This design comes from an exercise in tuning for small area on the open sky130 flow, not from production work.
Where RTL was checked, it was by simulation tests only, not by an equivalence proof against the original.
Some runs may be left out. An edit can pass the tests and still lose a function that they never use.
No functional check of the RTL was part of runs 3 and 4.
Power is estimated from default activity; no workload was simulated.

$ cat flow/design.v
module fixed_pri_arbiter_linear #(
    parameter N = 32
) (
    input  logic [N-1:0] req,
    output logic [N-1:0] gnt
);
  logic [N-1:0] higher_pri_req;
  assign higher_pri_req[0] = 1'b0;   
  generate
    for (genvar i = 0; i < N - 1; i++) begin : gen_prefix
      assign higher_pri_req[i+1] = higher_pri_req[i] | req[i];
    end
  endgenerate
  assign gnt = req & ~higher_pri_req;
endmodule
module rr_arbiter_linear_scan #(
    parameter int N = 32
) (
    input logic clk,
    input logic rst_n,
    input  logic [N-1:0] req,
    output logic [N-1:0] gnt    
);
  logic [$clog2(N)-1:0] last_grant;
  logic [$clog2(N)-1:0] grant_idx;
  logic [N-1:0] gnt_q[N];
  always_ff @(posedge clk) begin
    if (!rst_n) begin
      last_grant <= '0;
    end else if (|req) begin
      last_grant <= grant_idx;
    end
  end
  always_comb begin
    for (int q = 0; q < N; q++) begin
      logic found;
      found = 1'b0;
      gnt_q[q] = '0;
      for (int i = 0; i < N; i++) begin
        if (!found && req[(q+1+i)%N]) begin
          gnt_q[q][(q+1+i)%N] = 1'b1;
          found = 1'b1;
        end
      end
    end
  end
  assign gnt = gnt_q[last_grant];
  always_comb begin
    grant_idx = '0;
    for (int i = 0; i < N; i++) if (gnt[i]) grant_idx |= i[$clog2(N)-1:0];
  end
endmodule
module axi4_mux_r_arb #(
    parameter int RR_PRIO_NUMBER = 4,
    parameter int FIXED_PRIO_NUMBER = 1,
    localparam int INPUT_NUMBER = RR_PRIO_NUMBER + FIXED_PRIO_NUMBER
) (
    input logic clk,
    input logic rst_n,
    input logic [INPUT_NUMBER-1:0] in_ar_valid,
    input logic out_ar_ready,
    input logic out_r_last,
    input logic out_r_valid,
    input logic out_r_ready,
    output logic [INPUT_NUMBER-1:0] sel
);
  logic [INPUT_NUMBER-1:0] sel_r;
  logic [RR_PRIO_NUMBER-1:0] rr_req, rr_gnt;
  logic [FIXED_PRIO_NUMBER-1:0] fixed_req, fixed_gnt;
  logic busy, done;
  logic [INPUT_NUMBER-1:0] grant_comb;
  always_ff @(posedge clk) begin
    if (!rst_n) begin
      sel_r <= '0;
    end else if (busy) begin
      if (done) sel_r <= '0;
    end else begin
      sel_r <= grant_comb;
    end
  end
  assign {rr_req, fixed_req} = in_ar_valid & {INPUT_NUMBER{out_ar_ready}};
  assign busy = |sel_r;
  assign done = out_r_valid & out_r_ready & out_r_last;
  assign grant_comb = (|rr_req) ? {rr_gnt, {FIXED_PRIO_NUMBER{1'b0}}} :
                                  {{RR_PRIO_NUMBER{1'b0}}, fixed_gnt};
  assign sel = sel_r;
  fixed_pri_arbiter_linear #(
      .N(FIXED_PRIO_NUMBER)
  ) fixed_pri_arbiter (
      .req(fixed_req),
      .gnt(fixed_gnt)
  );
  rr_arbiter_linear_scan #(
      .N(RR_PRIO_NUMBER)
  ) rr_arbiter (
      .clk  (clk),
      .rst_n(rst_n),
      .req  (rr_req),
      .gnt  (rr_gnt)
  );
endmodule
module axi4_mux_r #(
    parameter int AW = 32,
    parameter int AXI_ID_WIDTH = 8,
    parameter int AXI_DATA_WIDTH = 256,
    parameter int RR_PRIO_NUMBER = 4,
    parameter int FIXED_PRIO_NUMBER = 1,
    localparam int INPUT_NUMBER = RR_PRIO_NUMBER + FIXED_PRIO_NUMBER
) (
    input logic [INPUT_NUMBER-1:0] sel,
    input  logic [INPUT_NUMBER-1:0][AXI_ID_WIDTH-1:0] in_ar_id,
    input  logic [INPUT_NUMBER-1:0][          AW-1:0] in_ar_addr,
    input  logic [INPUT_NUMBER-1:0][             7:0] in_ar_len,
    input  logic [INPUT_NUMBER-1:0][             2:0] in_ar_size,
    input  logic [INPUT_NUMBER-1:0][             1:0] in_ar_burst,
    input  logic [INPUT_NUMBER-1:0]                   in_ar_valid,
    output logic [INPUT_NUMBER-1:0]                   in_ar_ready,
    output logic [INPUT_NUMBER-1:0][  AXI_ID_WIDTH-1:0] in_r_id,
    output logic [INPUT_NUMBER-1:0][AXI_DATA_WIDTH-1:0] in_r_data,
    output logic [INPUT_NUMBER-1:0][               1:0] in_r_resp,
    output logic [INPUT_NUMBER-1:0]                     in_r_last,
    output logic [INPUT_NUMBER-1:0]                     in_r_valid,
    input  logic [INPUT_NUMBER-1:0]                     in_r_ready,
    output logic [AXI_ID_WIDTH-1:0] out_ar_id,
    output logic [          AW-1:0] out_ar_addr,
    output logic [             7:0] out_ar_len,
    output logic [             2:0] out_ar_size,
    output logic [             1:0] out_ar_burst,
    output logic                    out_ar_valid,
    input  logic                    out_ar_ready,
    input  logic [  AXI_ID_WIDTH-1:0] out_r_id,
    input  logic [AXI_DATA_WIDTH-1:0] out_r_data,
    input  logic [               1:0] out_r_resp,
    input  logic                      out_r_last,
    input  logic                      out_r_valid,
    output logic                      out_r_ready
);
  always_comb begin
    for (int i = 0; i < INPUT_NUMBER; i++) begin
      in_r_id[i]   = out_r_id;
      in_r_data[i] = out_r_data;
      in_r_resp[i] = out_r_resp;
      in_r_last[i] = out_r_last;
    end
  end
  assign in_ar_ready = sel & {INPUT_NUMBER{out_ar_ready}};
  assign in_r_valid  = sel & {INPUT_NUMBER{out_r_valid}};
  always_comb begin
    out_ar_id    = '0;
    out_ar_addr  = '0;
    out_ar_len   = '0;
    out_ar_size  = '0;
    out_ar_burst = '0;
    out_ar_valid = '0;
    out_r_ready  = '0;
    for (int i = 0; i < INPUT_NUMBER; i++) begin
      out_ar_id    |= {AXI_ID_WIDTH{sel[i]}} & in_ar_id[i];
      out_ar_addr  |= {AW{sel[i]}} & in_ar_addr[i];
      out_ar_len   |= {8{sel[i]}} & in_ar_len[i];
      out_ar_size  |= {3{sel[i]}} & in_ar_size[i];
      out_ar_burst |= {2{sel[i]}} & in_ar_burst[i];
      out_ar_valid |= sel[i] & in_ar_valid[i];
      out_r_ready  |= sel[i] & in_r_ready[i];
    end
  end
endmodule
module axi4_mux_w_arb #(
    parameter int RR_PRIO_NUMBER = 4,
    parameter int FIXED_PRIO_NUMBER = 1,
    localparam int INPUT_NUMBER = RR_PRIO_NUMBER + FIXED_PRIO_NUMBER
) (
    input logic clk,
    input logic rst_n,
    input logic [INPUT_NUMBER-1:0] in_aw_valid,
    input logic out_aw_ready,
    input logic out_b_valid,
    input logic out_b_ready,
    output logic [INPUT_NUMBER-1:0] sel
);
  logic [INPUT_NUMBER-1:0] sel_r;
  logic [RR_PRIO_NUMBER-1:0] rr_req, rr_gnt;
  logic [FIXED_PRIO_NUMBER-1:0] fixed_req, fixed_gnt;
  logic busy, done;
  logic [INPUT_NUMBER-1:0] grant_comb;
  always_ff @(posedge clk) begin
    if (!rst_n) begin
      sel_r <= '0;
    end else if (busy) begin
      if (done) sel_r <= '0;
    end else begin
      sel_r <= grant_comb;
    end
  end
  assign {rr_req, fixed_req} = in_aw_valid & {INPUT_NUMBER{out_aw_ready}};
  assign busy = |sel_r;
  assign done = out_b_valid & out_b_ready;
  assign grant_comb = (|rr_req) ? {rr_gnt, {FIXED_PRIO_NUMBER{1'b0}}} :
                                  {{RR_PRIO_NUMBER{1'b0}}, fixed_gnt};
  assign sel = sel_r;
  fixed_pri_arbiter_linear #(
      .N(FIXED_PRIO_NUMBER)
  ) fixed_pri_arbiter (
      .req(fixed_req),
      .gnt(fixed_gnt)
  );
  rr_arbiter_linear_scan #(
      .N(RR_PRIO_NUMBER)
  ) rr_arbiter (
      .clk  (clk),
      .rst_n(rst_n),
      .req  (rr_req),
      .gnt  (rr_gnt)
  );
endmodule
module axi4_mux_w #(
    parameter int AW = 32,
    parameter int AXI_ID_WIDTH = 8,
    parameter int AXI_DATA_WIDTH = 256,
    parameter int RR_PRIO_NUMBER = 4,
    parameter int FIXED_PRIO_NUMBER = 1,
    localparam int INPUT_NUMBER = RR_PRIO_NUMBER + FIXED_PRIO_NUMBER
) (
    input logic [INPUT_NUMBER-1:0] sel,
    input  logic [INPUT_NUMBER-1:0][AXI_ID_WIDTH-1:0] in_aw_id,
    input  logic [INPUT_NUMBER-1:0][          AW-1:0] in_aw_addr,
    input  logic [INPUT_NUMBER-1:0][             7:0] in_aw_len,
    input  logic [INPUT_NUMBER-1:0][             2:0] in_aw_size,
    input  logic [INPUT_NUMBER-1:0][             1:0] in_aw_burst,
    input  logic [INPUT_NUMBER-1:0]                   in_aw_valid,
    output logic [INPUT_NUMBER-1:0]                   in_aw_ready,
    input  logic [INPUT_NUMBER-1:0][    AXI_DATA_WIDTH-1:0] in_w_data,
    input  logic [INPUT_NUMBER-1:0][(AXI_DATA_WIDTH/8)-1:0] in_w_strb,
    input  logic [INPUT_NUMBER-1:0]                         in_w_last,
    input  logic [INPUT_NUMBER-1:0]                         in_w_valid,
    output logic [INPUT_NUMBER-1:0]                         in_w_ready,
    output logic [INPUT_NUMBER-1:0][AXI_ID_WIDTH-1:0] in_b_id,
    output logic [INPUT_NUMBER-1:0][             1:0] in_b_resp,
    output logic [INPUT_NUMBER-1:0]                   in_b_valid,
    input  logic [INPUT_NUMBER-1:0]                   in_b_ready,
    output logic [AXI_ID_WIDTH-1:0] out_aw_id,
    output logic [          AW-1:0] out_aw_addr,
    output logic [             7:0] out_aw_len,
    output logic [             2:0] out_aw_size,
    output logic [             1:0] out_aw_burst,
    output logic                    out_aw_valid,
    input  logic                    out_aw_ready,
    output logic [    AXI_DATA_WIDTH-1:0] out_w_data,
    output logic [(AXI_DATA_WIDTH/8)-1:0] out_w_strb,
    output logic                          out_w_last,
    output logic                          out_w_valid,
    input  logic                          out_w_ready,
    input  logic [AXI_ID_WIDTH-1:0] out_b_id,
    input  logic [             1:0] out_b_resp,
    input  logic                    out_b_valid,
    output logic                    out_b_ready
);
  always_comb begin
    for (int i = 0; i < INPUT_NUMBER; i++) begin
      in_b_id[i]   = out_b_id;
      in_b_resp[i] = out_b_resp;
    end
  end
  assign in_aw_ready = sel & {INPUT_NUMBER{out_aw_ready}};
  assign in_w_ready  = sel & {INPUT_NUMBER{out_w_ready}};
  assign in_b_valid  = sel & {INPUT_NUMBER{out_b_valid}};
  always_comb begin
    out_aw_id    = '0;
    out_aw_addr  = '0;
    out_aw_len   = '0;
    out_aw_size  = '0;
    out_aw_burst = '0;
    out_aw_valid = '0;
    out_w_data   = '0;
    out_w_strb   = '0;
    out_w_last   = '0;
    out_w_valid  = '0;
    out_b_ready  = '0;
    for (int i = 0; i < INPUT_NUMBER; i++) begin
      out_aw_id    |= {AXI_ID_WIDTH{sel[i]}} & in_aw_id[i];
      out_aw_addr  |= {AW{sel[i]}} & in_aw_addr[i];
      out_aw_len   |= {8{sel[i]}} & in_aw_len[i];
      out_aw_size  |= {3{sel[i]}} & in_aw_size[i];
      out_aw_burst |= {2{sel[i]}} & in_aw_burst[i];
      out_aw_valid |= sel[i] & in_aw_valid[i];
      out_w_data   |= {AXI_DATA_WIDTH{sel[i]}} & in_w_data[i];
      out_w_strb   |= {(AXI_DATA_WIDTH/8){sel[i]}} & in_w_strb[i];
      out_w_last   |= sel[i] & in_w_last[i];
      out_w_valid  |= sel[i] & in_w_valid[i];
      out_b_ready  |= sel[i] & in_b_ready[i];
    end
  end
endmodule
module axi4_mux #(
    parameter int AW = 16,
    parameter int AXI_ID_WIDTH = 4,
    parameter int AXI_DATA_WIDTH = 32,
    parameter int RR_PRIO_NUMBER = 4,
    parameter int FIXED_PRIO_NUMBER = 2,
    localparam int INPUT_NUMBER = RR_PRIO_NUMBER + FIXED_PRIO_NUMBER
) (
    input logic clk,
    input logic rst_n,
    input  logic [INPUT_NUMBER-1:0][AXI_ID_WIDTH-1:0] in_aw_id,
    input  logic [INPUT_NUMBER-1:0][          AW-1:0] in_aw_addr,
    input  logic [INPUT_NUMBER-1:0][             7:0] in_aw_len,
    input  logic [INPUT_NUMBER-1:0][             2:0] in_aw_size,
    input  logic [INPUT_NUMBER-1:0][             1:0] in_aw_burst,
    input  logic [INPUT_NUMBER-1:0]                   in_aw_valid,
    output logic [INPUT_NUMBER-1:0]                   in_aw_ready,
    input  logic [INPUT_NUMBER-1:0][    AXI_DATA_WIDTH-1:0] in_w_data,
    input  logic [INPUT_NUMBER-1:0][(AXI_DATA_WIDTH/8)-1:0] in_w_strb,
    input  logic [INPUT_NUMBER-1:0]                         in_w_last,
    input  logic [INPUT_NUMBER-1:0]                         in_w_valid,
    output logic [INPUT_NUMBER-1:0]                         in_w_ready,
    output logic [INPUT_NUMBER-1:0][AXI_ID_WIDTH-1:0] in_b_id,
    output logic [INPUT_NUMBER-1:0][             1:0] in_b_resp,
    output logic [INPUT_NUMBER-1:0]                   in_b_valid,
    input  logic [INPUT_NUMBER-1:0]                   in_b_ready,
    input  logic [INPUT_NUMBER-1:0][AXI_ID_WIDTH-1:0] in_ar_id,
    input  logic [INPUT_NUMBER-1:0][          AW-1:0] in_ar_addr,
    input  logic [INPUT_NUMBER-1:0][             7:0] in_ar_len,
    input  logic [INPUT_NUMBER-1:0][             2:0] in_ar_size,
    input  logic [INPUT_NUMBER-1:0][             1:0] in_ar_burst,
    input  logic [INPUT_NUMBER-1:0]                   in_ar_valid,
    output logic [INPUT_NUMBER-1:0]                   in_ar_ready,
    output logic [INPUT_NUMBER-1:0][  AXI_ID_WIDTH-1:0] in_r_id,
    output logic [INPUT_NUMBER-1:0][AXI_DATA_WIDTH-1:0] in_r_data,
    output logic [INPUT_NUMBER-1:0][               1:0] in_r_resp,
    output logic [INPUT_NUMBER-1:0]                     in_r_last,
    output logic [INPUT_NUMBER-1:0]                     in_r_valid,
    input  logic [INPUT_NUMBER-1:0]                     in_r_ready,
    output logic [AXI_ID_WIDTH-1:0] out_aw_id,
    output logic [          AW-1:0] out_aw_addr,
    output logic [             7:0] out_aw_len,
    output logic [             2:0] out_aw_size,
    output logic [             1:0] out_aw_burst,
    output logic                    out_aw_valid,
    input  logic                    out_aw_ready,
    output logic [    AXI_DATA_WIDTH-1:0] out_w_data,
    output logic [(AXI_DATA_WIDTH/8)-1:0] out_w_strb,
    output logic                          out_w_last,
    output logic                          out_w_valid,
    input  logic                          out_w_ready,
    input  logic [AXI_ID_WIDTH-1:0] out_b_id,
    input  logic [             1:0] out_b_resp,
    input  logic                    out_b_valid,
    output logic                    out_b_ready,
    output logic [AXI_ID_WIDTH-1:0] out_ar_id,
    output logic [          AW-1:0] out_ar_addr,
    output logic [             7:0] out_ar_len,
    output logic [             2:0] out_ar_size,
    output logic [             1:0] out_ar_burst,
    output logic                    out_ar_valid,
    input  logic                    out_ar_ready,
    input  logic [  AXI_ID_WIDTH-1:0] out_r_id,
    input  logic [AXI_DATA_WIDTH-1:0] out_r_data,
    input  logic [               1:0] out_r_resp,
    input  logic                      out_r_last,
    input  logic                      out_r_valid,
    output logic                      out_r_ready
);
  logic [INPUT_NUMBER-1:0] sel_r, sel_w;
  axi4_mux_r_arb #(
      .RR_PRIO_NUMBER(RR_PRIO_NUMBER),
      .FIXED_PRIO_NUMBER(FIXED_PRIO_NUMBER)
  ) arb_r (
      .clk  (clk),
      .rst_n(rst_n),
      .in_ar_valid (in_ar_valid),
      .out_ar_ready(out_ar_ready),
      .out_r_last (out_r_last),
      .out_r_valid(out_r_valid),
      .out_r_ready(out_r_ready),
      .sel(sel_r)
  );
  axi4_mux_r #(
      .AW(AW),
      .AXI_ID_WIDTH(AXI_ID_WIDTH),
      .AXI_DATA_WIDTH(AXI_DATA_WIDTH),
      .RR_PRIO_NUMBER(RR_PRIO_NUMBER),
      .FIXED_PRIO_NUMBER(FIXED_PRIO_NUMBER)
  ) mux_r (
      .sel(sel_r),
      .in_ar_id(in_ar_id),
      .in_ar_addr(in_ar_addr),
      .in_ar_len(in_ar_len),
      .in_ar_size(in_ar_size),
      .in_ar_burst(in_ar_burst),
      .in_ar_valid(in_ar_valid),
      .in_ar_ready(in_ar_ready),
      .in_r_id(in_r_id),
      .in_r_data(in_r_data),
      .in_r_resp(in_r_resp),
      .in_r_last(in_r_last),
      .in_r_valid(in_r_valid),
      .in_r_ready(in_r_ready),
      .out_ar_id(out_ar_id),
      .out_ar_addr(out_ar_addr),
      .out_ar_len(out_ar_len),
      .out_ar_size(out_ar_size),
      .out_ar_burst(out_ar_burst),
      .out_ar_valid(out_ar_valid),
      .out_ar_ready(out_ar_ready),
      .out_r_id(out_r_id),
      .out_r_data(out_r_data),
      .out_r_resp(out_r_resp),
      .out_r_last(out_r_last),
      .out_r_valid(out_r_valid),
      .out_r_ready(out_r_ready)
  );
  axi4_mux_w_arb #(
      .RR_PRIO_NUMBER(RR_PRIO_NUMBER),
      .FIXED_PRIO_NUMBER(FIXED_PRIO_NUMBER)
  ) arb_w (
      .clk  (clk),
      .rst_n(rst_n),
      .in_aw_valid (in_aw_valid),
      .out_aw_ready(out_aw_ready),
      .out_b_valid(out_b_valid),
      .out_b_ready(out_b_ready),
      .sel(sel_w)
  );
  axi4_mux_w #(
      .AW(AW),
      .AXI_ID_WIDTH(AXI_ID_WIDTH),
      .AXI_DATA_WIDTH(AXI_DATA_WIDTH),
      .RR_PRIO_NUMBER(RR_PRIO_NUMBER),
      .FIXED_PRIO_NUMBER(FIXED_PRIO_NUMBER)
  ) mux_w (
      .sel(sel_w),
      .in_aw_id   (in_aw_id),
      .in_aw_addr (in_aw_addr),
      .in_aw_len  (in_aw_len),
      .in_aw_size (in_aw_size),
      .in_aw_burst(in_aw_burst),
      .in_aw_valid(in_aw_valid),
      .in_aw_ready(in_aw_ready),
      .in_w_data (in_w_data),
      .in_w_strb (in_w_strb),
      .in_w_last (in_w_last),
      .in_w_valid(in_w_valid),
      .in_w_ready(in_w_ready),
      .in_b_id   (in_b_id),
      .in_b_resp (in_b_resp),
      .in_b_valid(in_b_valid),
      .in_b_ready(in_b_ready),
      .out_aw_id   (out_aw_id),
      .out_aw_addr (out_aw_addr),
      .out_aw_len  (out_aw_len),
      .out_aw_size (out_aw_size),
      .out_aw_burst(out_aw_burst),
      .out_aw_valid(out_aw_valid),
      .out_aw_ready(out_aw_ready),
      .out_w_data (out_w_data),
      .out_w_strb (out_w_strb),
      .out_w_last (out_w_last),
      .out_w_valid(out_w_valid),
      .out_w_ready(out_w_ready),
      .out_b_id   (out_b_id),
      .out_b_resp (out_b_resp),
      .out_b_valid(out_b_valid),
      .out_b_ready(out_b_ready)
  );
endmodule
$ cat flow/run.sh
#!/bin/bash
# synth_recipe.tcl (not shown) runs the flow's synth.tcl, then flattens the netlist and writes it again
# the make line also repeats each setting of config.mk as NAME=value (left out here)
make -C /OpenROAD-flow-scripts/flow DESIGN_CONFIG=/design/flow/config.mk WORK_HOME=/design/flow/orfs CLKGATE_MAP_FILE= SYNTH_SCRIPT=/design/flow/synth_recipe.tcl finish
$ cat flow/config.mk
export PLATFORM = sky130hd
export DESIGN_NAME = axi4_mux
export DESIGN_NICKNAME = axi4_mux
export VERILOG_FILES = /design/flow/design.v
export SDC_FILE = /design/flow/constraint.sdc
export NUM_CORES = 4
export LEC_CHECK = 0
export CAP_MARGIN = 20
export CORE_AREA = 5 5 435 435
export DIE_AREA = 0 0 440 440
export SLEW_MARGIN = 20
$ cat flow/constraint.sdc
create_clock -name core_clock -period 6.0 [get_ports {clk}]
set_input_delay 1.2000 -clock core_clock [delete_from_list [all_inputs] [get_ports {clk}]]
set_output_delay 1.2000 -clock core_clock [all_outputs]
set_load 0.01 [all_outputs]
==> out/results.tsv, run 1 <==
stage	metric	value	unit
status	status	complete, no violations	
sta	crit path time final	4740	ps
cells_and_area	ClkCell Share	0.511	%
route	Residual DRC	0	
yosys	Adder-Cell Fraction of Synth Area	0	%
route	Routed Antenna Nets	0	
cells_and_area	ratio of cells with drive above 1 in the final layout	3.25	%
cells_and_area	#MultiIn Comb	538	
sta	final worst path period share	79.0	%
yosys	Synth Flop Type	dfxtp_1	
global_route	first-pass GRT wire length	106000	microns
worst_setup_path	Crit path max-delay family	buffers and inverters	
cells_and_area	Seq cells	16	
worst_setup_path	CP Data Arrival Time	3540	ps
floorplan	Die ar.	194000	sq um
placement	Detail Placement HPWL	78800	microns
global_route	vias in the first global route	9788	
sta	relative slew slack	22.4	%
sta	RSZ-0062 raised after global routing	false	
power_and_ir_drop	peak supply drop	0.0648	mV
clock_network	CTS root buf	clkbuf_16	
floorplan	Die Width	440	microns
yosys	largest family of logic cells by synthesized area	compound AO/OA/AOI/OAI gates	
yosys	Seq/Total Area, Yosys	5.03	%
yosys	largest area contributor in the netlist	a22oi_1	
cells_and_area	Top class by area	buffers	
yosys	top-area cell type share of the netlist area	37.5	%
clock_network	buffers from clock root to sink, at most	2	
yosys	Syn. warnings	6	
yosys	top-count cell post-synth	a22oi_1	
worst_setup_path	slowest stage cell, crit path	a22oi_1	
cells_and_area	fin nets	2085	
sta	Slew Viols, Final	0	
clock_network	post-CTS sizing	0	
yosys	post-synthesis net count	1611	
yosys	count of unique library cells instantiated by Yosys	43	
worst_setup_path	capturing element type of the critical path	output port	
route	Vias/cell	2.48	
clock_network	clk latency of the worst-skew pair	270	ps
cells_and_area	fraction of area in multi-input gates	23.8	%
yosys	Synth Area in Simple Gates	14.5	%
power_and_ir_drop	Final Power	1.75	mW
sta	Final Setup Violations	0	
cells_and_area	commonest non-fill, non-tap cell in the layout	clkdlybuf4s50_1	
route	1st-pass router iterations	5	
placement	placed insts	3844	
global_route	number of antenna violations at the first check in global routing	35	
cells_and_area	antenna diode count	7	
global_route	GR Overflow Total	0	
worst_setup_path	CP Max Fanout	1	
cells_and_area	Non-CTS buffers	822	
yosys	Post-Synthesis Cells	911	
placement	routability congestion estimate	0.905	
floorplan	Initial Util	3.47	%
yosys	Post-synth EDFFs	0	
power_and_ir_drop	Power Density	113	nW/um^2
placement	# port buffers	799	
yosys	ys async rst share	0	%
route	routed length per placed instance	22.8	microns
clock_network	Hold Buf Count CTS	0	
yosys	post-synthesis mux area share	0	%
placement	Placement Cell Area	15300	sq um
sta	final hold viol count	0	
yosys	top cells by count, synth	a22oi_1, buf_4, nand3_1	
clock_network	CTS tree	done	
yosys	synth top area cells	a22oi_1, buf_4, nand3_1, dfxtp_1, clkbuf_1	
yosys	Avg Inst Size Synth	6.99	sq um
cells_and_area	area delta synth->final	142	%
yosys	Post-Synth XOR/XNOR Area	0	%
sta	Fin Clk Skew	0.683	ps
sta	Max Fclk	211	MHz
sta	worst slew pin tran	1160	ps
placement	Place WS	1250	ps
yosys	Yosys reg bits	16	
floorplan	num ports	1108	
clock_network	post-CTS setup buffers	0	
global_route	GRT Total Usage	8.43	%
clock_network	CTS Buf Count	3	
floorplan	number of tapcells	2464	
run	max_cap viols	0	
cells_and_area	commonest cells after routing, fill and taps aside	clkdlybuf4s50_1, a22oi_1, nand3_1	
cells_and_area	inverters	4	
clock_network	CTS sink cnt	16	
power_and_ir_drop	LEAKAGE	4.51	nW
global_route	pin count of the biggest net entering global routing	41	
cells_and_area	Filler Cell Count	21500	
cells_and_area	Signal buf overhead	53.2	%
cells_and_area	Seq. cell area	350	sq um
yosys	Synth Cell Area	6370	sq um
yosys	post-synthesis compound-gate area fraction	43.3	%
floorplan	num rows	157	
worst_setup_path	CP startpoint kind	input pin	
sta	WHS	495	ps
worst_setup_path	Buf+Inv Stages, Crit Path	2	
worst_setup_path	CP peak stage delay	900	ps
clock_network	H-tree depth	1	
floorplan	Die Ht	440	microns
cells_and_area	clkbuf count	4	
clock_network	Worst-path clk slew	50	ps
worst_setup_path	CP required	4800	ps
route	drt initial violations	761	
cells_and_area	post-route insts no fill	3855	
cells_and_area	footprint of the multi-input gates	3680	sq um
worst_setup_path	most frequent CP cell	clkdlybuf4s50_1	
cells_and_area	Design Area, Final	15400	sq um
## run 1: metal layers
metal,global-route usage (%),up-vias,part of all wire [%]
met5,0,-,0.19
met4,1.65,30,1.3
met3,6.72,108,18
met2,14.6,661,50
met1,7.84,4564,31
li1,-,4194,-
## run 1: power by group
part	leakage, nW	switching (mW)	internal [mW]
sequential	0.138	0.0493	0.114
combinational	4.33	0.709	0.732
clock	0.0382	0.0567	0.0908
## run 1: sequential cells by signal, summed over array words and instances (netlist names)
register                     flops
arb_r.rr_arbiter.last_grant      2
arb_r.sel_r                      6
arb_w.rr_arbiter.last_grant      2
arb_w.sel_r                      6
## run 1: worst paths after layout
kind / slack [ps] / cells after the start / from / to
max: 1260 / 4 / in_w_data[23] / out_w_data[23]
min reg2reg: 500 / 1 / arb_r.sel_r[4]$_SDFFE_PN0P_ / arb_r.sel_r[4]$_SDFFE_PN0P_
max reg2reg: 3860 / 5 / arb_w.sel_r[1]$_SDFFE_PN0P_ / arb_w.sel_r[1]$_SDFFE_PN0P_
min: 500 / 1 / arb_r.sel_r[4]$_SDFFE_PN0P_ / arb_r.sel_r[4]$_SDFFE_PN0P_
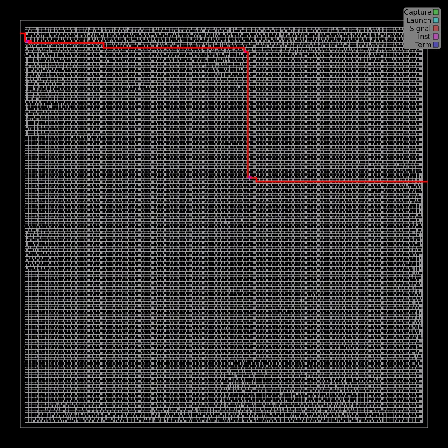
(run_1/final_worst_path.png)
final worst setup slack: 1260 ps
Final TNS setup: 0 ps

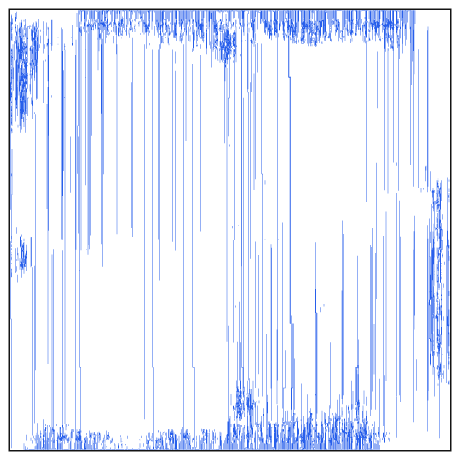
(run_1/met2.png)
Scale: 1 px per micron.
share of all routed wire: 50%
nets with wire on the layer: 1,854
longest straight run: 406 microns
main direction: vertical
DR vias: 9,557
GRT met2 Usage: 14.6%
final WL: 87,900 microns

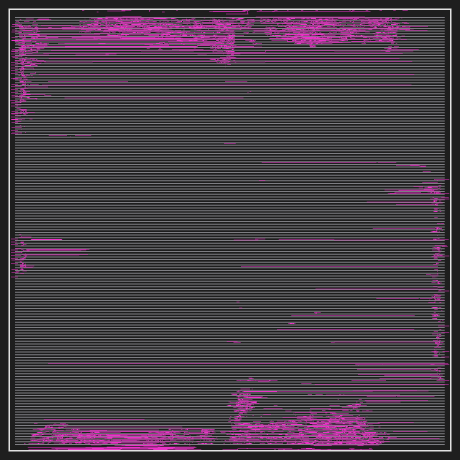
(run_1/met1.png)
Scale: 1 px per micron. Supply wires on this layer in grey.
nets with wire on the layer: 1,798
share of all routed wire: 31%
longest straight run: 400 microns
main direction: horizontal
wire length on this layer: 26.8 mm

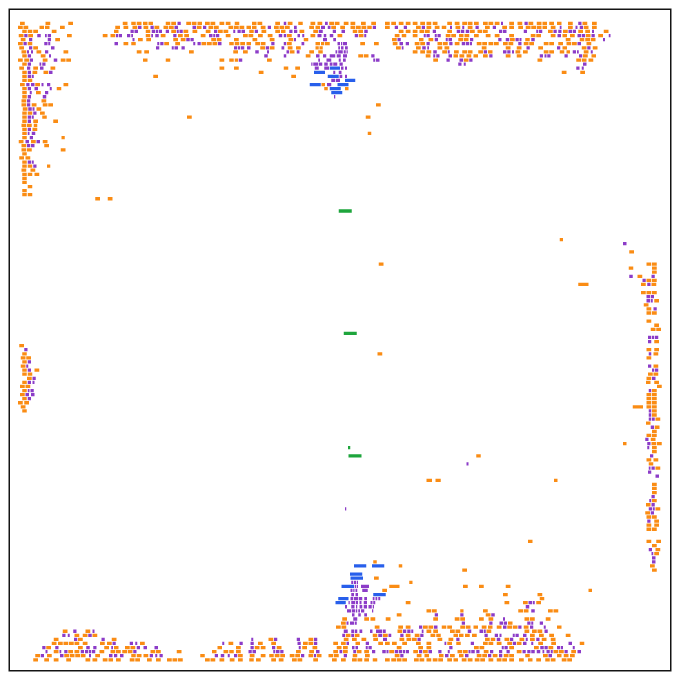
(run_1/cell_classes.png)
Scale: 1.5 px per micron.
legend:
  orange:
    class: other buffers and delay cells
    cells: 822
    share_of_their_area: 67%
  green:
    class: clock drivers and dummy loads
    cells: 4
    share_of_their_area: 0.64%
  purple:
    class: all other logic
    cells: 542
    share_of_their_area: 30%
  blue:
    class: flip-flops
    cells: 16
    share_of_their_area: 2.8%
CORE AREA: 183,000 sq um
post-route core utilization: 8.41%
sequential cell area share: 2.27%

==> run_1/pins.png <==
Scale: 1 px per micron. Pins as bars across the die edge, other pins in grey.
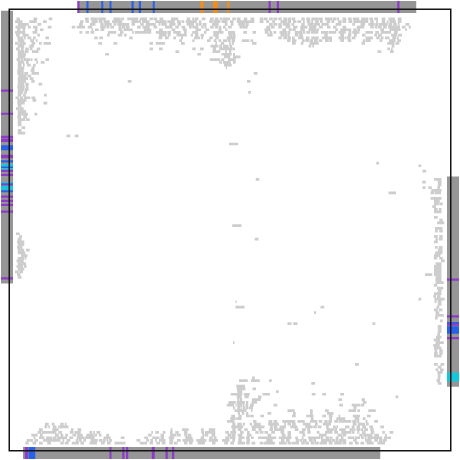

==> run 2: changes to the inputs <==
--- a/flow/design.v
+++ b/flow/design.v
@@ -146,22 +146,19 @@
   assign in_ar_ready = sel & {INPUT_NUMBER{out_ar_ready}};
   assign in_r_valid  = sel & {INPUT_NUMBER{out_r_valid}};
+  localparam int MW = AXI_ID_WIDTH + AW + 8 + 3 + 2 + 1 + 1;
+  logic [INPUT_NUMBER-1:0][MW-1:0] mux_d;
   always_comb begin
-    out_ar_id    = '0;
-    out_ar_addr  = '0;
-    out_ar_len   = '0;
-    out_ar_size  = '0;
-    out_ar_burst = '0;
-    out_ar_valid = '0;
-    out_r_ready  = '0;
     for (int i = 0; i < INPUT_NUMBER; i++) begin
-      out_ar_id    |= {AXI_ID_WIDTH{sel[i]}} & in_ar_id[i];
-      out_ar_addr  |= {AW{sel[i]}} & in_ar_addr[i];
-      out_ar_len   |= {8{sel[i]}} & in_ar_len[i];
-      out_ar_size  |= {3{sel[i]}} & in_ar_size[i];
-      out_ar_burst |= {2{sel[i]}} & in_ar_burst[i];
-      out_ar_valid |= sel[i] & in_ar_valid[i];
-      out_r_ready  |= sel[i] & in_r_ready[i];
+      mux_d[i] = {in_r_ready[i], in_ar_valid[i], in_ar_burst[i], in_ar_size[i], in_ar_len[i], in_ar_addr[i], in_ar_id[i]};
     end
   end
+  axi4_mux_onehot #(
+      .N(INPUT_NUMBER),
+      .W(MW)
+  ) mux (
+      .sel(sel),
+      .d  (mux_d),
+      .y  ({out_r_ready, out_ar_valid, out_ar_burst, out_ar_size, out_ar_len, out_ar_addr, out_ar_id})
+  );
 endmodule
 module axi4_mux_w_arb #(
@@ -264,30 +261,21 @@
   assign in_w_ready  = sel & {INPUT_NUMBER{out_w_ready}};
   assign in_b_valid  = sel & {INPUT_NUMBER{out_b_valid}};
+  localparam int MW = AXI_ID_WIDTH + AW + 8 + 3 + 2 + 1 + AXI_DATA_WIDTH + AXI_DATA_WIDTH / 8 + 1 + 1 + 1;
+  logic [INPUT_NUMBER-1:0][MW-1:0] mux_d;
   always_comb begin
-    out_aw_id    = '0;
-    out_aw_addr  = '0;
-    out_aw_len   = '0;
-    out_aw_size  = '0;
-    out_aw_burst = '0;
-    out_aw_valid = '0;
-    out_w_data   = '0;
-    out_w_strb   = '0;
-    out_w_last   = '0;
-    out_w_valid  = '0;
-    out_b_ready  = '0;
     for (int i = 0; i < INPUT_NUMBER; i++) begin
-      out_aw_id    |= {AXI_ID_WIDTH{sel[i]}} & in_aw_id[i];
-      out_aw_addr  |= {AW{sel[i]}} & in_aw_addr[i];
-      out_aw_len   |= {8{sel[i]}} & in_aw_len[i];
-      out_aw_size  |= {3{sel[i]}} & in_aw_size[i];
-      out_aw_burst |= {2{sel[i]}} & in_aw_burst[i];
-      out_aw_valid |= sel[i] & in_aw_valid[i];
-      out_w_data   |= {AXI_DATA_WIDTH{sel[i]}} & in_w_data[i];
-      out_w_strb   |= {(AXI_DATA_WIDTH/8){sel[i]}} & in_w_strb[i];
-      out_w_last   |= sel[i] & in_w_last[i];
-      out_w_valid  |= sel[i] & in_w_valid[i];
-      out_b_ready  |= sel[i] & in_b_ready[i];
+      mux_d[i] = {in_b_ready[i], in_w_valid[i], in_w_last[i], in_w_strb[i], in_w_data[i],
+                in_aw_valid[i], in_aw_burst[i], in_aw_size[i], in_aw_len[i], in_aw_addr[i], in_aw_id[i]};
     end
   end
+  axi4_mux_onehot #(
+      .N(INPUT_NUMBER),
+      .W(MW)
+  ) mux (
+      .sel(sel),
+      .d  (mux_d),
+      .y  ({out_b_ready, out_w_valid, out_w_last, out_w_strb, out_w_data,
+            out_aw_valid, out_aw_burst, out_aw_size, out_aw_len, out_aw_addr, out_aw_id})
+  );
 endmodule
 module axi4_mux #(
@@ -463,2 +451,40 @@
   );
 endmodule
+module axi4_mux_onehot #(
+    parameter int N = 6,
+    parameter int W = 1
+) (
+    input  logic [N-1:0]        sel,
+    input  logic [N-1:0][W-1:0] d,
+    output logic [W-1:0]        y
+);
+  localparam int G = (N + 2) / 3;
+  logic [G*3-1:0] sel_p;
+  assign sel_p = (G * 3)'(sel);
+  for (genvar b = 0; b < W; b++) begin : gen_bit
+    logic [G*3-1:0] d_p;
+    logic [G-1:0] grp_n;
+    for (genvar i = 0; i < G * 3; i++) begin : gen_in
+      if (i < N) begin : gen_d
+        assign d_p[i] = d[i][b];
+      end else begin : gen_z
+        assign d_p[i] = 1'b0;
+      end
+    end
+    for (genvar g = 0; g < G; g++) begin : gen_grp
+      axi4_mux_aoi3 aoi (
+          .s(sel_p[g*3+:3]),
+          .d(d_p[g*3+:3]),
+          .y(grp_n[g])
+      );
+    end
+    assign y[b] = ~&grp_n;
+  end
+endmodule
+module axi4_mux_aoi3 (
+    input  logic [2:0] s,
+    input  logic [2:0] d,
+    output logic       y
+);
+  assign y = ~|(s & d);
+endmodule
==> flow/flow/run.sh (new file) <==
#!/bin/bash
# The standard layout, with the smallest buffer cell on the ports.
set -euo pipefail
export BUFFER_PORTS_ARGS="-buffer_cell sky130_fd_sc_hd__buf_1"
bash standard.sh finish > standard_finish.log 2>&1
==> flow/standard.sh (new file) <==
#!/bin/bash
# synth_recipe.tcl (not shown) runs the flow's synth.tcl, then flattens the netlist and writes it again
# the make line also repeats each setting of config.mk as NAME=value (left out here)
make -C /OpenROAD-flow-scripts/flow DESIGN_CONFIG=/design/flow/config.mk WORK_HOME=/design/flow/orfs CLKGATE_MAP_FILE= SYNTH_SCRIPT=/design/flow/synth_recipe.tcl "${@:-finish}"
--- a/flow/config.mk
+++ b/flow/config.mk
@@ -10,2 +10,4 @@
 export DIE_AREA = 0 0 440 440
 export SLEW_MARGIN = 20
+export SYNTH_HIERARCHICAL = 1
+export SYNTH_MINIMUM_KEEP_SIZE = 0
removed: flow/run.sh
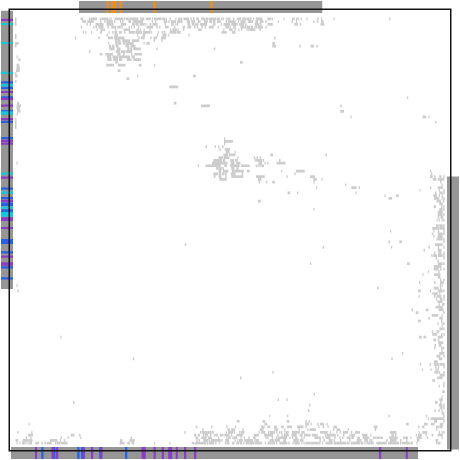
(run_2/pins.png)
Scale: 1 px per micron. Pins as bars across the die edge, other pins in grey.
legend:
  cyan:
    port: in_b_resp
    pins: 12
    direction: output
    edge: west
  blue:
    port: in_r_id
    pins: 24
    direction: output
    edge: 18 west, 6 south
  purple:
    port: out_r_data
    pins: 32
    direction: input
    edge: 17 south, 15 west
  orange:
    port: in_ar_valid
    pins: 6
    direction: input
    edge: north
all pins by edge: 441 south, 263 north, 204 west, 200 east

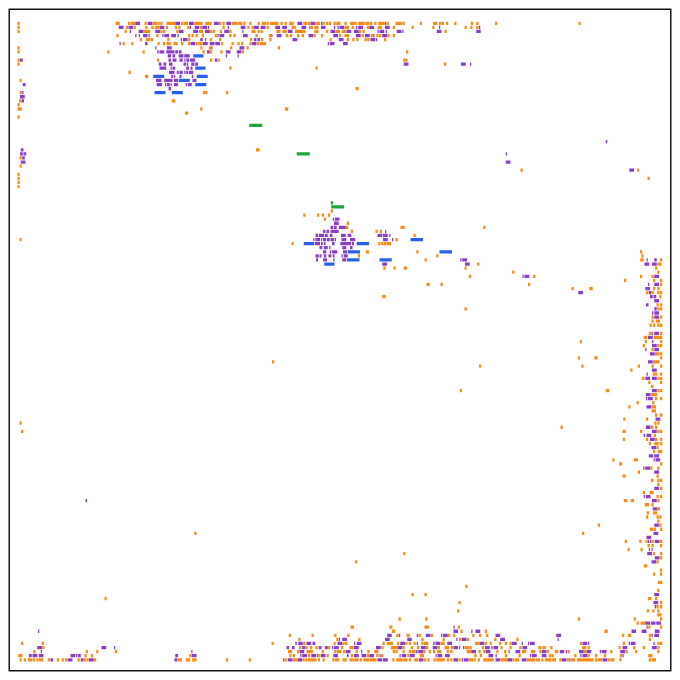
(run_2/cell_classes.png)
Scale: 1.5 px per micron.
legend:
  orange:
    class: other buffers and delay cells
    cells: 828
    share_of_their_area: 45%
  purple:
    class: all other logic
    cells: 449
    share_of_their_area: 49%
  green:
    class: clock drivers and dummy loads
    cells: 4
    share_of_their_area: 1.1%
  blue:
    class: flip-flops
    cells: 16
    share_of_their_area: 4.9%

==> out/results.tsv, run 2 <==
stage	metric	value	unit
status	status	complete, no violations	
power_and_ir_drop	Sw Pwr	0.925	mW
yosys	largest family of logic cells by synthesized area	compound AO/OA/AOI/OAI gates	
yosys	Synth Cell Area	5860	sq um
sta	RSZ-0062 raised after global routing	false	
sta	Final Setup Violations	0	
yosys	count of unique library cells instantiated by Yosys	38	
worst_hold_path	WHS Path Cells	1	
clock_network	post-CTS sizing	0	
clock_network	CTS root buf	clkbuf_16	
yosys	Avg Inst Size Synth	7.89	sq um
run	max_cap viols	0	
route	drt initial violations	2615	
cells_and_area	commonest non-fill, non-tap cell in the layout	buf_1	
clock_network	Worst-path clk slew	70	ps
yosys	synth top area cells	a222oi_1, buf_4, nand2_1, dfxtp_1, and2_1	
global_route	GR Overflow Total	0	
global_route	pin count of the biggest net entering global routing	73	
clock_network	Hold Buf Count CTS	0	
global_route	GRT Total Usage	9.64	%
power_and_ir_drop	Int Power	0.531	mW
worst_setup_path	CP Data Arrival Time	2880	ps
cells_and_area	ratio of cells with drive above 1 in the final layout	4.78	%
power_and_ir_drop	LEAKAGE	2.64	nW
route	top sig layer	met5	
power_and_ir_drop	Pwr top	combinational cells	
global_route	GR peak layer	met2	
route	DRT met1 WL	39000	microns
power_and_ir_drop	Power Density	142	nW/um^2
sta	Slew Viols, Final	0	
clock_network	CTS sink cnt	16	
cells_and_area	Design Area, Final	10300	sq um
route	Residual DRC	0	
global_route	first-pass GRT wire length	117000	microns
power_and_ir_drop	Final Power	1.46	mW
floorplan	CORE AREA	183000	sq um
sta	Fin Clk Skew	1.50	ps
floorplan	Die Width	440	microns
floorplan	num ports	1108	
route	Vias/cell	2.77	
worst_setup_path	CP required	4800	ps
worst_setup_path	CP peak stage delay	820	ps
cells_and_area	post-route insts no fill	3794	
cells_and_area	area delta synth->final	75.4	%
worst_setup_path	FF-to-FF path depth	4	
route	met2 routed WL	45100	microns
sta	crit path time final	4080	ps
global_route	M1 GR Usage	11.5	%
placement	Placement Cell Area	10100	sq um
power_and_ir_drop	Clk network pwr share	10.4	%
worst_setup_path	worst r2r dst	arb_w.sel_r[2]$_SDFFE_PN0P_	
yosys	Post-Synthesis Cells	743	
worst_hold_path	hold endpoint	arb_r.sel_r[0]$_SDFFE_PN0P_	
power_and_ir_drop	sequential power share	13.0	%
route	Routed Antenna Nets	0	
power_and_ir_drop	Comb group	1.12	mW
floorplan	num rows	157	
cells_and_area	fin nets	1998	
yosys	post-synthesis net count	1443	
yosys	Yosys reg bits	16	
sta	final worst path period share	68.0	%
power_and_ir_drop	peak supply drop	0.0719	mV
yosys	top-count cell post-synth	buf_4	
yosys	ys async rst share	0	%
worst_setup_path	CP Max Fanout	41	
sta	WHS	582	ps
yosys	post-synthesis compound-gate area fraction	43.3	%
yosys	top-area cell type share of the netlist area	36.9	%
power_and_ir_drop	Sw Share	63.5	%
worst_setup_path	Buf+Inv Stages, Crit Path	2	
worst_hold_path	critical hold path startpoint	arb_r.sel_r[0]$_SDFFE_PN0P_	
clock_network	buffers from clock root to sink, at most	2	
cells_and_area	Filler Cell Count	22000	
cells_and_area	post-route core utilization	5.60	%
yosys	largest area contributor in the netlist	a222oi_1	
sta	final worst setup slack	1920	ps
yosys	Syn. warnings	12	
floorplan	Die Ht	440	microns
[run 2: final cells by class]
cell class | count | area, sq um | area share [%]
Inverter | 5 | 18.8 | 0.183
Sequential cell | 16 | 350 | 3.41
Timing Repair Buffer | 828 | 3230 | 31.4
Multi-Input combinational cell | 444 | 3440 | 33.5
Tap cell | 2464 | 3080 | 30.0
Clock buffer | 4 | 78.8 | 0.767
Antenna cell | 33 | 82.6 | 0.803
[run 2: logic make-up after synthesis]
logic type      Yosys count
buf+inv                 283
compound gates          262
flops                    16
mux                       2
simple gates            180
[run 2: worst max-delay path by stage]
stage | startpoint | end | depth (start not counted)
floorplan | arb_w.sel_r[0]$_SDFFE_PN0P_ | out_b_ready | 2
global placement | in_w_data[118] | out_w_data[22] | 4
detailed placement | in_w_data[3] | out_w_data[3] | 4
CTS | arb_w.sel_r[5]$_SDFFE_PN0P_ | out_aw_len[5] | 4
global route | arb_w.sel_r[5]$_SDFFE_PN0P_ | out_aw_len[5] | 4
finish | arb_w.sel_r[5]$_SDFFE_PN0P_ | out_w_strb[3] | 4
[run 2: worst register-to-register path: stages, from the launching register on]
cell and delay [ps]:
dfxtp_4 840, a222oi_1 440, nand2_1 390, a21boi_1 240, a22o_1 330
==> run 3: changes to the inputs <==
--- a/flow/design.v
+++ b/flow/design.v
@@ -1,54 +1,2 @@
-module fixed_pri_arbiter_linear #(
-    parameter N = 32
-) (
-    input  logic [N-1:0] req,
-    output logic [N-1:0] gnt
-);
-  logic [N-1:0] higher_pri_req;
-  assign higher_pri_req[0] = 1'b0;   
-  generate
-    for (genvar i = 0; i < N - 1; i++) begin : gen_prefix
-      assign higher_pri_req[i+1] = higher_pri_req[i] | req[i];
-    end
-  endgenerate
-  assign gnt = req & ~higher_pri_req;
-endmodule
-module rr_arbiter_linear_scan #(
-    parameter int N = 32
-) (
-    input logic clk,
-    input logic rst_n,
-    input  logic [N-1:0] req,
-    output logic [N-1:0] gnt    
-);
-  logic [$clog2(N)-1:0] last_grant;
-  logic [$clog2(N)-1:0] grant_idx;
-  logic [N-1:0] gnt_q[N];
-  always_ff @(posedge clk) begin
-    if (!rst_n) begin
-      last_grant <= '0;
-    end else if (|req) begin
-      last_grant <= grant_idx;
-    end
-  end
-  always_comb begin
-    for (int q = 0; q < N; q++) begin
-      logic found;
-      found = 1'b0;
-      gnt_q[q] = '0;
-      for (int i = 0; i < N; i++) begin
-        if (!found && req[(q+1+i)%N]) begin
-          gnt_q[q][(q+1+i)%N] = 1'b1;
-          found = 1'b1;
-        end
-      end
-    end
-  end
-  assign gnt = gnt_q[last_grant];
-  always_comb begin
-    grant_idx = '0;
-    for (int i = 0; i < N; i++) if (gnt[i]) grant_idx |= i[$clog2(N)-1:0];
-  end
-endmodule
 module axi4_mux_r_arb #(
     parameter int RR_PRIO_NUMBER = 4,
@@ -65,38 +13,75 @@
     output logic [INPUT_NUMBER-1:0] sel
 );
+  logic done;
+  assign done = out_r_valid & out_r_ready & out_r_last;
+  axi4_mux_arb_core #(
+      .RR_PRIO_NUMBER(RR_PRIO_NUMBER),
+      .FIXED_PRIO_NUMBER(FIXED_PRIO_NUMBER)
+  ) core (
+      .clk  (clk),
+      .rst_n(rst_n),
+      .valid(in_ar_valid),
+      .ready(out_ar_ready),
+      .done (done),
+      .sel  (sel)
+  );
+endmodule
+module axi4_mux_arb_core #(
+    parameter int RR_PRIO_NUMBER = 4,
+    parameter int FIXED_PRIO_NUMBER = 1,
+    localparam int INPUT_NUMBER = RR_PRIO_NUMBER + FIXED_PRIO_NUMBER
+) (
+    input logic clk,
+    input logic rst_n,
+    input logic [INPUT_NUMBER-1:0] valid,
+    input logic                    ready,
+    input logic                    done,
+    output logic [INPUT_NUMBER-1:0] sel
+);
+  localparam int PW = $clog2(RR_PRIO_NUMBER);
   logic [INPUT_NUMBER-1:0] sel_r;
-  logic [RR_PRIO_NUMBER-1:0] rr_req, rr_gnt;
-  logic [FIXED_PRIO_NUMBER-1:0] fixed_req, fixed_gnt;
-  logic busy, done;
+  logic [PW-1:0] last_grant;
+  logic [RR_PRIO_NUMBER-1:0] rr_v, rr_gnt;
+  logic [FIXED_PRIO_NUMBER-1:0] fixed_v, fixed_gnt;
+  logic [PW-1:0] rr_idx;
+  logic rr_any, busy, keep, load, step;
   logic [INPUT_NUMBER-1:0] grant_comb;
-  always_ff @(posedge clk) begin
-    if (!rst_n) begin
-      sel_r <= '0;
-    end else if (busy) begin
-      if (done) sel_r <= '0;
-    end else begin
-      sel_r <= grant_comb;
+  assign {rr_v, fixed_v} = valid;
+  assign rr_any = |rr_v;
+  assign busy = |sel_r;
+  always_comb begin
+    rr_gnt = '0;
+    rr_idx = '0;
+    for (int q = 0; q < RR_PRIO_NUMBER; q++) begin
+      if (last_grant == q[PW-1:0]) begin
+        for (int i = RR_PRIO_NUMBER; i >= 1; i--) begin
+          if (rr_v[(q+i)%RR_PRIO_NUMBER]) begin
+            rr_gnt = '0;
+            rr_gnt[(q+i)%RR_PRIO_NUMBER] = 1'b1;
+            rr_idx = PW'((q + i) % RR_PRIO_NUMBER);
+          end
+        end
+      end
     end
   end
-  assign {rr_req, fixed_req} = in_ar_valid & {INPUT_NUMBER{out_ar_ready}};
-  assign busy = |sel_r;
-  assign done = out_r_valid & out_r_ready & out_r_last;
-  assign grant_comb = (|rr_req) ? {rr_gnt, {FIXED_PRIO_NUMBER{1'b0}}} :
-                                  {{RR_PRIO_NUMBER{1'b0}}, fixed_gnt};
+  always_comb begin
+    fixed_gnt = '0;
+    for (int i = FIXED_PRIO_NUMBER - 1; i >= 0; i--) begin
+      if (fixed_v[i]) begin
+        fixed_gnt = '0;
+        fixed_gnt[i] = 1'b1;
+      end
+    end
+  end
+  assign grant_comb = rr_any ? {rr_gnt, {FIXED_PRIO_NUMBER{1'b0}}} :
+                               {{RR_PRIO_NUMBER{1'b0}}, fixed_gnt};
+  assign keep = rst_n & ~done;
+  assign load = rst_n & ~busy & ready;
+  assign step = ready & rr_any;
+  always_ff @(posedge clk) begin
+    sel_r      <= (sel_r & {INPUT_NUMBER{keep}}) | (grant_comb & {INPUT_NUMBER{load}});
+    last_grant <= {PW{rst_n}} & (step ? rr_idx : last_grant);
+  end
   assign sel = sel_r;
-  fixed_pri_arbiter_linear #(
-      .N(FIXED_PRIO_NUMBER)
-  ) fixed_pri_arbiter (
-      .req(fixed_req),
-      .gnt(fixed_gnt)
-  );
-  rr_arbiter_linear_scan #(
-      .N(RR_PRIO_NUMBER)
-  ) rr_arbiter (
-      .clk  (clk),
-      .rst_n(rst_n),
-      .req  (rr_req),
-      .gnt  (rr_gnt)
-  );
 endmodule
 module axi4_mux_r #(
@@ -175,37 +160,14 @@
     output logic [INPUT_NUMBER-1:0] sel
 );
-  logic [INPUT_NUMBER-1:0] sel_r;
-  logic [RR_PRIO_NUMBER-1:0] rr_req, rr_gnt;
-  logic [FIXED_PRIO_NUMBER-1:0] fixed_req, fixed_gnt;
-  logic busy, done;
-  logic [INPUT_NUMBER-1:0] grant_comb;
-  always_ff @(posedge clk) begin
-    if (!rst_n) begin
-      sel_r <= '0;
-    end else if (busy) begin
-      if (done) sel_r <= '0;
-    end else begin
-      sel_r <= grant_comb;
-    end
-  end
-  assign {rr_req, fixed_req} = in_aw_valid & {INPUT_NUMBER{out_aw_ready}};
-  assign busy = |sel_r;
-  assign done = out_b_valid & out_b_ready;
-  assign grant_comb = (|rr_req) ? {rr_gnt, {FIXED_PRIO_NUMBER{1'b0}}} :
-                                  {{RR_PRIO_NUMBER{1'b0}}, fixed_gnt};
-  assign sel = sel_r;
-  fixed_pri_arbiter_linear #(
-      .N(FIXED_PRIO_NUMBER)
-  ) fixed_pri_arbiter (
-      .req(fixed_req),
-      .gnt(fixed_gnt)
-  );
-  rr_arbiter_linear_scan #(
-      .N(RR_PRIO_NUMBER)
-  ) rr_arbiter (
+  axi4_mux_arb_core #(
+      .RR_PRIO_NUMBER(RR_PRIO_NUMBER),
+      .FIXED_PRIO_NUMBER(FIXED_PRIO_NUMBER)
+  ) core (
       .clk  (clk),
       .rst_n(rst_n),
-      .req  (rr_req),
-      .gnt  (rr_gnt)
+      .valid(in_aw_valid),
+      .ready(out_aw_ready),
+      .done (out_b_valid & out_b_ready),
+      .sel  (sel)
   );
 endmodule
--- a/flow/config.mk
+++ b/flow/config.mk
@@ -7,6 +7,7 @@
 export LEC_CHECK = 0
 export CAP_MARGIN = 20
-export CORE_AREA = 5 5 435 435
-export DIE_AREA = 0 0 440 440
+export CORE_AREA = 5 5 295 295
+export CTS_BUF_LIST = sky130_fd_sc_hd__clkbuf_2 sky130_fd_sc_hd__clkbuf_4
+export DIE_AREA = 0 0 300 300
 export SLEW_MARGIN = 20
 export SYNTH_HIERARCHICAL = 1
==> out/results.tsv, run 3 <==
stage	metric	value	unit
yosys	Post-Synthesis Cells	738	
yosys	count of unique library cells instantiated by Yosys	30	
yosys	Post-synth EDFFs	0	
status	status	did not finish	
yosys	largest family of logic cells by synthesized area	compound AO/OA/AOI/OAI gates	
floorplan	Die Ht	300	microns
yosys	Adder-Cell Fraction of Synth Area	0	%
floorplan	Die Width	300	microns
yosys	top cells by count, synth	buf_4, a222oi_1, nand2_1	
yosys	Synth Cell Area	5820	sq um
yosys	Avg Inst Size Synth	7.89	sq um
yosys	largest area contributor in the netlist	a222oi_1	
status	Stopped at	I/O pin placement	
yosys	ys async rst share	0	%
yosys	Synth Flop Type	dfxtp_1	
yosys	Syn. warnings	9	
yosys	synth top area cells	a222oi_1, buf_4, nand2_1, dfxtp_1, and2_1	
floorplan	num rows	106	
yosys	Seq/Total Area, Yosys	5.50	%
floorplan	Initial Util	6.97	%
yosys	Post-Synth XOR/XNOR Area	0.301	%
yosys	top-area cell type share of the netlist area	37.1	%
yosys	top-count cell post-synth	buf_4	
yosys	post-synthesis net count	1438	
yosys	post-synthesis compound-gate area fraction	43.2	%
status	First Err	[ERROR PPL-0024] Number of IO pins (1108) exceeds maximum number of available positions (1082). Increase the die perimeter from 1200.00um to 1506.88um.	
yosys	Yosys reg bits	16	
yosys	post-synthesis mux area share	0.688	%
yosys	Synth Area in Simple Gates	14.7	%
==> run 3: cell count changes after synthesis, moves of 3 or more <==
cell / change
nor2b_1: +8
inv_1: -5
o22ai_1: -4
a22o_1: -8
clkbuf_1: +10
a32o_1: +8
nand2b_1: +3
nand2_1: +4
and2_1: -10
nor2_1: -7
==> run 3: kinds of logic after synthesis <==
family	after synthesis
muxes	4
buffers and inverters	282
DFF	16
AOI/OAI and AO/OA	258
xor gates and xnor gates	2
and+or+nand+nor	176
==> run 4: changes to the inputs <==
--- a/flow/design.v
+++ b/flow/design.v
@@ -79,10 +79,29 @@
   assign load = rst_n & ~busy & ready;
   assign step = ready & rr_any;
+  logic [INPUT_NUMBER-1:0] sel_n;
+  for (genvar i = 0; i < INPUT_NUMBER; i++) begin : gen_sel
+    axi4_mux_ao22 next (
+        .a(sel_r[i]),
+        .b(keep),
+        .c(grant_comb[i]),
+        .d(load),
+        .y(sel_n[i])
+    );
+  end
   always_ff @(posedge clk) begin
-    sel_r      <= (sel_r & {INPUT_NUMBER{keep}}) | (grant_comb & {INPUT_NUMBER{load}});
+    sel_r      <= sel_n;
     last_grant <= {PW{rst_n}} & (step ? rr_idx : last_grant);
   end
   assign sel = sel_r;
 endmodule
+module axi4_mux_ao22 (
+    input  logic a,
+    input  logic b,
+    input  logic c,
+    input  logic d,
+    output logic y
+);
+  assign y = (a & b) | (c & d);
+endmodule
 module axi4_mux_r #(
     parameter int AW = 32,
--- a/flow/config.mk
+++ b/flow/config.mk
@@ -7,7 +7,7 @@
 export LEC_CHECK = 0
 export CAP_MARGIN = 20
-export CORE_AREA = 5 5 295 295
-export CTS_BUF_LIST = sky130_fd_sc_hd__clkbuf_2 sky130_fd_sc_hd__clkbuf_4
-export DIE_AREA = 0 0 300 300
+export CORE_AREA = 5 5 380 380
+export CTS_BUF_LIST = sky130_fd_sc_hd__clkbuf_4 sky130_fd_sc_hd__clkbuf_8
+export DIE_AREA = 0 0 385 385
 export SLEW_MARGIN = 20
 export SYNTH_HIERARCHICAL = 1
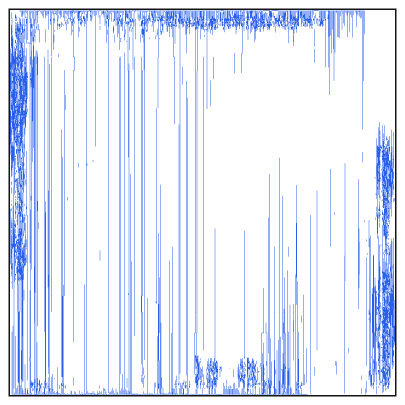
(run_4/met2.png)
Scale: 1 px per micron.
main direction: vertical
nets with wire on the layer: 1,761

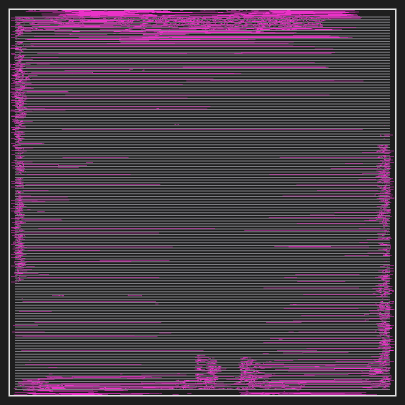
(run_4/met1.png)
Scale: 1 px per micron. Supply wires on this layer in grey.
wire length on this layer: 30.8 mm
nets with wire on the layer: 1,706
share of all routed wire: 37%
main direction: horizontal
DR vias: 9,900
M1 GR Usage: 11.1%

==> out/results.tsv, run 4 <==
stage	metric	value	unit
placement	# port buffers	799	
yosys	Adder-Cell Fraction of Synth Area	0	%
worst_setup_path	CP Data Arrival Time	2800	ps
worst_setup_path	CP peak stage delay	740	ps
sta	worst slew pin tran	1190	ps
cells_and_area	Filler Cell Count	16600	
power_and_ir_drop	combinational power share	80.1	%
cells_and_area	top flop regs	arb_r.core.sel_r x6, arb_w.core.sel_r x6	
yosys	Avg Inst Size Synth	7.71	sq um
route	drt initial violations	1726	
yosys	post-synthesis net count	1438	
cells_and_area	post-route core utilization	6.68	%
cells_and_area	sequential cell area share	3.68	%
global_route	first-pass GRT wire length	95100	microns
global_route	GRT Total Usage	10.0	%
worst_setup_path	CP Max Fanout	68	
floorplan	Die Ht	385	microns
yosys	largest area contributor in the netlist	a222oi_1	
floorplan	Die Width	385	microns
clock_network	H-tree depth	1	
global_route	number of antenna violations at the first check in global routing	49	
clock_network	CTS sink cnt	16	
power_and_ir_drop	peak supply drop	0.0657	mV
power_and_ir_drop	Sw Pwr	0.735	mW
power_and_ir_drop	Pwr top	combinational cells	
power_and_ir_drop	sequential power share	12.2	%
power_and_ir_drop	LEAKAGE	2.60	nW
worst_setup_path	capturing element type of the critical path	output port	
route	final WL	82500	microns
run	max_cap viols	0	
yosys	Syn. warnings	9	
placement	Place WS	2220	ps
yosys	Synth Cell Area	5690	sq um
placement	routability congestion estimate	0.943	
yosys	post-synthesis compound-gate area fraction	42.5	%
floorplan	CORE AREA	140000	sq um
power_and_ir_drop	Sw Share	62.9	%
yosys	count of unique library cells instantiated by Yosys	22	
clock_network	CTS root buf	clkbuf_8	
cells_and_area	fin nets	1994	
sta	RSZ-0062 raised after global routing	false	
worst_setup_path	Crit path max-delay family	buffers and inverters	
cells_and_area	Design Area, Final	9330	sq um
cells_and_area	Seq. cell area	343	sq um
sta	WHS	539	ps
yosys	Post-synth EDFFs	0	
cells_and_area	Signal buf overhead	34.3	%
cells_and_area	ratio of cells with drive above 1 in the final layout	3.02	%
cells_and_area	area delta synth->final	63.8	%
route	Residual DRC	0	
sta	Max Fclk	250	MHz
power_and_ir_drop	Final Power	1.17	mW
sta	final worst path period share	66.7	%
sta	Slew Viols, Final	0	
route	1st-pass router iterations	12	
route	Routed Antenna Nets	0	
floorplan	Die ar.	148000	sq um
sta	Final TNS setup	0	ps
yosys	Post-Synthesis Cells	738	
clock_network	Worst-path clk slew	70	ps
floorplan	Initial Util	4.08	%
yosys	Seq/Total Area, Yosys	5.63	%
route	Vias/cell	3.10	
cells_and_area	antenna diode count	26	
cells_and_area	footprint of the multi-input gates	3310	sq um
sta	final hold viol count	0	
power_and_ir_drop	Power Density	125	nW/um^2
cells_and_area	inverters	6	
clock_network	buffers from clock root to sink, at most	2	
sta	final worst setup slack	2000	ps
yosys	post-synthesis mux area share	0	%
clock_network	Hold Buf Count CTS	0	
yosys	Post-Synth XOR/XNOR Area	0	%
sta	Final Setup Violations	0	
clock_network	post-CTS sizing	0	
yosys	synth top area cells	a222oi_1, buf_4, nand2_1, dfxtp_1, and2_1	
power_and_ir_drop	Clk network pwr share	7.6	%
power_and_ir_drop	Int Power	0.434	mW
power_and_ir_drop	Seq power	0.143	mW
global_route	vias in the first global route	9087	
global_route	GR Overflow Total	0	
cells_and_area	Top class by area	multi-input gates	
cells_and_area	commonest cells after routing, fill and taps aside	buf_1, a222oi_1, nand2_1	
yosys	ys async rst share	0	%
yosys	Synth Flop Type	dfxtp_1	
worst_setup_path	Buf+Inv Stages, Crit Path	2	
status	status	complete, no violations	
floorplan	num rows	137	
yosys	Yosys reg bits	16	
cells_and_area	fraction of area in multi-input gates	35.5	%
clock_network	CTS Buf Count	3	
cells_and_area	commonest non-fill, non-tap cell in the layout	buf_1	
==> run 4: cell count changes after synthesis, sizes merged, moves of 6 or more <==
cell,before,now
a21oi,2,8
a22o,0,12
a32o,10,0
clkbuf,10,0
inv,0,6
nand2,114,126
nor2,2,12
nor2b,12,0
==> run 4: per-layer routing <==
metal | part of all wire [%] | wire length, microns | vias to the layer above | GRT usage, %
li1 | - | - | 4030 | -
met3 | 12 | 9920 | 128 | 4.76
met2 | 47 | 39200 | 1112 | 16.7
met1 | 37 | 30800 | 4616 | 11.1
met4 | 2.8 | 2280 | 14 | 3.42
met5 | 0.35 | 289 | - | 1.03
==> run 4: worst paths after layout <==
check	start	to	slack (ps)	cells after the start
max	arb_w.core.sel_r[0]$_DFF_P_	out_aw_len[2]	2000	4
min	arb_r.core.last_grant[0]$_DFF_P_	arb_r.core.last_grant[0]$_DFF_P_	540	2
max reg2reg	arb_r.core.sel_r[0]$_DFF_P_	arb_r.core.sel_r[0]$_DFF_P_	3310	4
min reg2reg	arb_r.core.last_grant[0]$_DFF_P_	arb_r.core.last_grant[0]$_DFF_P_	540	2
==> run_4/pins.png <==
Scale: 1 px per micron. Pins as bars across the die edge, other pins in grey.
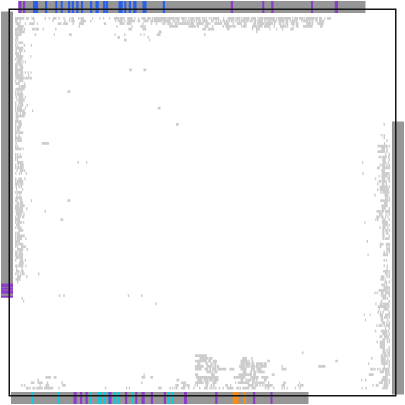

==> run 5: changes to the inputs <==
--- a/flow/design.v
+++ b/flow/design.v
@@ -50,18 +50,13 @@
   assign rr_any = |rr_v;
   assign busy = |sel_r;
+  logic [RR_PRIO_NUMBER-1:0] rr_mask, rr_hi, rr_hi_gnt, rr_lo_gnt;
   always_comb begin
-    rr_gnt = '0;
+    for (int k = 0; k < RR_PRIO_NUMBER; k++) rr_mask[k] = (k > last_grant);
+    rr_hi = rr_v & rr_mask;
+    rr_hi_gnt = rr_hi & ~(rr_hi - 1'b1);
+    rr_lo_gnt = rr_v & ~(rr_v - 1'b1);
+    rr_gnt = (|rr_hi) ? rr_hi_gnt : rr_lo_gnt;
     rr_idx = '0;
-    for (int q = 0; q < RR_PRIO_NUMBER; q++) begin
-      if (last_grant == q[PW-1:0]) begin
-        for (int i = RR_PRIO_NUMBER; i >= 1; i--) begin
-          if (rr_v[(q+i)%RR_PRIO_NUMBER]) begin
-            rr_gnt = '0;
-            rr_gnt[(q+i)%RR_PRIO_NUMBER] = 1'b1;
-            rr_idx = PW'((q + i) % RR_PRIO_NUMBER);
-          end
-        end
-      end
-    end
+    for (int k = 0; k < RR_PRIO_NUMBER; k++) if (rr_gnt[k]) rr_idx |= PW'(k);
   end
   always_comb begin
--- a/flow/config.mk
+++ b/flow/config.mk
@@ -6,9 +6,9 @@
 export NUM_CORES = 4
 export LEC_CHECK = 0
-export CAP_MARGIN = 20
+export CAP_MARGIN = 10
 export CORE_AREA = 5 5 380 380
 export CTS_BUF_LIST = sky130_fd_sc_hd__clkbuf_4 sky130_fd_sc_hd__clkbuf_8
 export DIE_AREA = 0 0 385 385
-export SLEW_MARGIN = 20
+export SLEW_MARGIN = 10
 export SYNTH_HIERARCHICAL = 1
 export SYNTH_MINIMUM_KEEP_SIZE = 0
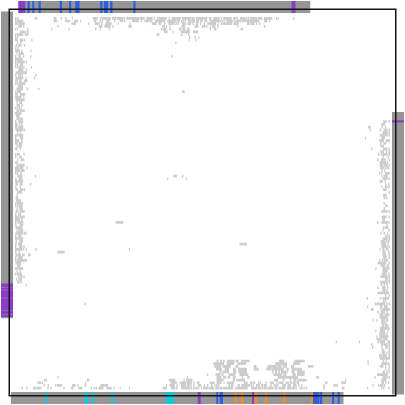
(run_5/pins.png)
Scale: 1 px per micron. Pins as bars across the die edge, other pins in grey.
legend:
  purple:
    port: out_r_data
    pins: 32
    direction: input
    edge: 19 west, 9 north, 3 south, 1 east
  cyan:
    port: in_b_resp
    pins: 12
    direction: output
    edge: south
  orange:
    port: in_ar_valid
    pins: 6
    direction: input
    edge: south
  blue:
    port: in_r_id
    pins: 24
    direction: output
    edge: 12 north, 12 south
all pins by edge: 360 south, 316 north, 225 west, 207 east

==> out/results.tsv, run 5 <==
stage	metric	value	unit
sta	Max Fclk	268	MHz
clock_network	CTS sink cnt	16	
cells_and_area	commonest non-fill, non-tap cell in the layout	buf_1	
cells_and_area	area delta synth->final	63.9	%
global_route	GRT Total Usage	10.1	%
floorplan	num ports	1108	
power_and_ir_drop	Pwr top	combinational cells	
sta	Final TNS setup	0	ps
sta	worst slew pin tran	946	ps
worst_setup_path	crit path from	arb_w.core.sel_r[0]$_DFF_P_	
clock_network	CTS Buf Count	3	
clock_network	H-tree depth	1	
floorplan	Die Width	385	microns
placement	placed insts	3138	
cells_and_area	commonest cells after routing, fill and taps aside	buf_1, a222oi_1, nand2_1	
yosys	Yosys reg bits	16	
sta	final hold viol count	0	
yosys	Syn. warnings	9	
clock_network	Hold Buf Count CTS	0	
clock_network	CTS tree	done	
route	DR vias	10000	
route	1st-pass router iterations	10	
worst_setup_path	worst r2r dst	arb_w.core.sel_r[1]$_DFF_P_	
yosys	count of unique library cells instantiated by Yosys	26	
route	routed length per placed instance	26.2	microns
route	drt initial violations	1851	
cells_and_area	fin nets	1967	
yosys	top-area cell type share of the netlist area	38.2	%
yosys	largest area contributor in the netlist	a222oi_1	
yosys	Post-Synthesis Cells	720	
route	Vias/cell	3.16	
worst_setup_path	CP peak stage delay	860	ps
cells_and_area	top flop regs	arb_r.core.sel_r x6, arb_w.core.sel_r x6	
clock_network	CTS root buf	clkbuf_8	
worst_setup_path	CP Data Arrival Time	2530	ps
yosys	synth top area cells	a222oi_1, buf_4, nand2_1, dfxtp_1, and2_1	
power_and_ir_drop	sequential power share	13.3	%
worst_setup_path	Worst R2R Start	arb_w.core.sel_r[5]$_DFF_P_	
yosys	Post-synth EDFFs	0	
worst_setup_path	CP Max Fanout	54	
power_and_ir_drop	peak supply drop	0.0602	mV
yosys	post-synthesis net count	1420	
yosys	top cells by count, synth	buf_4, a222oi_1, nand2_1	
global_route	pin count of the biggest net entering global routing	63	
worst_setup_path	CP required	4800	ps
sta	Slew Viols, Final	0	
worst_hold_path	hold endpoint	arb_r.core.sel_r[4]$_DFF_P_	
route	Residual DRC	0	
yosys	Synth Cell Area	5660	sq um
status	status	complete, no violations	
worst_setup_path	CP Capture Point	out_w_data[10]	
worst_setup_path	reg2reg setup slack	3930	ps
clock_network	post-CTS setup buffers	0	
placement	Detail Placement HPWL	74700	microns
clock_network	clk latency of the worst-skew pair	240	ps
floorplan	Die ar.	148000	sq um
worst_setup_path	slowest stage cell, crit path	dfxtp_4	
clock_network	post-CTS sizing	0	
floorplan	Die Ht	385	microns
yosys	Synth Flop Type	dfxtp_1	
power_and_ir_drop	combinational power share	79.1	%
global_route	number of antenna violations at the first check in global routing	52	
floorplan	CORE AREA	140000	sq um
sta	Fin Clk Skew	0.678	ps
placement	routability congestion estimate	0.960	
run	max_cap viols	0	
worst_setup_path	cell depth of the worst setup path	4	
clock_network	Worst-path clk slew	60	ps
clock_network	buffers from clock root to sink, at most	2	
yosys	Avg Inst Size Synth	7.86	sq um
global_route	first-pass GRT wire length	96900	microns
sta	Final Setup Violations	0	
sta	final worst path period share	62.2	%
global_route	GR Overflow Total	0	
power_and_ir_drop	Comb group	0.890	mW
power_and_ir_drop	Power Density	121	nW/um^2
worst_hold_path	critical hold path startpoint	arb_r.core.sel_r[4]$_DFF_P_	
worst_setup_path	CP startpoint kind	flop	
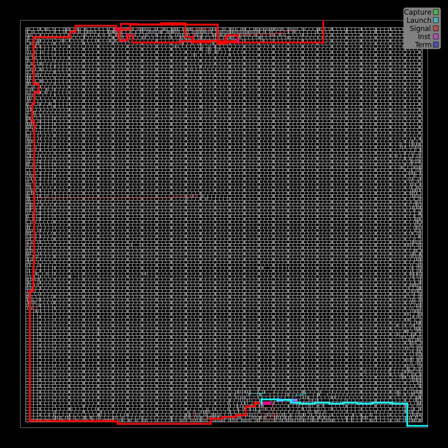
(run_5/final_worst_path.png)
post-route core utilization: 6.64%
crit path time final: 3730 ps
post-route insts no fill: 3,174
final worst setup slack: 2270 ps

==> run 5: cell types whose count changed after synthesis, sizes merged, moves of 4 or more <==
cell   before  now
and2       31   35
inv         6    2
nand2     126  110
nand4       4    0
nor2       12    6
nor2b       0    4
nor3        0    6
o211a       4    0
o21a        4    0
o221a       0    8
==> run 5: stage by stage <==
step                      hold slack [ps]  setup slack (ps)
after floorplan                       580              2830
after global placement                577              2260
after detailed placement              586              2290
after CTS                             599              2220
after global routing                  619              2160
final                                 600              2270
==> run 5: metal layers <==
layer / GRT usage [%] / share of wire, % / up-vias
met2: 16.6 / 46 / 1253
li1: - / - / 3977
met1: 10.6 / 34 / 4628
met4: 4.24 / 5.0 / 12
met5: 1.55 / 0.19 / -
met3: 5.30 / 14 / 171
==> run 5: final cells by class <==
type	count	area, sq um
clock buffers	4	48.8
repair buffers	814	3150
multi-input cells	430	3290
well taps	1876	2350
flip-flops and latches	16	347
diodes	32	80.1
fillers	16600	130000
inverters	2	7.51
==> run 5: logic make-up after synthesis <==
group | synth area share (%)
simple gates | 15.1
compound gates | 43.1
buf+inv | 36.1
flops | 5.66
==> run_5/cell_classes.png <==
Scale: 1.5 px per micron.
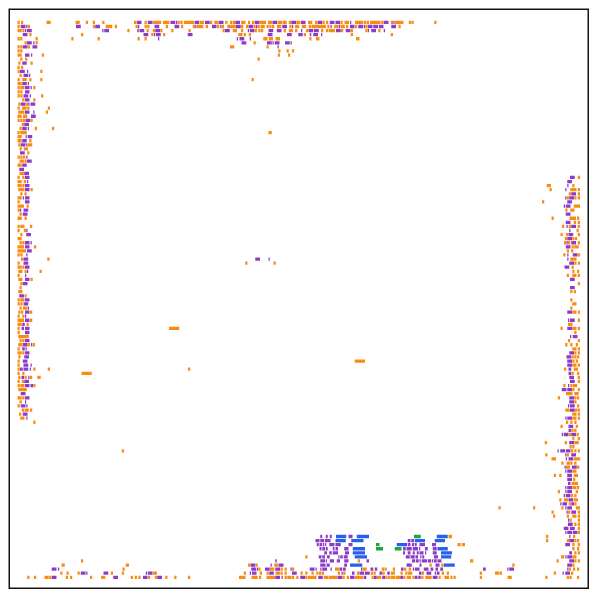

==> run 6: changes to the inputs <==
--- a/flow/config.mk
+++ b/flow/config.mk
@@ -10,4 +10,5 @@
 export CTS_BUF_LIST = sky130_fd_sc_hd__clkbuf_4 sky130_fd_sc_hd__clkbuf_8
 export DIE_AREA = 0 0 385 385
+export PLACE_DENSITY = 0.8
 export SLEW_MARGIN = 10
 export SYNTH_HIERARCHICAL = 1
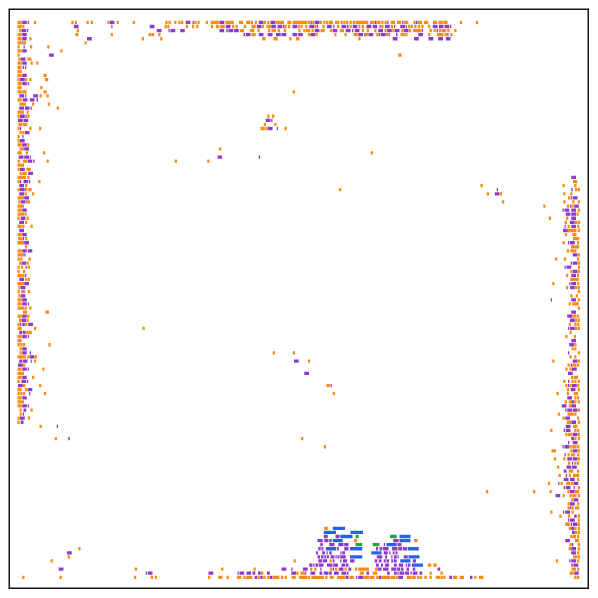
(run_6/cell_classes.png)
Scale: 1.5 px per micron.
legend:
  blue:
    class: flip-flops
    cells: 16
    share_of_their_area: 5.1%
  orange:
    class: other buffers and delay cells
    cells: 816
    share_of_their_area: 46%
  green:
    class: clock drivers and dummy loads
    cells: 4
    share_of_their_area: 0.71%
  purple:
    class: all other logic
    cells: 432
    share_of_their_area: 48%
CORE AREA: 140,000 sq um
num rows: 137
Design Area, Final: 9270 sq um
sequential cell area share: 3.76%

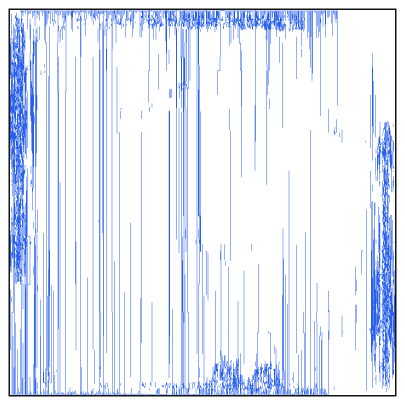
(run_6/met2.png)
Scale: 1 px per micron.
share of all routed wire: 47%
main direction: vertical
wire length on this layer: 40.7 mm
DR vias: 9,877
final WL: 86,500 microns
GRT met2 Usage: 17.4%

==> out/results.tsv, run 6 <==
stage	metric	value	unit
cells_and_area	top flop regs	arb_r.core.sel_r x6, arb_w.core.sel_r x6	
route	Vias/cell	3.10	
sta	Final TNS setup	0	ps
worst_setup_path	slowest stage cell, crit path	a222oi_1	
worst_setup_path	CP Capture Point	out_ar_id[3]	
power_and_ir_drop	Clk network pwr share	7.7	%
power_and_ir_drop	Int Power	0.439	mW
power_and_ir_drop	Final Power	1.14	mW
worst_hold_path	WHS Path Cells	1	
floorplan	Die Width	385	microns
worst_setup_path	Buf+Inv Stages, Crit Path	2	
global_route	vias in the first global route	8989	
clock_network	buffers from clock root to sink, at most	2	
global_route	number of antenna violations at the first check in global routing	69	
cells_and_area	post-route core utilization	6.64	%
clock_network	CTS root buf	clkbuf_8	
yosys	top-area cell type share of the netlist area	38.2	%
sta	crit path time final	4140	ps
yosys	Avg Inst Size Synth	7.86	sq um
power_and_ir_drop	Pwr top	combinational cells	
sta	relative slew slack	20.1	%
route	drt initial violations	1546	
clock_network	clk latency of the worst-skew pair	240	ps
clock_network	CTS tree	done	
global_route	first-pass GRT wire length	99600	microns
yosys	top-count cell post-synth	buf_4	
power_and_ir_drop	P_clk	0.0877	mW
route	Routed Antenna Nets	0	
sta	final hold viol count	0	
worst_setup_path	CP Data Arrival Time	2940	ps
yosys	count of unique library cells instantiated by Yosys	26	
clock_network	Worst-path clk slew	60	ps
global_route	GRT Total Usage	10.5	%
power_and_ir_drop	combinational power share	78.2	%
cells_and_area	commonest cells after routing, fill and taps aside	buf_1, a222oi_1, nand2_1	
sta	Max Fclk	242	MHz
route	routed length per placed instance	27.2	microns
yosys	Synth Cell Area	5660	sq um
worst_setup_path	crit path from	in_ar_id[3]	
clock_network	Hold Buf Count CTS	0	
clock_network	post-CTS setup buffers	0	
placement	routability congestion estimate	1.00	
worst_setup_path	capturing element type of the critical path	output port	
yosys	post-synthesis net count	1420	
worst_hold_path	critical hold path startpoint	arb_r.core.sel_r[1]$_DFF_P_	
floorplan	Die Ht	385	microns
global_route	met3 Track Usage GR	4.92	%
worst_hold_path	hold endpoint	arb_r.core.sel_r[1]$_DFF_P_	
status	status	complete, no violations	
placement	Placement Cell Area	9130	sq um
placement	Detail Placement HPWL	78300	microns
floorplan	Initial Util	4.05	%
route	1st-pass router iterations	10	
yosys	Post-synth EDFFs	0	
placement	# port buffers	799	
worst_setup_path	FF-to-FF path depth	4	
power_and_ir_drop	Sw Share	61.4	%
worst_setup_path	Crit path max-delay family	compound AO/OA/AOI/OAI gates	
power_and_ir_drop	Power Density	123	nW/um^2
power_and_ir_drop	sequential power share	14.1	%
route	met3 wire length	10800	microns
yosys	Synth Flop Type	dfxtp_1	
cells_and_area	fin nets	1969	
sta	Slew Viols, Final	0	
worst_setup_path	Worst R2R Start	arb_w.core.sel_r[2]$_DFF_P_	
sta	Fin Clk Skew	1.16	ps
clock_network	CTS Buf Count	3	
clock_network	post-CTS sizing	0	
yosys	Syn. warnings	9	
power_and_ir_drop	peak supply drop	0.0723	mV
global_route	GR peak layer	met2	
route	Residual DRC	0	
power_and_ir_drop	Sw Pwr	0.697	mW
worst_setup_path	CP peak stage delay	980	ps
sta	RSZ-0062 raised after global routing	false	
sta	worst slew pin tran	1200	ps
worst_setup_path	worst r2r dst	arb_w.core.sel_r[3]$_DFF_P_	
power_and_ir_drop	Seq power	0.160	mW
floorplan	num ports	1108	
power_and_ir_drop	LEAKAGE	2.51	nW
route	DRT met1 WL	30700	microns
cells_and_area	ratio of cells with drive above 1 in the final layout	3.47	%
yosys	ys async rst share	0	%
sta	WHS	556	ps
run 6: changes by cell type in the layout (fill, tap and decap cells not counted), sizes merged:
cell   before  now
buf       814  816
diode      32   37
run 6: layout make-up:
| class | instances | area (sq um) |
|---|---|---|
| antenna | 37 | 92.6 |
| clock buffer | 4 | 48.8 |
| fill | 16500 | 130000 |
| inverter | 2 | 7.51 |
| multi-input combinational | 430 | 3290 |
| sequential | 16 | 349 |
| tap | 1876 | 2350 |
| timing repair buffer | 816 | 3130 |
run 6: cells by family after synthesis:
family	Yosys count	share of synthesized area [%]
buf+inv	274	36.1
flops	16	5.66
simple gates	180	15.1
compound gates	250	43.1
run 6: worst register-to-register path: cells and delay by family (launching register included):
kind	cells	cell delay [ps]
AOI/OAI and AO/OA	1	250
buffers and inverters	1	320
DFF	1	470
and+or+nand+nor	2	1360
run 6: Yosys stat by module, one instance, submodules excluded, excerpt:
module         cells inside  flops+latches  cell area (sq um)  copies in the design
axi4_mux_aoi3             1              0               10.0                   216
axi4_mux_ao22             1              0               8.76                    12
run 6: stage by stage:
step / setup slack (ps) / cells
finish: 1860 / 3181
global route: 1770 / 3176
CTS: 1650 / 3144
detailed placement: 1650 / 3140
global placement: 1610 / 3140
floorplan: 2830 / 720
==> run 7: changes to the inputs <==
--- a/flow/config.mk
+++ b/flow/config.mk
@@ -9,4 +9,6 @@
 export CORE_AREA = 5 5 380 380
 export CTS_BUF_LIST = sky130_fd_sc_hd__clkbuf_4 sky130_fd_sc_hd__clkbuf_8
+export CTS_CLUSTER_DIAMETER = 400
+export CTS_CLUSTER_SIZE = 20
 export DIE_AREA = 0 0 385 385
 export PLACE_DENSITY = 0.8
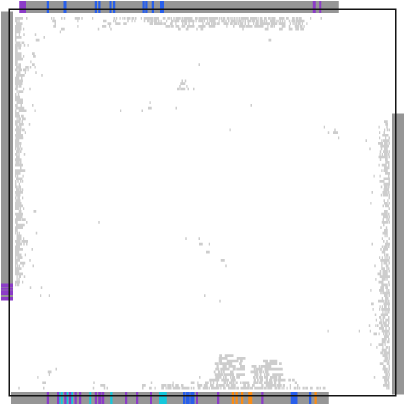
(run_7/pins.png)
Scale: 1 px per micron. Pins as bars across the die edge, other pins in grey.
legend:
  purple:
    port: out_r_data
    pins: 32
    direction: input
    edge: 16 south, 8 north, 8 west
  blue:
    port: in_r_id
    pins: 24
    direction: output
    edge: 12 north, 12 south
  cyan:
    port: in_b_resp
    pins: 12
    direction: output
    edge: south
  orange:
    port: in_ar_valid
    pins: 6
    direction: input
    edge: south

==> out/results.tsv, run 7 <==
stage	metric	value	unit
status	status	complete, no violations	
power_and_ir_drop	Sw Pwr	0.697	mW
floorplan	num rows	137	
yosys	Synth Cell Area	5660	sq um
yosys	top cells by count, synth	buf_4, a222oi_1, nand2_1	
global_route	GR Overflow Total	0	
route	routed length per placed instance	27.2	microns
cells_and_area	footprint of the multi-input gates	3290	sq um
global_route	GRT Total Usage	10.5	%
yosys	Adder-Cell Fraction of Synth Area	0	%
power_and_ir_drop	Seq power	0.160	mW
yosys	synth top area cells	a222oi_1, buf_4, nand2_1, dfxtp_1, and2_1	
cells_and_area	Top class by area	multi-input gates	
route	Vias/cell	3.10	
power_and_ir_drop	Pwr top	combinational cells	
cells_and_area	fin nets	1969	
run	max_cap viols	0	
floorplan	Initial Util	4.05	%
worst_setup_path	CP peak stage delay	980	ps
cells_and_area	fraction of area in multi-input gates	35.5	%
global_route	pin count of the biggest net entering global routing	58	
power_and_ir_drop	Final Power	1.14	mW
global_route	vias in the first global route	8989	
cells_and_area	inverters	2	
power_and_ir_drop	P_clk	0.0877	mW
power_and_ir_drop	combinational power share	78.2	%
sta	Final Setup Violations	0	
floorplan	Die ar.	148000	sq um
sta	Max Fclk	242	MHz
clock_network	H-tree depth	1	
clock_network	CTS sink cnt	16	
sta	worst slew pin tran	1200	ps
yosys	top-area cell type share of the netlist area	38.2	%
clock_network	Worst-path clk slew	60	ps
cells_and_area	Filler Cell Count	16500	
cells_and_area	ratio of cells with drive above 1 in the final layout	3.47	%
cells_and_area	sequential cell area share	3.76	%
route	drt initial violations	1546	
route	1st-pass router iterations	10	
cells_and_area	Signal buf overhead	33.8	%
clock_network	buffers from clock root to sink, at most	2	
global_route	number of antenna violations at the first check in global routing	69	
yosys	Syn. warnings	9	
sta	final worst setup slack	1860	ps
placement	routability congestion estimate	1.00	
power_and_ir_drop	sequential power share	14.1	%
sta	Fin Clk Skew	1.16	ps
yosys	Synth Flop Type	dfxtp_1	
worst_setup_path	most frequent CP cell	buf_1	
yosys	post-synthesis net count	1420	
yosys	Avg Inst Size Synth	7.86	sq um
power_and_ir_drop	Int Power	0.439	mW
cells_and_area	post-route core utilization	6.64	%
cells_and_area	post-route insts no fill	3181	
floorplan	Die Width	385	microns
clock_network	clk latency of the worst-skew pair	240	ps
power_and_ir_drop	peak supply drop	0.0723	mV
yosys	ys async rst share	0	%
yosys	largest family of logic cells by synthesized area	compound AO/OA/AOI/OAI gates	
cells_and_area	Non-CTS buffers	816	
yosys	Post-synth EDFFs	0	
yosys	largest area contributor in the netlist	a222oi_1	
route	Residual DRC	0	
yosys	Yosys reg bits	16	
cells_and_area	commonest cells after routing, fill and taps aside	buf_1, a222oi_1, nand2_1	
placement	# port buffers	799	
clock_network	post-CTS sizing	0	
yosys	Synth Area in Simple Gates	15.1	%
worst_setup_path	Buf+Inv Stages, Crit Path	2	
placement	Detail Placement HPWL	78300	microns
route	Routed Antenna Nets	0	
yosys	Post-Synthesis Cells	720	
yosys	top-count cell post-synth	buf_4	
cells_and_area	clkbuf count	4	
cells_and_area	Seq. cell area	349	sq um
clock_network	Hold Buf Count CTS	0	
power_and_ir_drop	Power Density	123	nW/um^2
global_route	first-pass GRT wire length	99600	microns
cells_and_area	commonest non-fill, non-tap cell in the layout	buf_1	
worst_setup_path	Crit path max-delay family	compound AO/OA/AOI/OAI gates	
placement	Place WS	1650	ps
yosys	Seq/Total Area, Yosys	5.66	%
cells_and_area	#MultiIn Comb	430	
yosys	Post-Synth XOR/XNOR Area	0	%
floorplan	Die Ht	385	microns
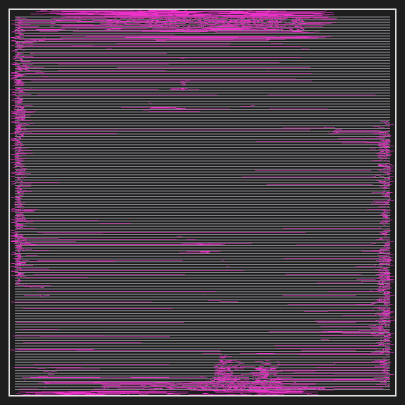
(run_7/met1.png)
Scale: 1 px per micron. Supply wires on this layer in grey.
wire length on this layer: 30.7 mm
share of all routed wire: 35%
M1 GR Usage: 11.3%

[run 7: logic make-up (layout without fill, tap and decap cells)]
| logic type | after synthesis | after routing |
|---|---|---|
| buffers and inverters | 274 | 822 |
| AO/OA/AOI/OAI | 250 | 250 |
| AND/OR/NAND/NOR | 180 | 180 |
| flip-flops | 16 | 16 |
| other | 0 | 37 |
[run 7: worst paths after layout]
path	start	end	slack [ps]	cells after the start
hold reg to reg	arb_r.core.sel_r[1]$_DFF_P_	arb_r.core.sel_r[1]$_DFF_P_	560	1
hold / removal	arb_r.core.sel_r[1]$_DFF_P_	arb_r.core.sel_r[1]$_DFF_P_	560	1
setup reg to reg	arb_w.core.sel_r[2]$_DFF_P_	arb_w.core.sel_r[3]$_DFF_P_	3540	4
setup / recovery	in_ar_id[3]	out_ar_id[3]	1860	4
[run 7: layer usage]
| layer | share of wire [%] | track usage [%] | routed length (microns) |
|---|---|---|---|
| met1 | 35 | 11.3 | 30700 |
| met3 | 12 | 4.92 | 10800 |
| met2 | 47 | 17.4 | 40700 |
| met5 | 0.15 | 1.06 | 132 |
| met4 | 4.9 | 5.02 | 4240 |
==> run 8: changes to the inputs <==
==> flow/config.mk (replaced) <==
export PLATFORM = sky130hd
export DESIGN_NAME = axi4_mux
export DESIGN_NICKNAME = axi4_mux
export VERILOG_FILES = /design/flow/design.v
export SDC_FILE = /design/flow/constraint.sdc
export NUM_CORES = 4
export LEC_CHECK = 0
export CAP_MARGIN = 0
export CORE_AREA = 5 5 380 380
export CTS_BUF_LIST = sky130_fd_sc_hd__clkbuf_4 sky130_fd_sc_hd__clkbuf_8
export DIE_AREA = 0 0 385 385
export PLACE_DENSITY = 0.8
export SLEW_MARGIN = 0
export SYNTH_HIERARCHICAL = 1
export SYNTH_MINIMUM_KEEP_SIZE = 0
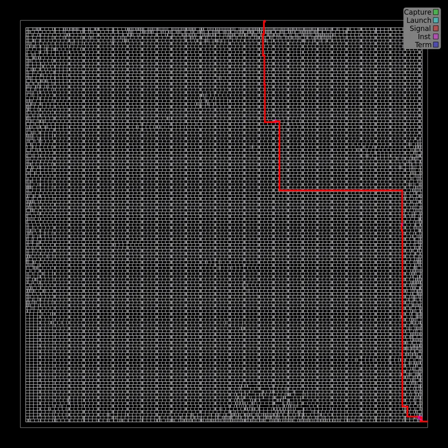
(run_8/final_worst_path.png)
post-route insts no fill: 3,181
crit path time final: 4140 ps
final worst setup slack: 1860 ps

==> out/results.tsv, run 8 <==
stage	metric	value	unit
global_route	GRT Total Usage	10.5	%
floorplan	Initial Util	4.05	%
sta	Max Fclk	242	MHz
global_route	met3 Track Usage GR	4.92	%
worst_hold_path	critical hold path startpoint	arb_r.core.sel_r[1]$_DFF_P_	
global_route	pin count of the biggest net entering global routing	58	
placement	# port buffers	799	
clock_network	clk latency of the worst-skew pair	240	ps
yosys	Post-synth EDFFs	0	
worst_setup_path	capturing element type of the critical path	output port	
sta	final hold viol count	0	
floorplan	CORE AREA	140000	sq um
sta	worst slew pin tran	1200	ps
global_route	vias in the first global route	8989	
run	max_cap viols	0	
worst_setup_path	CP Capture Point	out_ar_id[3]	
cells_and_area	commonest non-fill, non-tap cell in the layout	buf_1	
clock_network	CTS root buf	clkbuf_8	
route	DRT met1 WL	30700	microns
power_and_ir_drop	peak supply drop	0.0723	mV
floorplan	Die ar.	148000	sq um
yosys	largest area contributor in the netlist	a222oi_1	
yosys	top cells by count, synth	buf_4, a222oi_1, nand2_1	
clock_network	post-CTS sizing	0	
route	Routed Antenna Nets	0	
worst_hold_path	WHS Path Cells	1	
yosys	top-count cell post-synth	buf_4	
worst_setup_path	FF-to-FF path depth	4	
clock_network	CTS Buf Count	3	
sta	Slew Viols, Final	0	
worst_setup_path	Worst R2R Start	arb_w.core.sel_r[2]$_DFF_P_	
global_route	GR Overflow Total	0	
worst_setup_path	Buf+Inv Stages, Crit Path	2	
power_and_ir_drop	Power Density	123	nW/um^2
worst_setup_path	crit path from	in_ar_id[3]	
worst_setup_path	CP peak stage delay	980	ps
yosys	Yosys reg bits	16	
power_and_ir_drop	Final Power	1.14	mW
cells_and_area	area delta synth->final	63.9	%
sta	relative slew slack	20.1	%
yosys	synth top area cells	a222oi_1, buf_4, nand2_1, dfxtp_1, and2_1	
worst_setup_path	Crit path max-delay family	compound AO/OA/AOI/OAI gates	
yosys	Syn. warnings	9	
placement	Detail Placement HPWL	78300	microns
clock_network	CTS tree	done	
yosys	Avg Inst Size Synth	7.86	sq um
global_route	GRT met2 Usage	17.4	%
global_route	first-pass GRT wire length	99600	microns
sta	Final Setup Violations	0	
cells_and_area	commonest cells after routing, fill and taps aside	buf_1, a222oi_1, nand2_1	
yosys	top-area cell type share of the netlist area	38.2	%
yosys	post-synthesis net count	1420	
sta	Final TNS setup	0	ps
route	met3 wire length	10800	microns
worst_setup_path	CP required	4800	ps
yosys	ys async rst share	0	%
route	DR vias	9877	
worst_setup_path	slowest stage cell, crit path	a222oi_1	
route	routed length per placed instance	27.2	microns
status	status	complete, no violations	
global_route	M1 GR Usage	11.3	%
route	final WL	86500	microns
cells_and_area	Seq. cell area	349	sq um
yosys	count of unique library cells instantiated by Yosys	26	
route	drt initial violations	1546	
cells_and_area	top flop regs	arb_r.core.sel_r x6, arb_w.core.sel_r x6	
worst_setup_path	CP Data Arrival Time	2940	ps
sta	Fin Clk Skew	1.16	ps
cells_and_area	fin nets	1969	
worst_setup_path	most frequent CP cell	buf_1	
global_route	GR peak layer	met2	
cells_and_area	ratio of cells with drive above 1 in the final layout	3.47	%
worst_setup_path	worst r2r dst	arb_w.core.sel_r[3]$_DFF_P_	
cells_and_area	footprint of the multi-input gates	3290	sq um
clock_network	Worst-path clk slew	60	ps
clock_network	post-CTS setup buffers	0	
route	met2 routed WL	40700	microns
yosys	Synth Cell Area	5660	sq um
route	1st-pass router iterations	10	
worst_setup_path	CP Max Fanout	1	
route	Residual DRC	0	
cells_and_area	Filler Cell Count	16500	
global_route	number of antenna violations at the first check in global routing	69	
clock_network	H-tree depth	1	
power_and_ir_drop	LEAKAGE	2.51	nW
floorplan	num ports	1108	
worst_hold_path	hold endpoint	arb_r.core.sel_r[1]$_DFF_P_	
worst_setup_path	cell depth of the worst setup path	4	
sta	RSZ-0062 raised after global routing	false	
route	top sig layer	met5	
## run 8: Yosys stat by module (local to each module, per instance), excerpt
module         flops+latches  cells inside
axi4_mux_ao22              0             1
axi4_mux_aoi3              0             1
## run 8: layout make-up
class	count	area share [%]
multi-input cells	430	35.5
clock buffers	4	0.526
diodes	37	0.999
well taps	1876	25.3
flip-flops and latches	16	3.76
repair buffers	816	33.8
inverters	2	0.0810
## run 8: kinds of logic (layout without fill, tap and decap cells)
kind of cell | after synthesis | after routing | synth area share [%]
buf+inv | 274 | 822 | 36.1
compound gates | 250 | 250 | 43.1
simple gates | 180 | 180 | 15.1
flops | 16 | 16 | 5.66
other cells | 0 | 37 | 0
## run 8: power by group
group	switching, mW	internal [mW]
Clock	0.0362	0.0515
Sequential	0.0474	0.113
Combinational	0.614	0.275
## run 8: per-stage QoR
stage | cell area (sq um) | hold slack [ps] | util [%] | setup WS, ps
final | 9270 | 556 | 6.64 | 1860
after floorplan | 5660 | 580 | - | 2830
after global routing | 9260 | 587 | 6.63 | 1770
after detailed placement | 9130 | 532 | 6.54 | 1650
after CTS | 9180 | 546 | 6.57 | 1650
after global placement | 9130 | 528 | 6.54 | 1610
==> run 9: changes to the inputs <==
--- a/flow/design.v
+++ b/flow/design.v
@@ -40,14 +40,15 @@
 );
   localparam int PW = $clog2(RR_PRIO_NUMBER);
-  logic [INPUT_NUMBER-1:0] sel_r;
+  localparam int RR_BASE = 2 ** FIXED_PRIO_NUMBER;
+  localparam int CW = $clog2(RR_BASE + RR_PRIO_NUMBER);
+  logic [CW-1:0] code_r, code_n, grant_code;
   logic [PW-1:0] last_grant;
   logic [RR_PRIO_NUMBER-1:0] rr_v, rr_gnt;
-  logic [FIXED_PRIO_NUMBER-1:0] fixed_v, fixed_gnt;
+  logic [FIXED_PRIO_NUMBER-1:0] fixed_v;
   logic [PW-1:0] rr_idx;
   logic rr_any, busy, keep, load, step;
-  logic [INPUT_NUMBER-1:0] grant_comb;
   assign {rr_v, fixed_v} = valid;
   assign rr_any = |rr_v;
-  assign busy = |sel_r;
+  assign busy = |code_r;
   logic [RR_PRIO_NUMBER-1:0] rr_mask, rr_hi, rr_hi_gnt, rr_lo_gnt;
   always_comb begin
@@ -61,32 +62,30 @@
   end
   always_comb begin
-    fixed_gnt = '0;
-    for (int i = FIXED_PRIO_NUMBER - 1; i >= 0; i--) begin
-      if (fixed_v[i]) begin
-        fixed_gnt = '0;
-        fixed_gnt[i] = 1'b1;
-      end
-    end
+    grant_code = '0;
+    for (int i = FIXED_PRIO_NUMBER - 1; i >= 0; i--) if (fixed_v[i]) grant_code = CW'(1 << i);
+    if (rr_any) grant_code = CW'(RR_BASE) | CW'(rr_idx);
   end
-  assign grant_comb = rr_any ? {rr_gnt, {FIXED_PRIO_NUMBER{1'b0}}} :
-                               {{RR_PRIO_NUMBER{1'b0}}, fixed_gnt};
   assign keep = rst_n & ~done;
   assign load = rst_n & ~busy & ready;
   assign step = ready & rr_any;
-  logic [INPUT_NUMBER-1:0] sel_n;
-  for (genvar i = 0; i < INPUT_NUMBER; i++) begin : gen_sel
+  for (genvar b = 0; b < CW; b++) begin : gen_code
     axi4_mux_ao22 next (
-        .a(sel_r[i]),
+        .a(code_r[b]),
         .b(keep),
-        .c(grant_comb[i]),
+        .c(grant_code[b]),
         .d(load),
-        .y(sel_n[i])
+        .y(code_n[b])
     );
   end
   always_ff @(posedge clk) begin
-    sel_r      <= sel_n;
+    code_r     <= code_n;
     last_grant <= {PW{rst_n}} & (step ? rr_idx : last_grant);
   end
-  assign sel = sel_r;
+  always_comb begin
+    for (int i = 0; i < INPUT_NUMBER; i++) begin
+      if (i < FIXED_PRIO_NUMBER) sel[i] = ~code_r[CW-1] & code_r[i];
+      else sel[i] = code_r[CW-1] & (code_r[PW-1:0] == PW'(i - FIXED_PRIO_NUMBER));
+    end
+  end
 endmodule
 module axi4_mux_ao22 (
--- a/flow/config.mk
+++ b/flow/config.mk
@@ -6,10 +6,10 @@
 export NUM_CORES = 4
 export LEC_CHECK = 0
-export CAP_MARGIN = 0
+export CAP_MARGIN = 20
 export CORE_AREA = 5 5 380 380
 export CTS_BUF_LIST = sky130_fd_sc_hd__clkbuf_4 sky130_fd_sc_hd__clkbuf_8
 export DIE_AREA = 0 0 385 385
 export PLACE_DENSITY = 0.8
-export SLEW_MARGIN = 0
+export SLEW_MARGIN = 30
 export SYNTH_HIERARCHICAL = 1
 export SYNTH_MINIMUM_KEEP_SIZE = 0
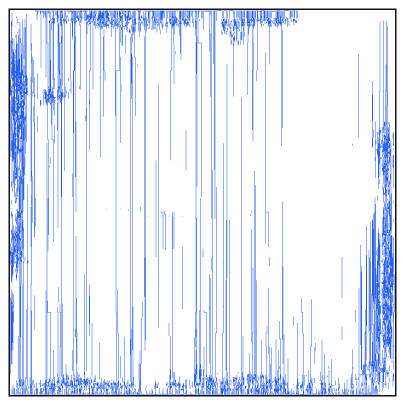
(run_9/met2.png)
Scale: 1 px per micron.
longest straight run: 361 microns
nets with wire on the layer: 1,768
wire length on this layer: 39.2 mm
final WL: 84,500 microns
GRT met2 Usage: 17.1%
DR vias: 10,100

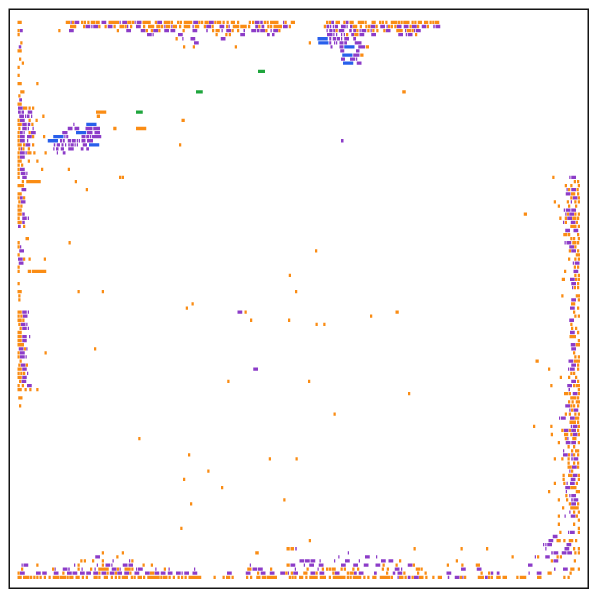
(run_9/cell_classes.png)
Scale: 1.5 px per micron.
legend:
  blue:
    class: flip-flops
    cells: 10
    share_of_their_area: 3.0%
  purple:
    class: all other logic
    cells: 426
    share_of_their_area: 49%
  orange:
    class: other buffers and delay cells
    cells: 819
    share_of_their_area: 48%
  green:
    class: cells driving clock nets
    cells: 3
    share_of_their_area: 0.61%
Design Area, Final: 9110 sq um
sequential cell area share: 2.20%
post-route core utilization: 6.52%

==> out/results.tsv, run 9 <==
stage	metric	value	unit
sta	Final TNS setup	0	ps
power_and_ir_drop	Clk network pwr share	4.9	%
clock_network	CTS tree	done	
cells_and_area	area delta synth->final	68.1	%
worst_setup_path	cell depth of the worst setup path	5	
yosys	top-count cell post-synth	buf_4	
placement	placed insts	3130	
power_and_ir_drop	Power Density	191	nW/um^2
power_and_ir_drop	Pwr top	combinational cells	
floorplan	Die Width	385	microns
power_and_ir_drop	Seq power	0.0969	mW
sta	Final Setup Violations	0	
clock_network	post-CTS setup buffers	0	
global_route	first-pass GRT wire length	98900	microns
clock_network	Worst-path clk slew	60	ps
yosys	Post-synth EDFFs	0	
sta	RSZ-0062 raised after global routing	false	
global_route	pin count of the biggest net entering global routing	60	
placement	Detail Placement HPWL	76400	microns
yosys	top-area cell type share of the netlist area	39.9	%
sta	final worst setup slack	1840	ps
global_route	vias in the first global route	9109	
floorplan	Die ar.	148000	sq um
floorplan	num ports	1108	
cells_and_area	commonest cells after routing, fill and taps aside	buf_1, a222oi_1, nand2_1	
floorplan	Initial Util	3.88	%
worst_setup_path	capturing element type of the critical path	output port	
route	Vias/cell	3.20	
yosys	Seq/Total Area, Yosys	3.69	%
clock_network	H-tree depth	1	
global_route	M1 GR Usage	10.5	%
worst_setup_path	Buf+Inv Stages, Crit Path	2	
yosys	post-synthesis net count	1406	
yosys	Synth Cell Area	5420	sq um
cells_and_area	footprint of the multi-input gates	3250	sq um
sta	Max Fclk	240	MHz
worst_hold_path	WHS Path Cells	2	
yosys	Yosys reg bits	10	
power_and_ir_drop	Comb group	1.55	mW
worst_setup_path	crit path from	arb_w.core.code_r[2]$_DFF_P_	
sta	Slew Viols, Final	0	
power_and_ir_drop	Sw Share	67.5	%
cells_and_area	top flop regs	arb_r.core.code_r x3, arb_w.core.code_r x3	
placement	routability congestion estimate	0.952	
power_and_ir_drop	Final Power	1.74	mW
sta	final hold viol count	0	
worst_setup_path	CP startpoint kind	flop	
sta	crit path time final	4160	ps
cells_and_area	commonest non-fill, non-tap cell in the layout	buf_1	
global_route	GRT Total Usage	10.3	%
cells_and_area	Seq. cell area	200	sq um
worst_setup_path	CP Capture Point	out_w_data[24]	
yosys	Syn. warnings	9	
floorplan	Die Ht	385	microns
yosys	synth top area cells	a222oi_1, buf_4, nand2_1, dfxtp_1, and2_1	
global_route	number of antenna violations at the first check in global routing	48	
worst_setup_path	CP peak stage delay	890	ps
power_and_ir_drop	combinational power share	89.5	%
cells_and_area	fin nets	1960	
yosys	count of unique library cells instantiated by Yosys	24	
sta	final worst path period share	69.3	%
clock_network	CTS Buf Count	3	
sta	WHS	523	ps
power_and_ir_drop	Sw Pwr	1.17	mW
global_route	GR Overflow Total	0	
placement	Place WS	1960	ps
worst_hold_path	critical hold path startpoint	arb_r.core.last_grant[1]$_DFF_P_	
placement	Placement Cell Area	9000	sq um
yosys	Post-Synthesis Cells	706	
floorplan	num rows	137	
floorplan	CORE AREA	140000	sq um
sta	worst slew pin tran	1070	ps
sta	relative slew slack	28.6	%
worst_setup_path	worst path cell trace	and3b_4 -> buf_4 -> a222oi_1 -> nand2_1 -> buf_1	
global_route	GR peak layer	met2	
power_and_ir_drop	peak supply drop	0.0731	mV
global_route	met3 Track Usage GR	6.32	%
worst_setup_path	reg2reg setup slack	3150	ps
yosys	Synth Flop Type	dfxtp_1	
yosys	top cells by count, synth	buf_4, a222oi_1, nand2_1	
worst_setup_path	worst r2r dst	arb_r.core.code_r[1]$_DFF_P_	
power_and_ir_drop	LEAKAGE	2.44	nW
worst_setup_path	CP Data Arrival Time	2960	ps
clock_network	buffers from clock root to sink, at most	2	
route	drt initial violations	2058	
route	1st-pass router iterations	10	
status	status	complete, no violations	
clock_network	CTS root buf	clkbuf_8	
route	routed length per placed instance	26.8	microns
worst_setup_path	Worst R2R Start	arb_r.core.code_r[1]$_DFF_P_	
clock_network	clk latency of the worst-skew pair	270	ps
clock_network	post-CTS sizing	0	
cells_and_area	ratio of cells with drive above 1 in the final layout	3.10	%
route	Residual DRC	0	
clock_network	CTS sink cnt	10	
worst_setup_path	CP Max Fanout	56	
route	Routed Antenna Nets	0	
run	max_cap viols	0	
power_and_ir_drop	Int Power	0.565	mW
worst_setup_path	FF-to-FF path depth	7	
placement	# port buffers	799	
sta	Fin Clk Skew	0.556	ps
yosys	largest area contributor in the netlist	a222oi_1	
worst_setup_path	slowest stage cell, crit path	and3b_4	
clock_network	Hold Buf Count CTS	0	
==> run 9: cell types whose count changed in the layout (fill, tap and decap cells not counted), sizes merged, moves of 3 or more <==
| cell | change |
|---|---|
| a22o | -6 |
| buf | +3 |
| dfxtp | -6 |
| diode | -20 |
| nand2 | +6 |
| nand2b | -4 |
| nor2 | +6 |
| nor3 | -6 |
| o221a | -6 |
==> run 9: cell families after synthesis <==
kind of cell,share of synthesized area (%)
DFF,3.69
buffers and inverters,37.7
and+or+nand+nor,15.8
AOI/OAI and AO/OA,42.8
==> run 9: final cells by class <==
type | instances | area share, %
diodes | 17 | 0.467
flip-flops and latches | 10 | 2.20
clock buffers | 3 | 0.453
inverters | 4 | 0.165
repair buffers | 819 | 35.3
well taps | 1876 | 25.8
multi-input cells | 422 | 35.7
==> run 9: layer usage <==
metal  routed length [microns]  share of wire [%]  up-vias
li1                          -                  -     3897
met1                     27200                 32     4750
met2                     39200                 46     1227
met3                     13700                 16      187
met4                      3990                4.7       34
met5                       358               0.42        -
==> run 9: modules after synthesis, one instance, submodules excluded, excerpt <==
module	cells	flip-flops and latches	times used	cell area (sq um)
axi4_mux_aoi3	1	0	216	10.0
axi4_mux_ao22	1	0	6	8.76
==> run_9/met1.png <==
Scale: 1 px per micron. Supply wires on this layer in grey.
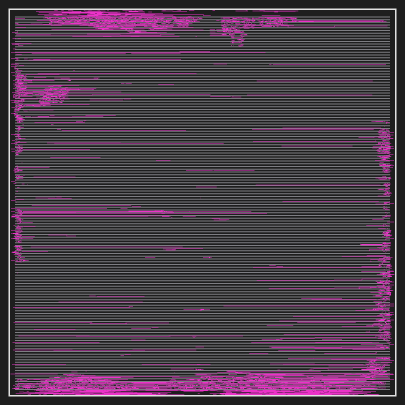

==> run 10: changes to the inputs <==
--- a/flow/design.v
+++ b/flow/design.v
@@ -40,5 +40,5 @@
 );
   localparam int PW = $clog2(RR_PRIO_NUMBER);
-  localparam int RR_BASE = 2 ** FIXED_PRIO_NUMBER;
+  localparam int RR_BASE = 2 ** $clog2(FIXED_PRIO_NUMBER + 1);
   localparam int CW = $clog2(RR_BASE + RR_PRIO_NUMBER);
   logic [CW-1:0] code_r, code_n, grant_code;
@@ -63,5 +63,5 @@
   always_comb begin
     grant_code = '0;
-    for (int i = FIXED_PRIO_NUMBER - 1; i >= 0; i--) if (fixed_v[i]) grant_code = CW'(1 << i);
+    for (int i = FIXED_PRIO_NUMBER - 1; i >= 0; i--) if (fixed_v[i]) grant_code = CW'(i + 1);
     if (rr_any) grant_code = CW'(RR_BASE) | CW'(rr_idx);
   end
@@ -84,6 +84,6 @@
   always_comb begin
     for (int i = 0; i < INPUT_NUMBER; i++) begin
-      if (i < FIXED_PRIO_NUMBER) sel[i] = ~code_r[CW-1] & code_r[i];
-      else sel[i] = code_r[CW-1] & (code_r[PW-1:0] == PW'(i - FIXED_PRIO_NUMBER));
+      if (i < FIXED_PRIO_NUMBER) sel[i] = (code_r == CW'(i + 1));
+      else sel[i] = (code_r == CW'(RR_BASE + i - FIXED_PRIO_NUMBER));
     end
   end
--- a/flow/config.mk
+++ b/flow/config.mk
@@ -6,10 +6,10 @@
 export NUM_CORES = 4
 export LEC_CHECK = 0
-export CAP_MARGIN = 20
+export CAP_MARGIN = 10
 export CORE_AREA = 5 5 380 380
 export CTS_BUF_LIST = sky130_fd_sc_hd__clkbuf_4 sky130_fd_sc_hd__clkbuf_8
 export DIE_AREA = 0 0 385 385
 export PLACE_DENSITY = 0.8
-export SLEW_MARGIN = 30
+export SLEW_MARGIN = 10
 export SYNTH_HIERARCHICAL = 1
 export SYNTH_MINIMUM_KEEP_SIZE = 0
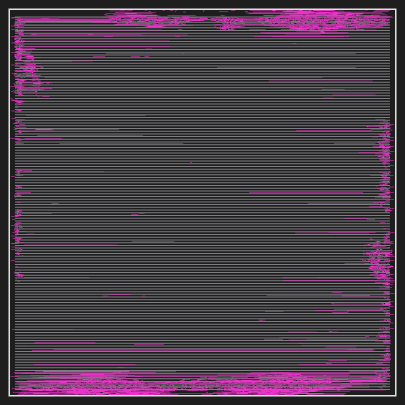
(run_10/met1.png)
Scale: 1 px per micron. Supply wires on this layer in grey.
wire length on this layer: 24.7 mm
share of all routed wire: 33%

==> out/results.tsv, run 10 <==
stage	metric	value	unit
worst_setup_path	CP startpoint kind	flop	
power_and_ir_drop	Seq power	0.0979	mW
cells_and_area	area delta synth->final	67.0	%
global_route	number of antenna violations at the first check in global routing	48	
power_and_ir_drop	peak supply drop	0.122	mV
clock_network	clk latency of the worst-skew pair	290	ps
floorplan	Die Ht	385	microns
worst_hold_path	WHS Path Cells	2	
worst_hold_path	hold endpoint	arb_r.core.last_grant[1]$_DFF_P_	
power_and_ir_drop	sequential power share	6.1	%
clock_network	CTS root buf	clkbuf_8	
power_and_ir_drop	P_clk	0.0937	mW
yosys	Synth Cell Area	5440	sq um
placement	placed insts	3119	
floorplan	Die Width	385	microns
route	routed length per placed instance	23.9	microns
yosys	largest area contributor in the netlist	a222oi_1	
route	DR vias	10000	
cells_and_area	Design Area, Final	9080	sq um
status	status	complete, but fails checks	
clock_network	CTS Buf Count	3	
power_and_ir_drop	Clk network pwr share	5.9	%
cells_and_area	#MultiIn Comb	420	
route	DRT met1 WL	24700	microns
cells_and_area	fin nets	1948	
cells_and_area	Seq cells	10	
yosys	Avg Inst Size Synth	7.77	sq um
yosys	Synth Area in Simple Gates	15.7	%
sta	Fin Clk Skew	0.556	ps
route	Vias/cell	3.19	
sta	WHS	528	ps
sta	Max Fclk	235	MHz
power_and_ir_drop	Sw Share	65.3	%
yosys	synth top area cells	a222oi_1, buf_4, nand2_1, dfxtp_1, and2_1	
power_and_ir_drop	Pwr top	combinational cells	
cells_and_area	ratio of cells with drive above 1 in the final layout	2.65	%
yosys	post-synthesis compound-gate area fraction	43.4	%
clock_network	Worst-path clk slew	70	ps
floorplan	num rows	137	
worst_setup_path	CP Data Arrival Time	3060	ps
cells_and_area	Signal buf overhead	34.7	%
worst_setup_path	reg2reg setup slack	2470	ps
clock_network	buffers from clock root to sink, at most	2	
sta	Final Setup Violations	0	
sta	RSZ-0062 raised after global routing	false	
yosys	Synth Flop Type	dfxtp_1	
placement	# port buffers	799	
yosys	Post-Synthesis Cells	700	
clock_network	CTS sink cnt	10	
power_and_ir_drop	LEAKAGE	2.39	nW
power_and_ir_drop	Int Power	0.554	mW
placement	routability congestion estimate	1.04	
cells_and_area	sequential cell area share	2.20	%
power_and_ir_drop	Comb group	1.41	mW
clock_network	H-tree depth	1	
worst_setup_path	crit path from	arb_w.core.code_r[1]$_DFF_P_	
global_route	GRT Total Usage	9.14	%
route	1st-pass router iterations	13	
status	Layout Check Fails	slew limit	
sta	Slew Viols, Final	1	
run	max_cap viols	0	
cells_and_area	commonest non-fill, non-tap cell in the layout	buf_1	
cells_and_area	antenna diode count	22	
cells_and_area	top flop regs	arb_r.core.code_r x3, arb_w.core.code_r x3	
yosys	top cells by count, synth	buf_4, a222oi_1, nand2_1	
yosys	ys async rst share	0	%
placement	Detail Placement HPWL	66800	microns
cells_and_area	commonest cells after routing, fill and taps aside	buf_1, a222oi_1, nand2_1	
floorplan	num ports	1108	
sta	worst slew pin tran	1520	ps
route	final WL	75100	microns
power_and_ir_drop	Sw Pwr	1.04	mW
cells_and_area	ClkCell Share	0.455	%
sta	final worst path period share	71.0	%
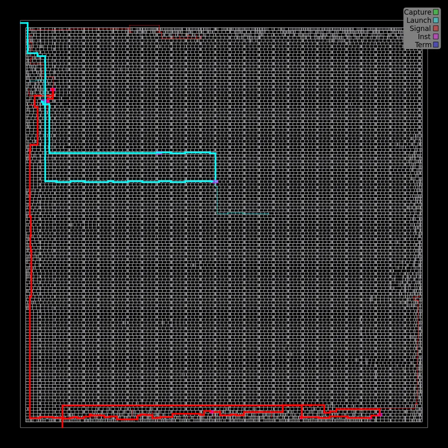
(run_10/final_worst_path.png)
post-route insts no fill: 3,144
final worst setup slack: 1740 ps
crit path time final: 4260 ps
post-route core utilization: 6.50%

==> run 10: cell count changes in the layout (fill, tap and decap cells not counted), moves of 4 or more <==
cell | before | now
nor2_1 | 10 | 2
inv_1 | 4 | 0
buf_4 | 16 | 10
diode_2 | 17 | 22
nor2b_1 | 2 | 6
a21oi_1 | 4 | 0
nor2b_4 | 4 | 0
==> run 10: critical path, stage by stage, from the launching register on <==
cell	delay (ps)
dfxtp_1	580
and3_4	750
buf_4	430
a222oi_1	150
nand2_1	230
buf_1	510
==> run 10: worst max-delay path by stage <==
| stage | end | slack [ps] | cells after the start |
|---|---|---|---|
| finish | out_aw_addr[9] | 1740 | 5 |
| floorplan | out_b_ready | 1450 | 4 |
| detailed placement | out_w_data[14] | 2090 | 6 |
| CTS | out_w_data[14] | 1730 | 6 |
| global route | out_aw_id[0] | 1690 | 5 |
| global placement | out_w_data[14] | 2130 | 6 |
==> run 10: modules after synthesis (local to each module, per instance), a selection <==
module	cells inside	area, sq um
axi4_mux_aoi3	1	10.0
axi4_mux_ao22	1	8.76
==> run 10: layer usage <==
layer	up-vias	track usage, %
met5	-	0.893
met4	42	2.79
met3	186	7.50
met2	1252	13.8
met1	4655	9.53
li1	3887	-
==> run_10/met2.png <==
Scale: 1 px per micron.
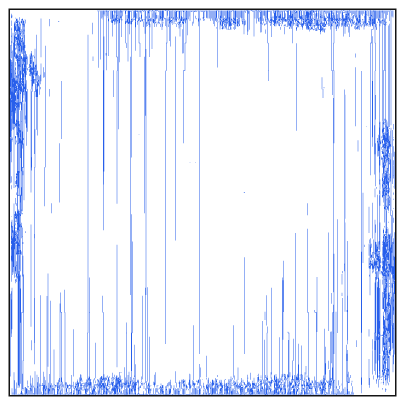

==> run 11: changes to the inputs <==
--- a/flow/config.mk
+++ b/flow/config.mk
@@ -6,10 +6,10 @@
 export NUM_CORES = 4
 export LEC_CHECK = 0
-export CAP_MARGIN = 10
+export CAP_MARGIN = 20
 export CORE_AREA = 5 5 380 380
 export CTS_BUF_LIST = sky130_fd_sc_hd__clkbuf_4 sky130_fd_sc_hd__clkbuf_8
 export DIE_AREA = 0 0 385 385
 export PLACE_DENSITY = 0.8
-export SLEW_MARGIN = 10
+export SLEW_MARGIN = 30
 export SYNTH_HIERARCHICAL = 1
 export SYNTH_MINIMUM_KEEP_SIZE = 0
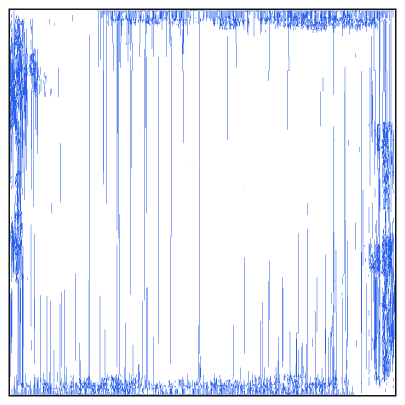
(run_11/met2.png)
Scale: 1 px per micron.
wire length on this layer: 33.1 mm
share of all routed wire: 44%
main direction: vertical
longest straight run: 345 microns

==> out/results.tsv, run 11 <==
stage	metric	value	unit
power_and_ir_drop	LEAKAGE	2.40	nW
yosys	top cells by count, synth	buf_4, a222oi_1, nand2_1	
route	Routed Antenna Nets	0	
power_and_ir_drop	Final Power	1.60	mW
route	1st-pass router iterations	10	
sta	final worst setup slack	1620	ps
global_route	number of antenna violations at the first check in global routing	50	
cells_and_area	area delta synth->final	67.4	%
sta	Slew Viols, Final	0	
power_and_ir_drop	Power Density	176	nW/um^2
route	DRT met1 WL	24700	microns
placement	Place WS	2090	ps
sta	Max Fclk	228	MHz
status	status	complete, no violations	
yosys	largest family of logic cells by synthesized area	compound AO/OA/AOI/OAI gates	
worst_setup_path	CP peak stage delay	970	ps
yosys	Syn. warnings	9	
yosys	Post-synth EDFFs	0	
clock_network	Worst-path clk slew	70	ps
route	final WL	75100	microns
clock_network	clk latency of the worst-skew pair	290	ps
yosys	Post-Synth XOR/XNOR Area	0	%
worst_setup_path	worst path cell trace	nor3b_4 -> buf_12 -> a222oi_1 -> nand2_1 -> buf_1	
power_and_ir_drop	Seq power	0.0984	mW
sta	RSZ-0062 raised after global routing	false	
sta	Final TNS setup	0	ps
sta	WHS	531	ps
clock_network	CTS root buf	clkbuf_8	
yosys	Post-Synthesis Cells	700	
clock_network	CTS Buf Count	3	
worst_setup_path	Buf+Inv Stages, Crit Path	2	
sta	final hold viol count	0	
floorplan	CORE AREA	140000	sq um
route	met2 routed WL	33100	microns
global_route	GRT met2 Usage	13.9	%
clock_network	buffers from clock root to sink, at most	2	
sta	worst slew pin tran	1010	ps
yosys	Synth Flop Type	dfxtp_1	
global_route	GR Overflow Total	0	
floorplan	Die Ht	385	microns
route	Vias/cell	3.19	
route	drt initial violations	2173	
sta	crit path time final	4380	ps
cells_and_area	Design Area, Final	9110	sq um
yosys	post-synthesis mux area share	0	%
yosys	Synth Cell Area	5440	sq um
power_and_ir_drop	combinational power share	88.0	%
cells_and_area	fin nets	1950	
placement	routability congestion estimate	1.04	
sta	final worst path period share	73.0	%
clock_network	Hold Buf Count CTS	0	
yosys	top-area cell type share of the netlist area	39.7	%
floorplan	Initial Util	3.89	%
global_route	met3 Track Usage GR	7.49	%
global_route	M1 GR Usage	9.52	%
global_route	vias in the first global route	8650	
global_route	GRT Total Usage	9.11	%
yosys	largest area contributor in the netlist	a222oi_1	
worst_setup_path	Crit path max-delay family	compound AO/OA/AOI/OAI gates	
yosys	Yosys reg bits	10	
run	max_cap viols	0	
floorplan	num rows	137	
yosys	count of unique library cells instantiated by Yosys	25	
sta	Fin Clk Skew	0.564	ps
clock_network	CTS tree	done	
clock_network	post-CTS setup buffers	0	
power_and_ir_drop	Pwr top	combinational cells	
placement	placed insts	3120	
global_route	pin count of the biggest net entering global routing	77	
worst_setup_path	capturing element type of the critical path	output port	
power_and_ir_drop	Clk network pwr share	5.8	%
yosys	Synth Area in Simple Gates	15.7	%
route	Residual DRC	0	
placement	Placement Cell Area	8990	sq um
floorplan	Die ar.	148000	sq um
global_route	GR peak layer	met2	
worst_setup_path	CP required	4800	ps
yosys	post-synthesis compound-gate area fraction	43.4	%
worst_setup_path	CP Data Arrival Time	3180	ps
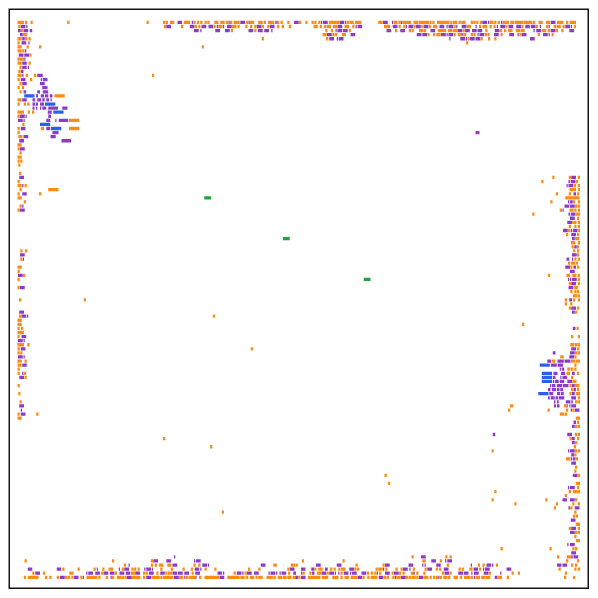
(run_11/cell_classes.png)
Scale: 1.5 px per micron.
legend:
  blue:
    class: flip-flops
    cells: 10
    share_of_their_area: 3.0%
  orange:
    class: other buffers and delay cells
    cells: 815
    share_of_their_area: 47%
  purple:
    class: all other logic
    cells: 420
    share_of_their_area: 49%
  green:
    class: cells driving clock nets
    cells: 3
    share_of_their_area: 0.61%

==> run 11: worst register-to-register path, cell delays in order, from the launching register on <==
cell and delay [ps]:
dfxtp_1 440, and3_4 430, buf_4 420, a222oi_1 550
nand2_1 190, and2_1 280, nor2b_2 540, a22o_1 250
==> run 11: area by class of cell <==
class,instances,area [sq um],area share (%)
diodes,18,45.0,0.495
clock buffers,3,41.3,0.453
multi-input cells,420,3290,36.1
flip-flops and latches,10,200,2.20
well taps,1876,2350,25.8
repair buffers,815,3190,35.0
==> run 11: worst paths after layout <==
path | startpoint | end | slack, ps | cells after the start
min reg2reg | arb_r.core.last_grant[1]$_DFF_P_ | arb_r.core.last_grant[1]$_DFF_P_ | 530 | 2
max | arb_w.core.code_r[1]$_DFF_P_ | out_aw_id[0] | 1620 | 5
min | arb_r.core.last_grant[1]$_DFF_P_ | arb_r.core.last_grant[1]$_DFF_P_ | 530 | 2
max reg2reg | arb_w.core.code_r[1]$_DFF_P_ | arb_w.core.code_r[1]$_DFF_P_ | 2830 | 7
==> run 11: Yosys stat by module, one instance, submodules excluded, a selection <==
module	area, sq um	flip-flops and latches	cells inside
axi4_mux_ao22	8.76	0	1
axi4_mux_aoi3	10.0	0	1

==> layout pictures side by side <==
The worst timing path.
picture 1
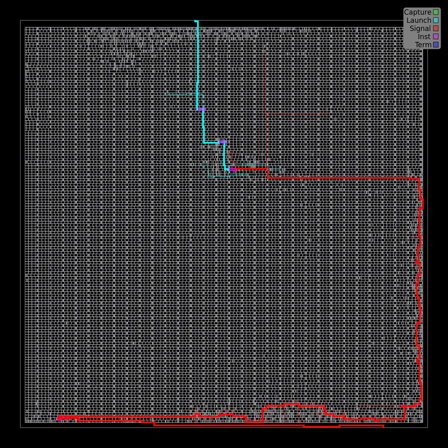
picture 2
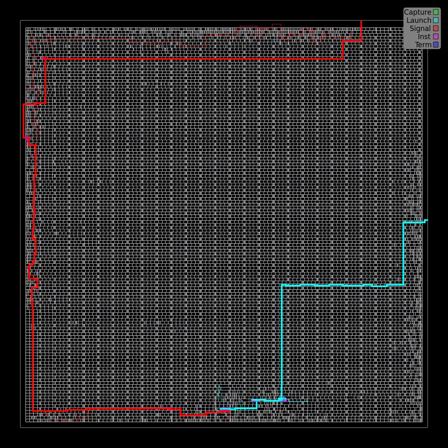
Run 2 is picture 1.
Run 4 is picture 2.
The one with the most cells is picture 1.
The one with the highest utilization is picture 2.

## static timing again, ports no longer ideal
The results above use ideal ports. As a check the final layouts listed here were re-extracted and re-timed, cells and wires unchanged.
Step 1, drivers: a clkbuf_16 drives clk and a buf_2 each remaining input, both assumed.
Step 2 adds t to the input delays and takes it off the output delays; t is the mean of the earliest and latest rising clock arrival at the registers after step 1. Input paths then give back, and output paths get back, about the clock's delay inside the block.
Three values: ideal, step 1, step 2; two values: the first two.
run | t (ns) | setup WS [ns] | hold WS [ns]
run 1 | 0.326 | 1.260 / 1.234 / 1.234 | 0.495 / 0.495 / 0.495
run 2 | 0.301 | 1.921 / 1.886 / 2.068 | 0.582 / 0.582 / 0.582
run 4 | 0.323 | 1.997 / 1.935 / 2.096 | 0.539 / 0.539 / 0.539
run 5 | 0.285 | 2.267 / 2.226 / 2.231 | 0.600 / 0.600 / 0.600
run 6 | 0.291 | 1.863 / 1.841 / 1.841 | 0.556 / 0.556 / 0.556
run 7 | 0.291 | 1.863 / 1.841 / 1.841 | 0.556 / 0.556 / 0.556
run 8 | 0.291 | 1.863 / 1.841 / 1.841 | 0.556 / 0.556 / 0.556
run 9 | 0.313 | 1.840 / 1.792 / 2.059 | 0.523 / 0.523 / 0.523
run 10 | 0.351 | 1.737 / 1.669 / 1.958 | 0.528 / 0.528 / 0.528
run 11 | 0.345 | 1.619 / 1.556 / 1.746 | 0.531 / 0.531 / 0.531
The setup slack of run 5, which loses most, moves by -0.041 ns with the drivers and by -0.036 ns with both steps.
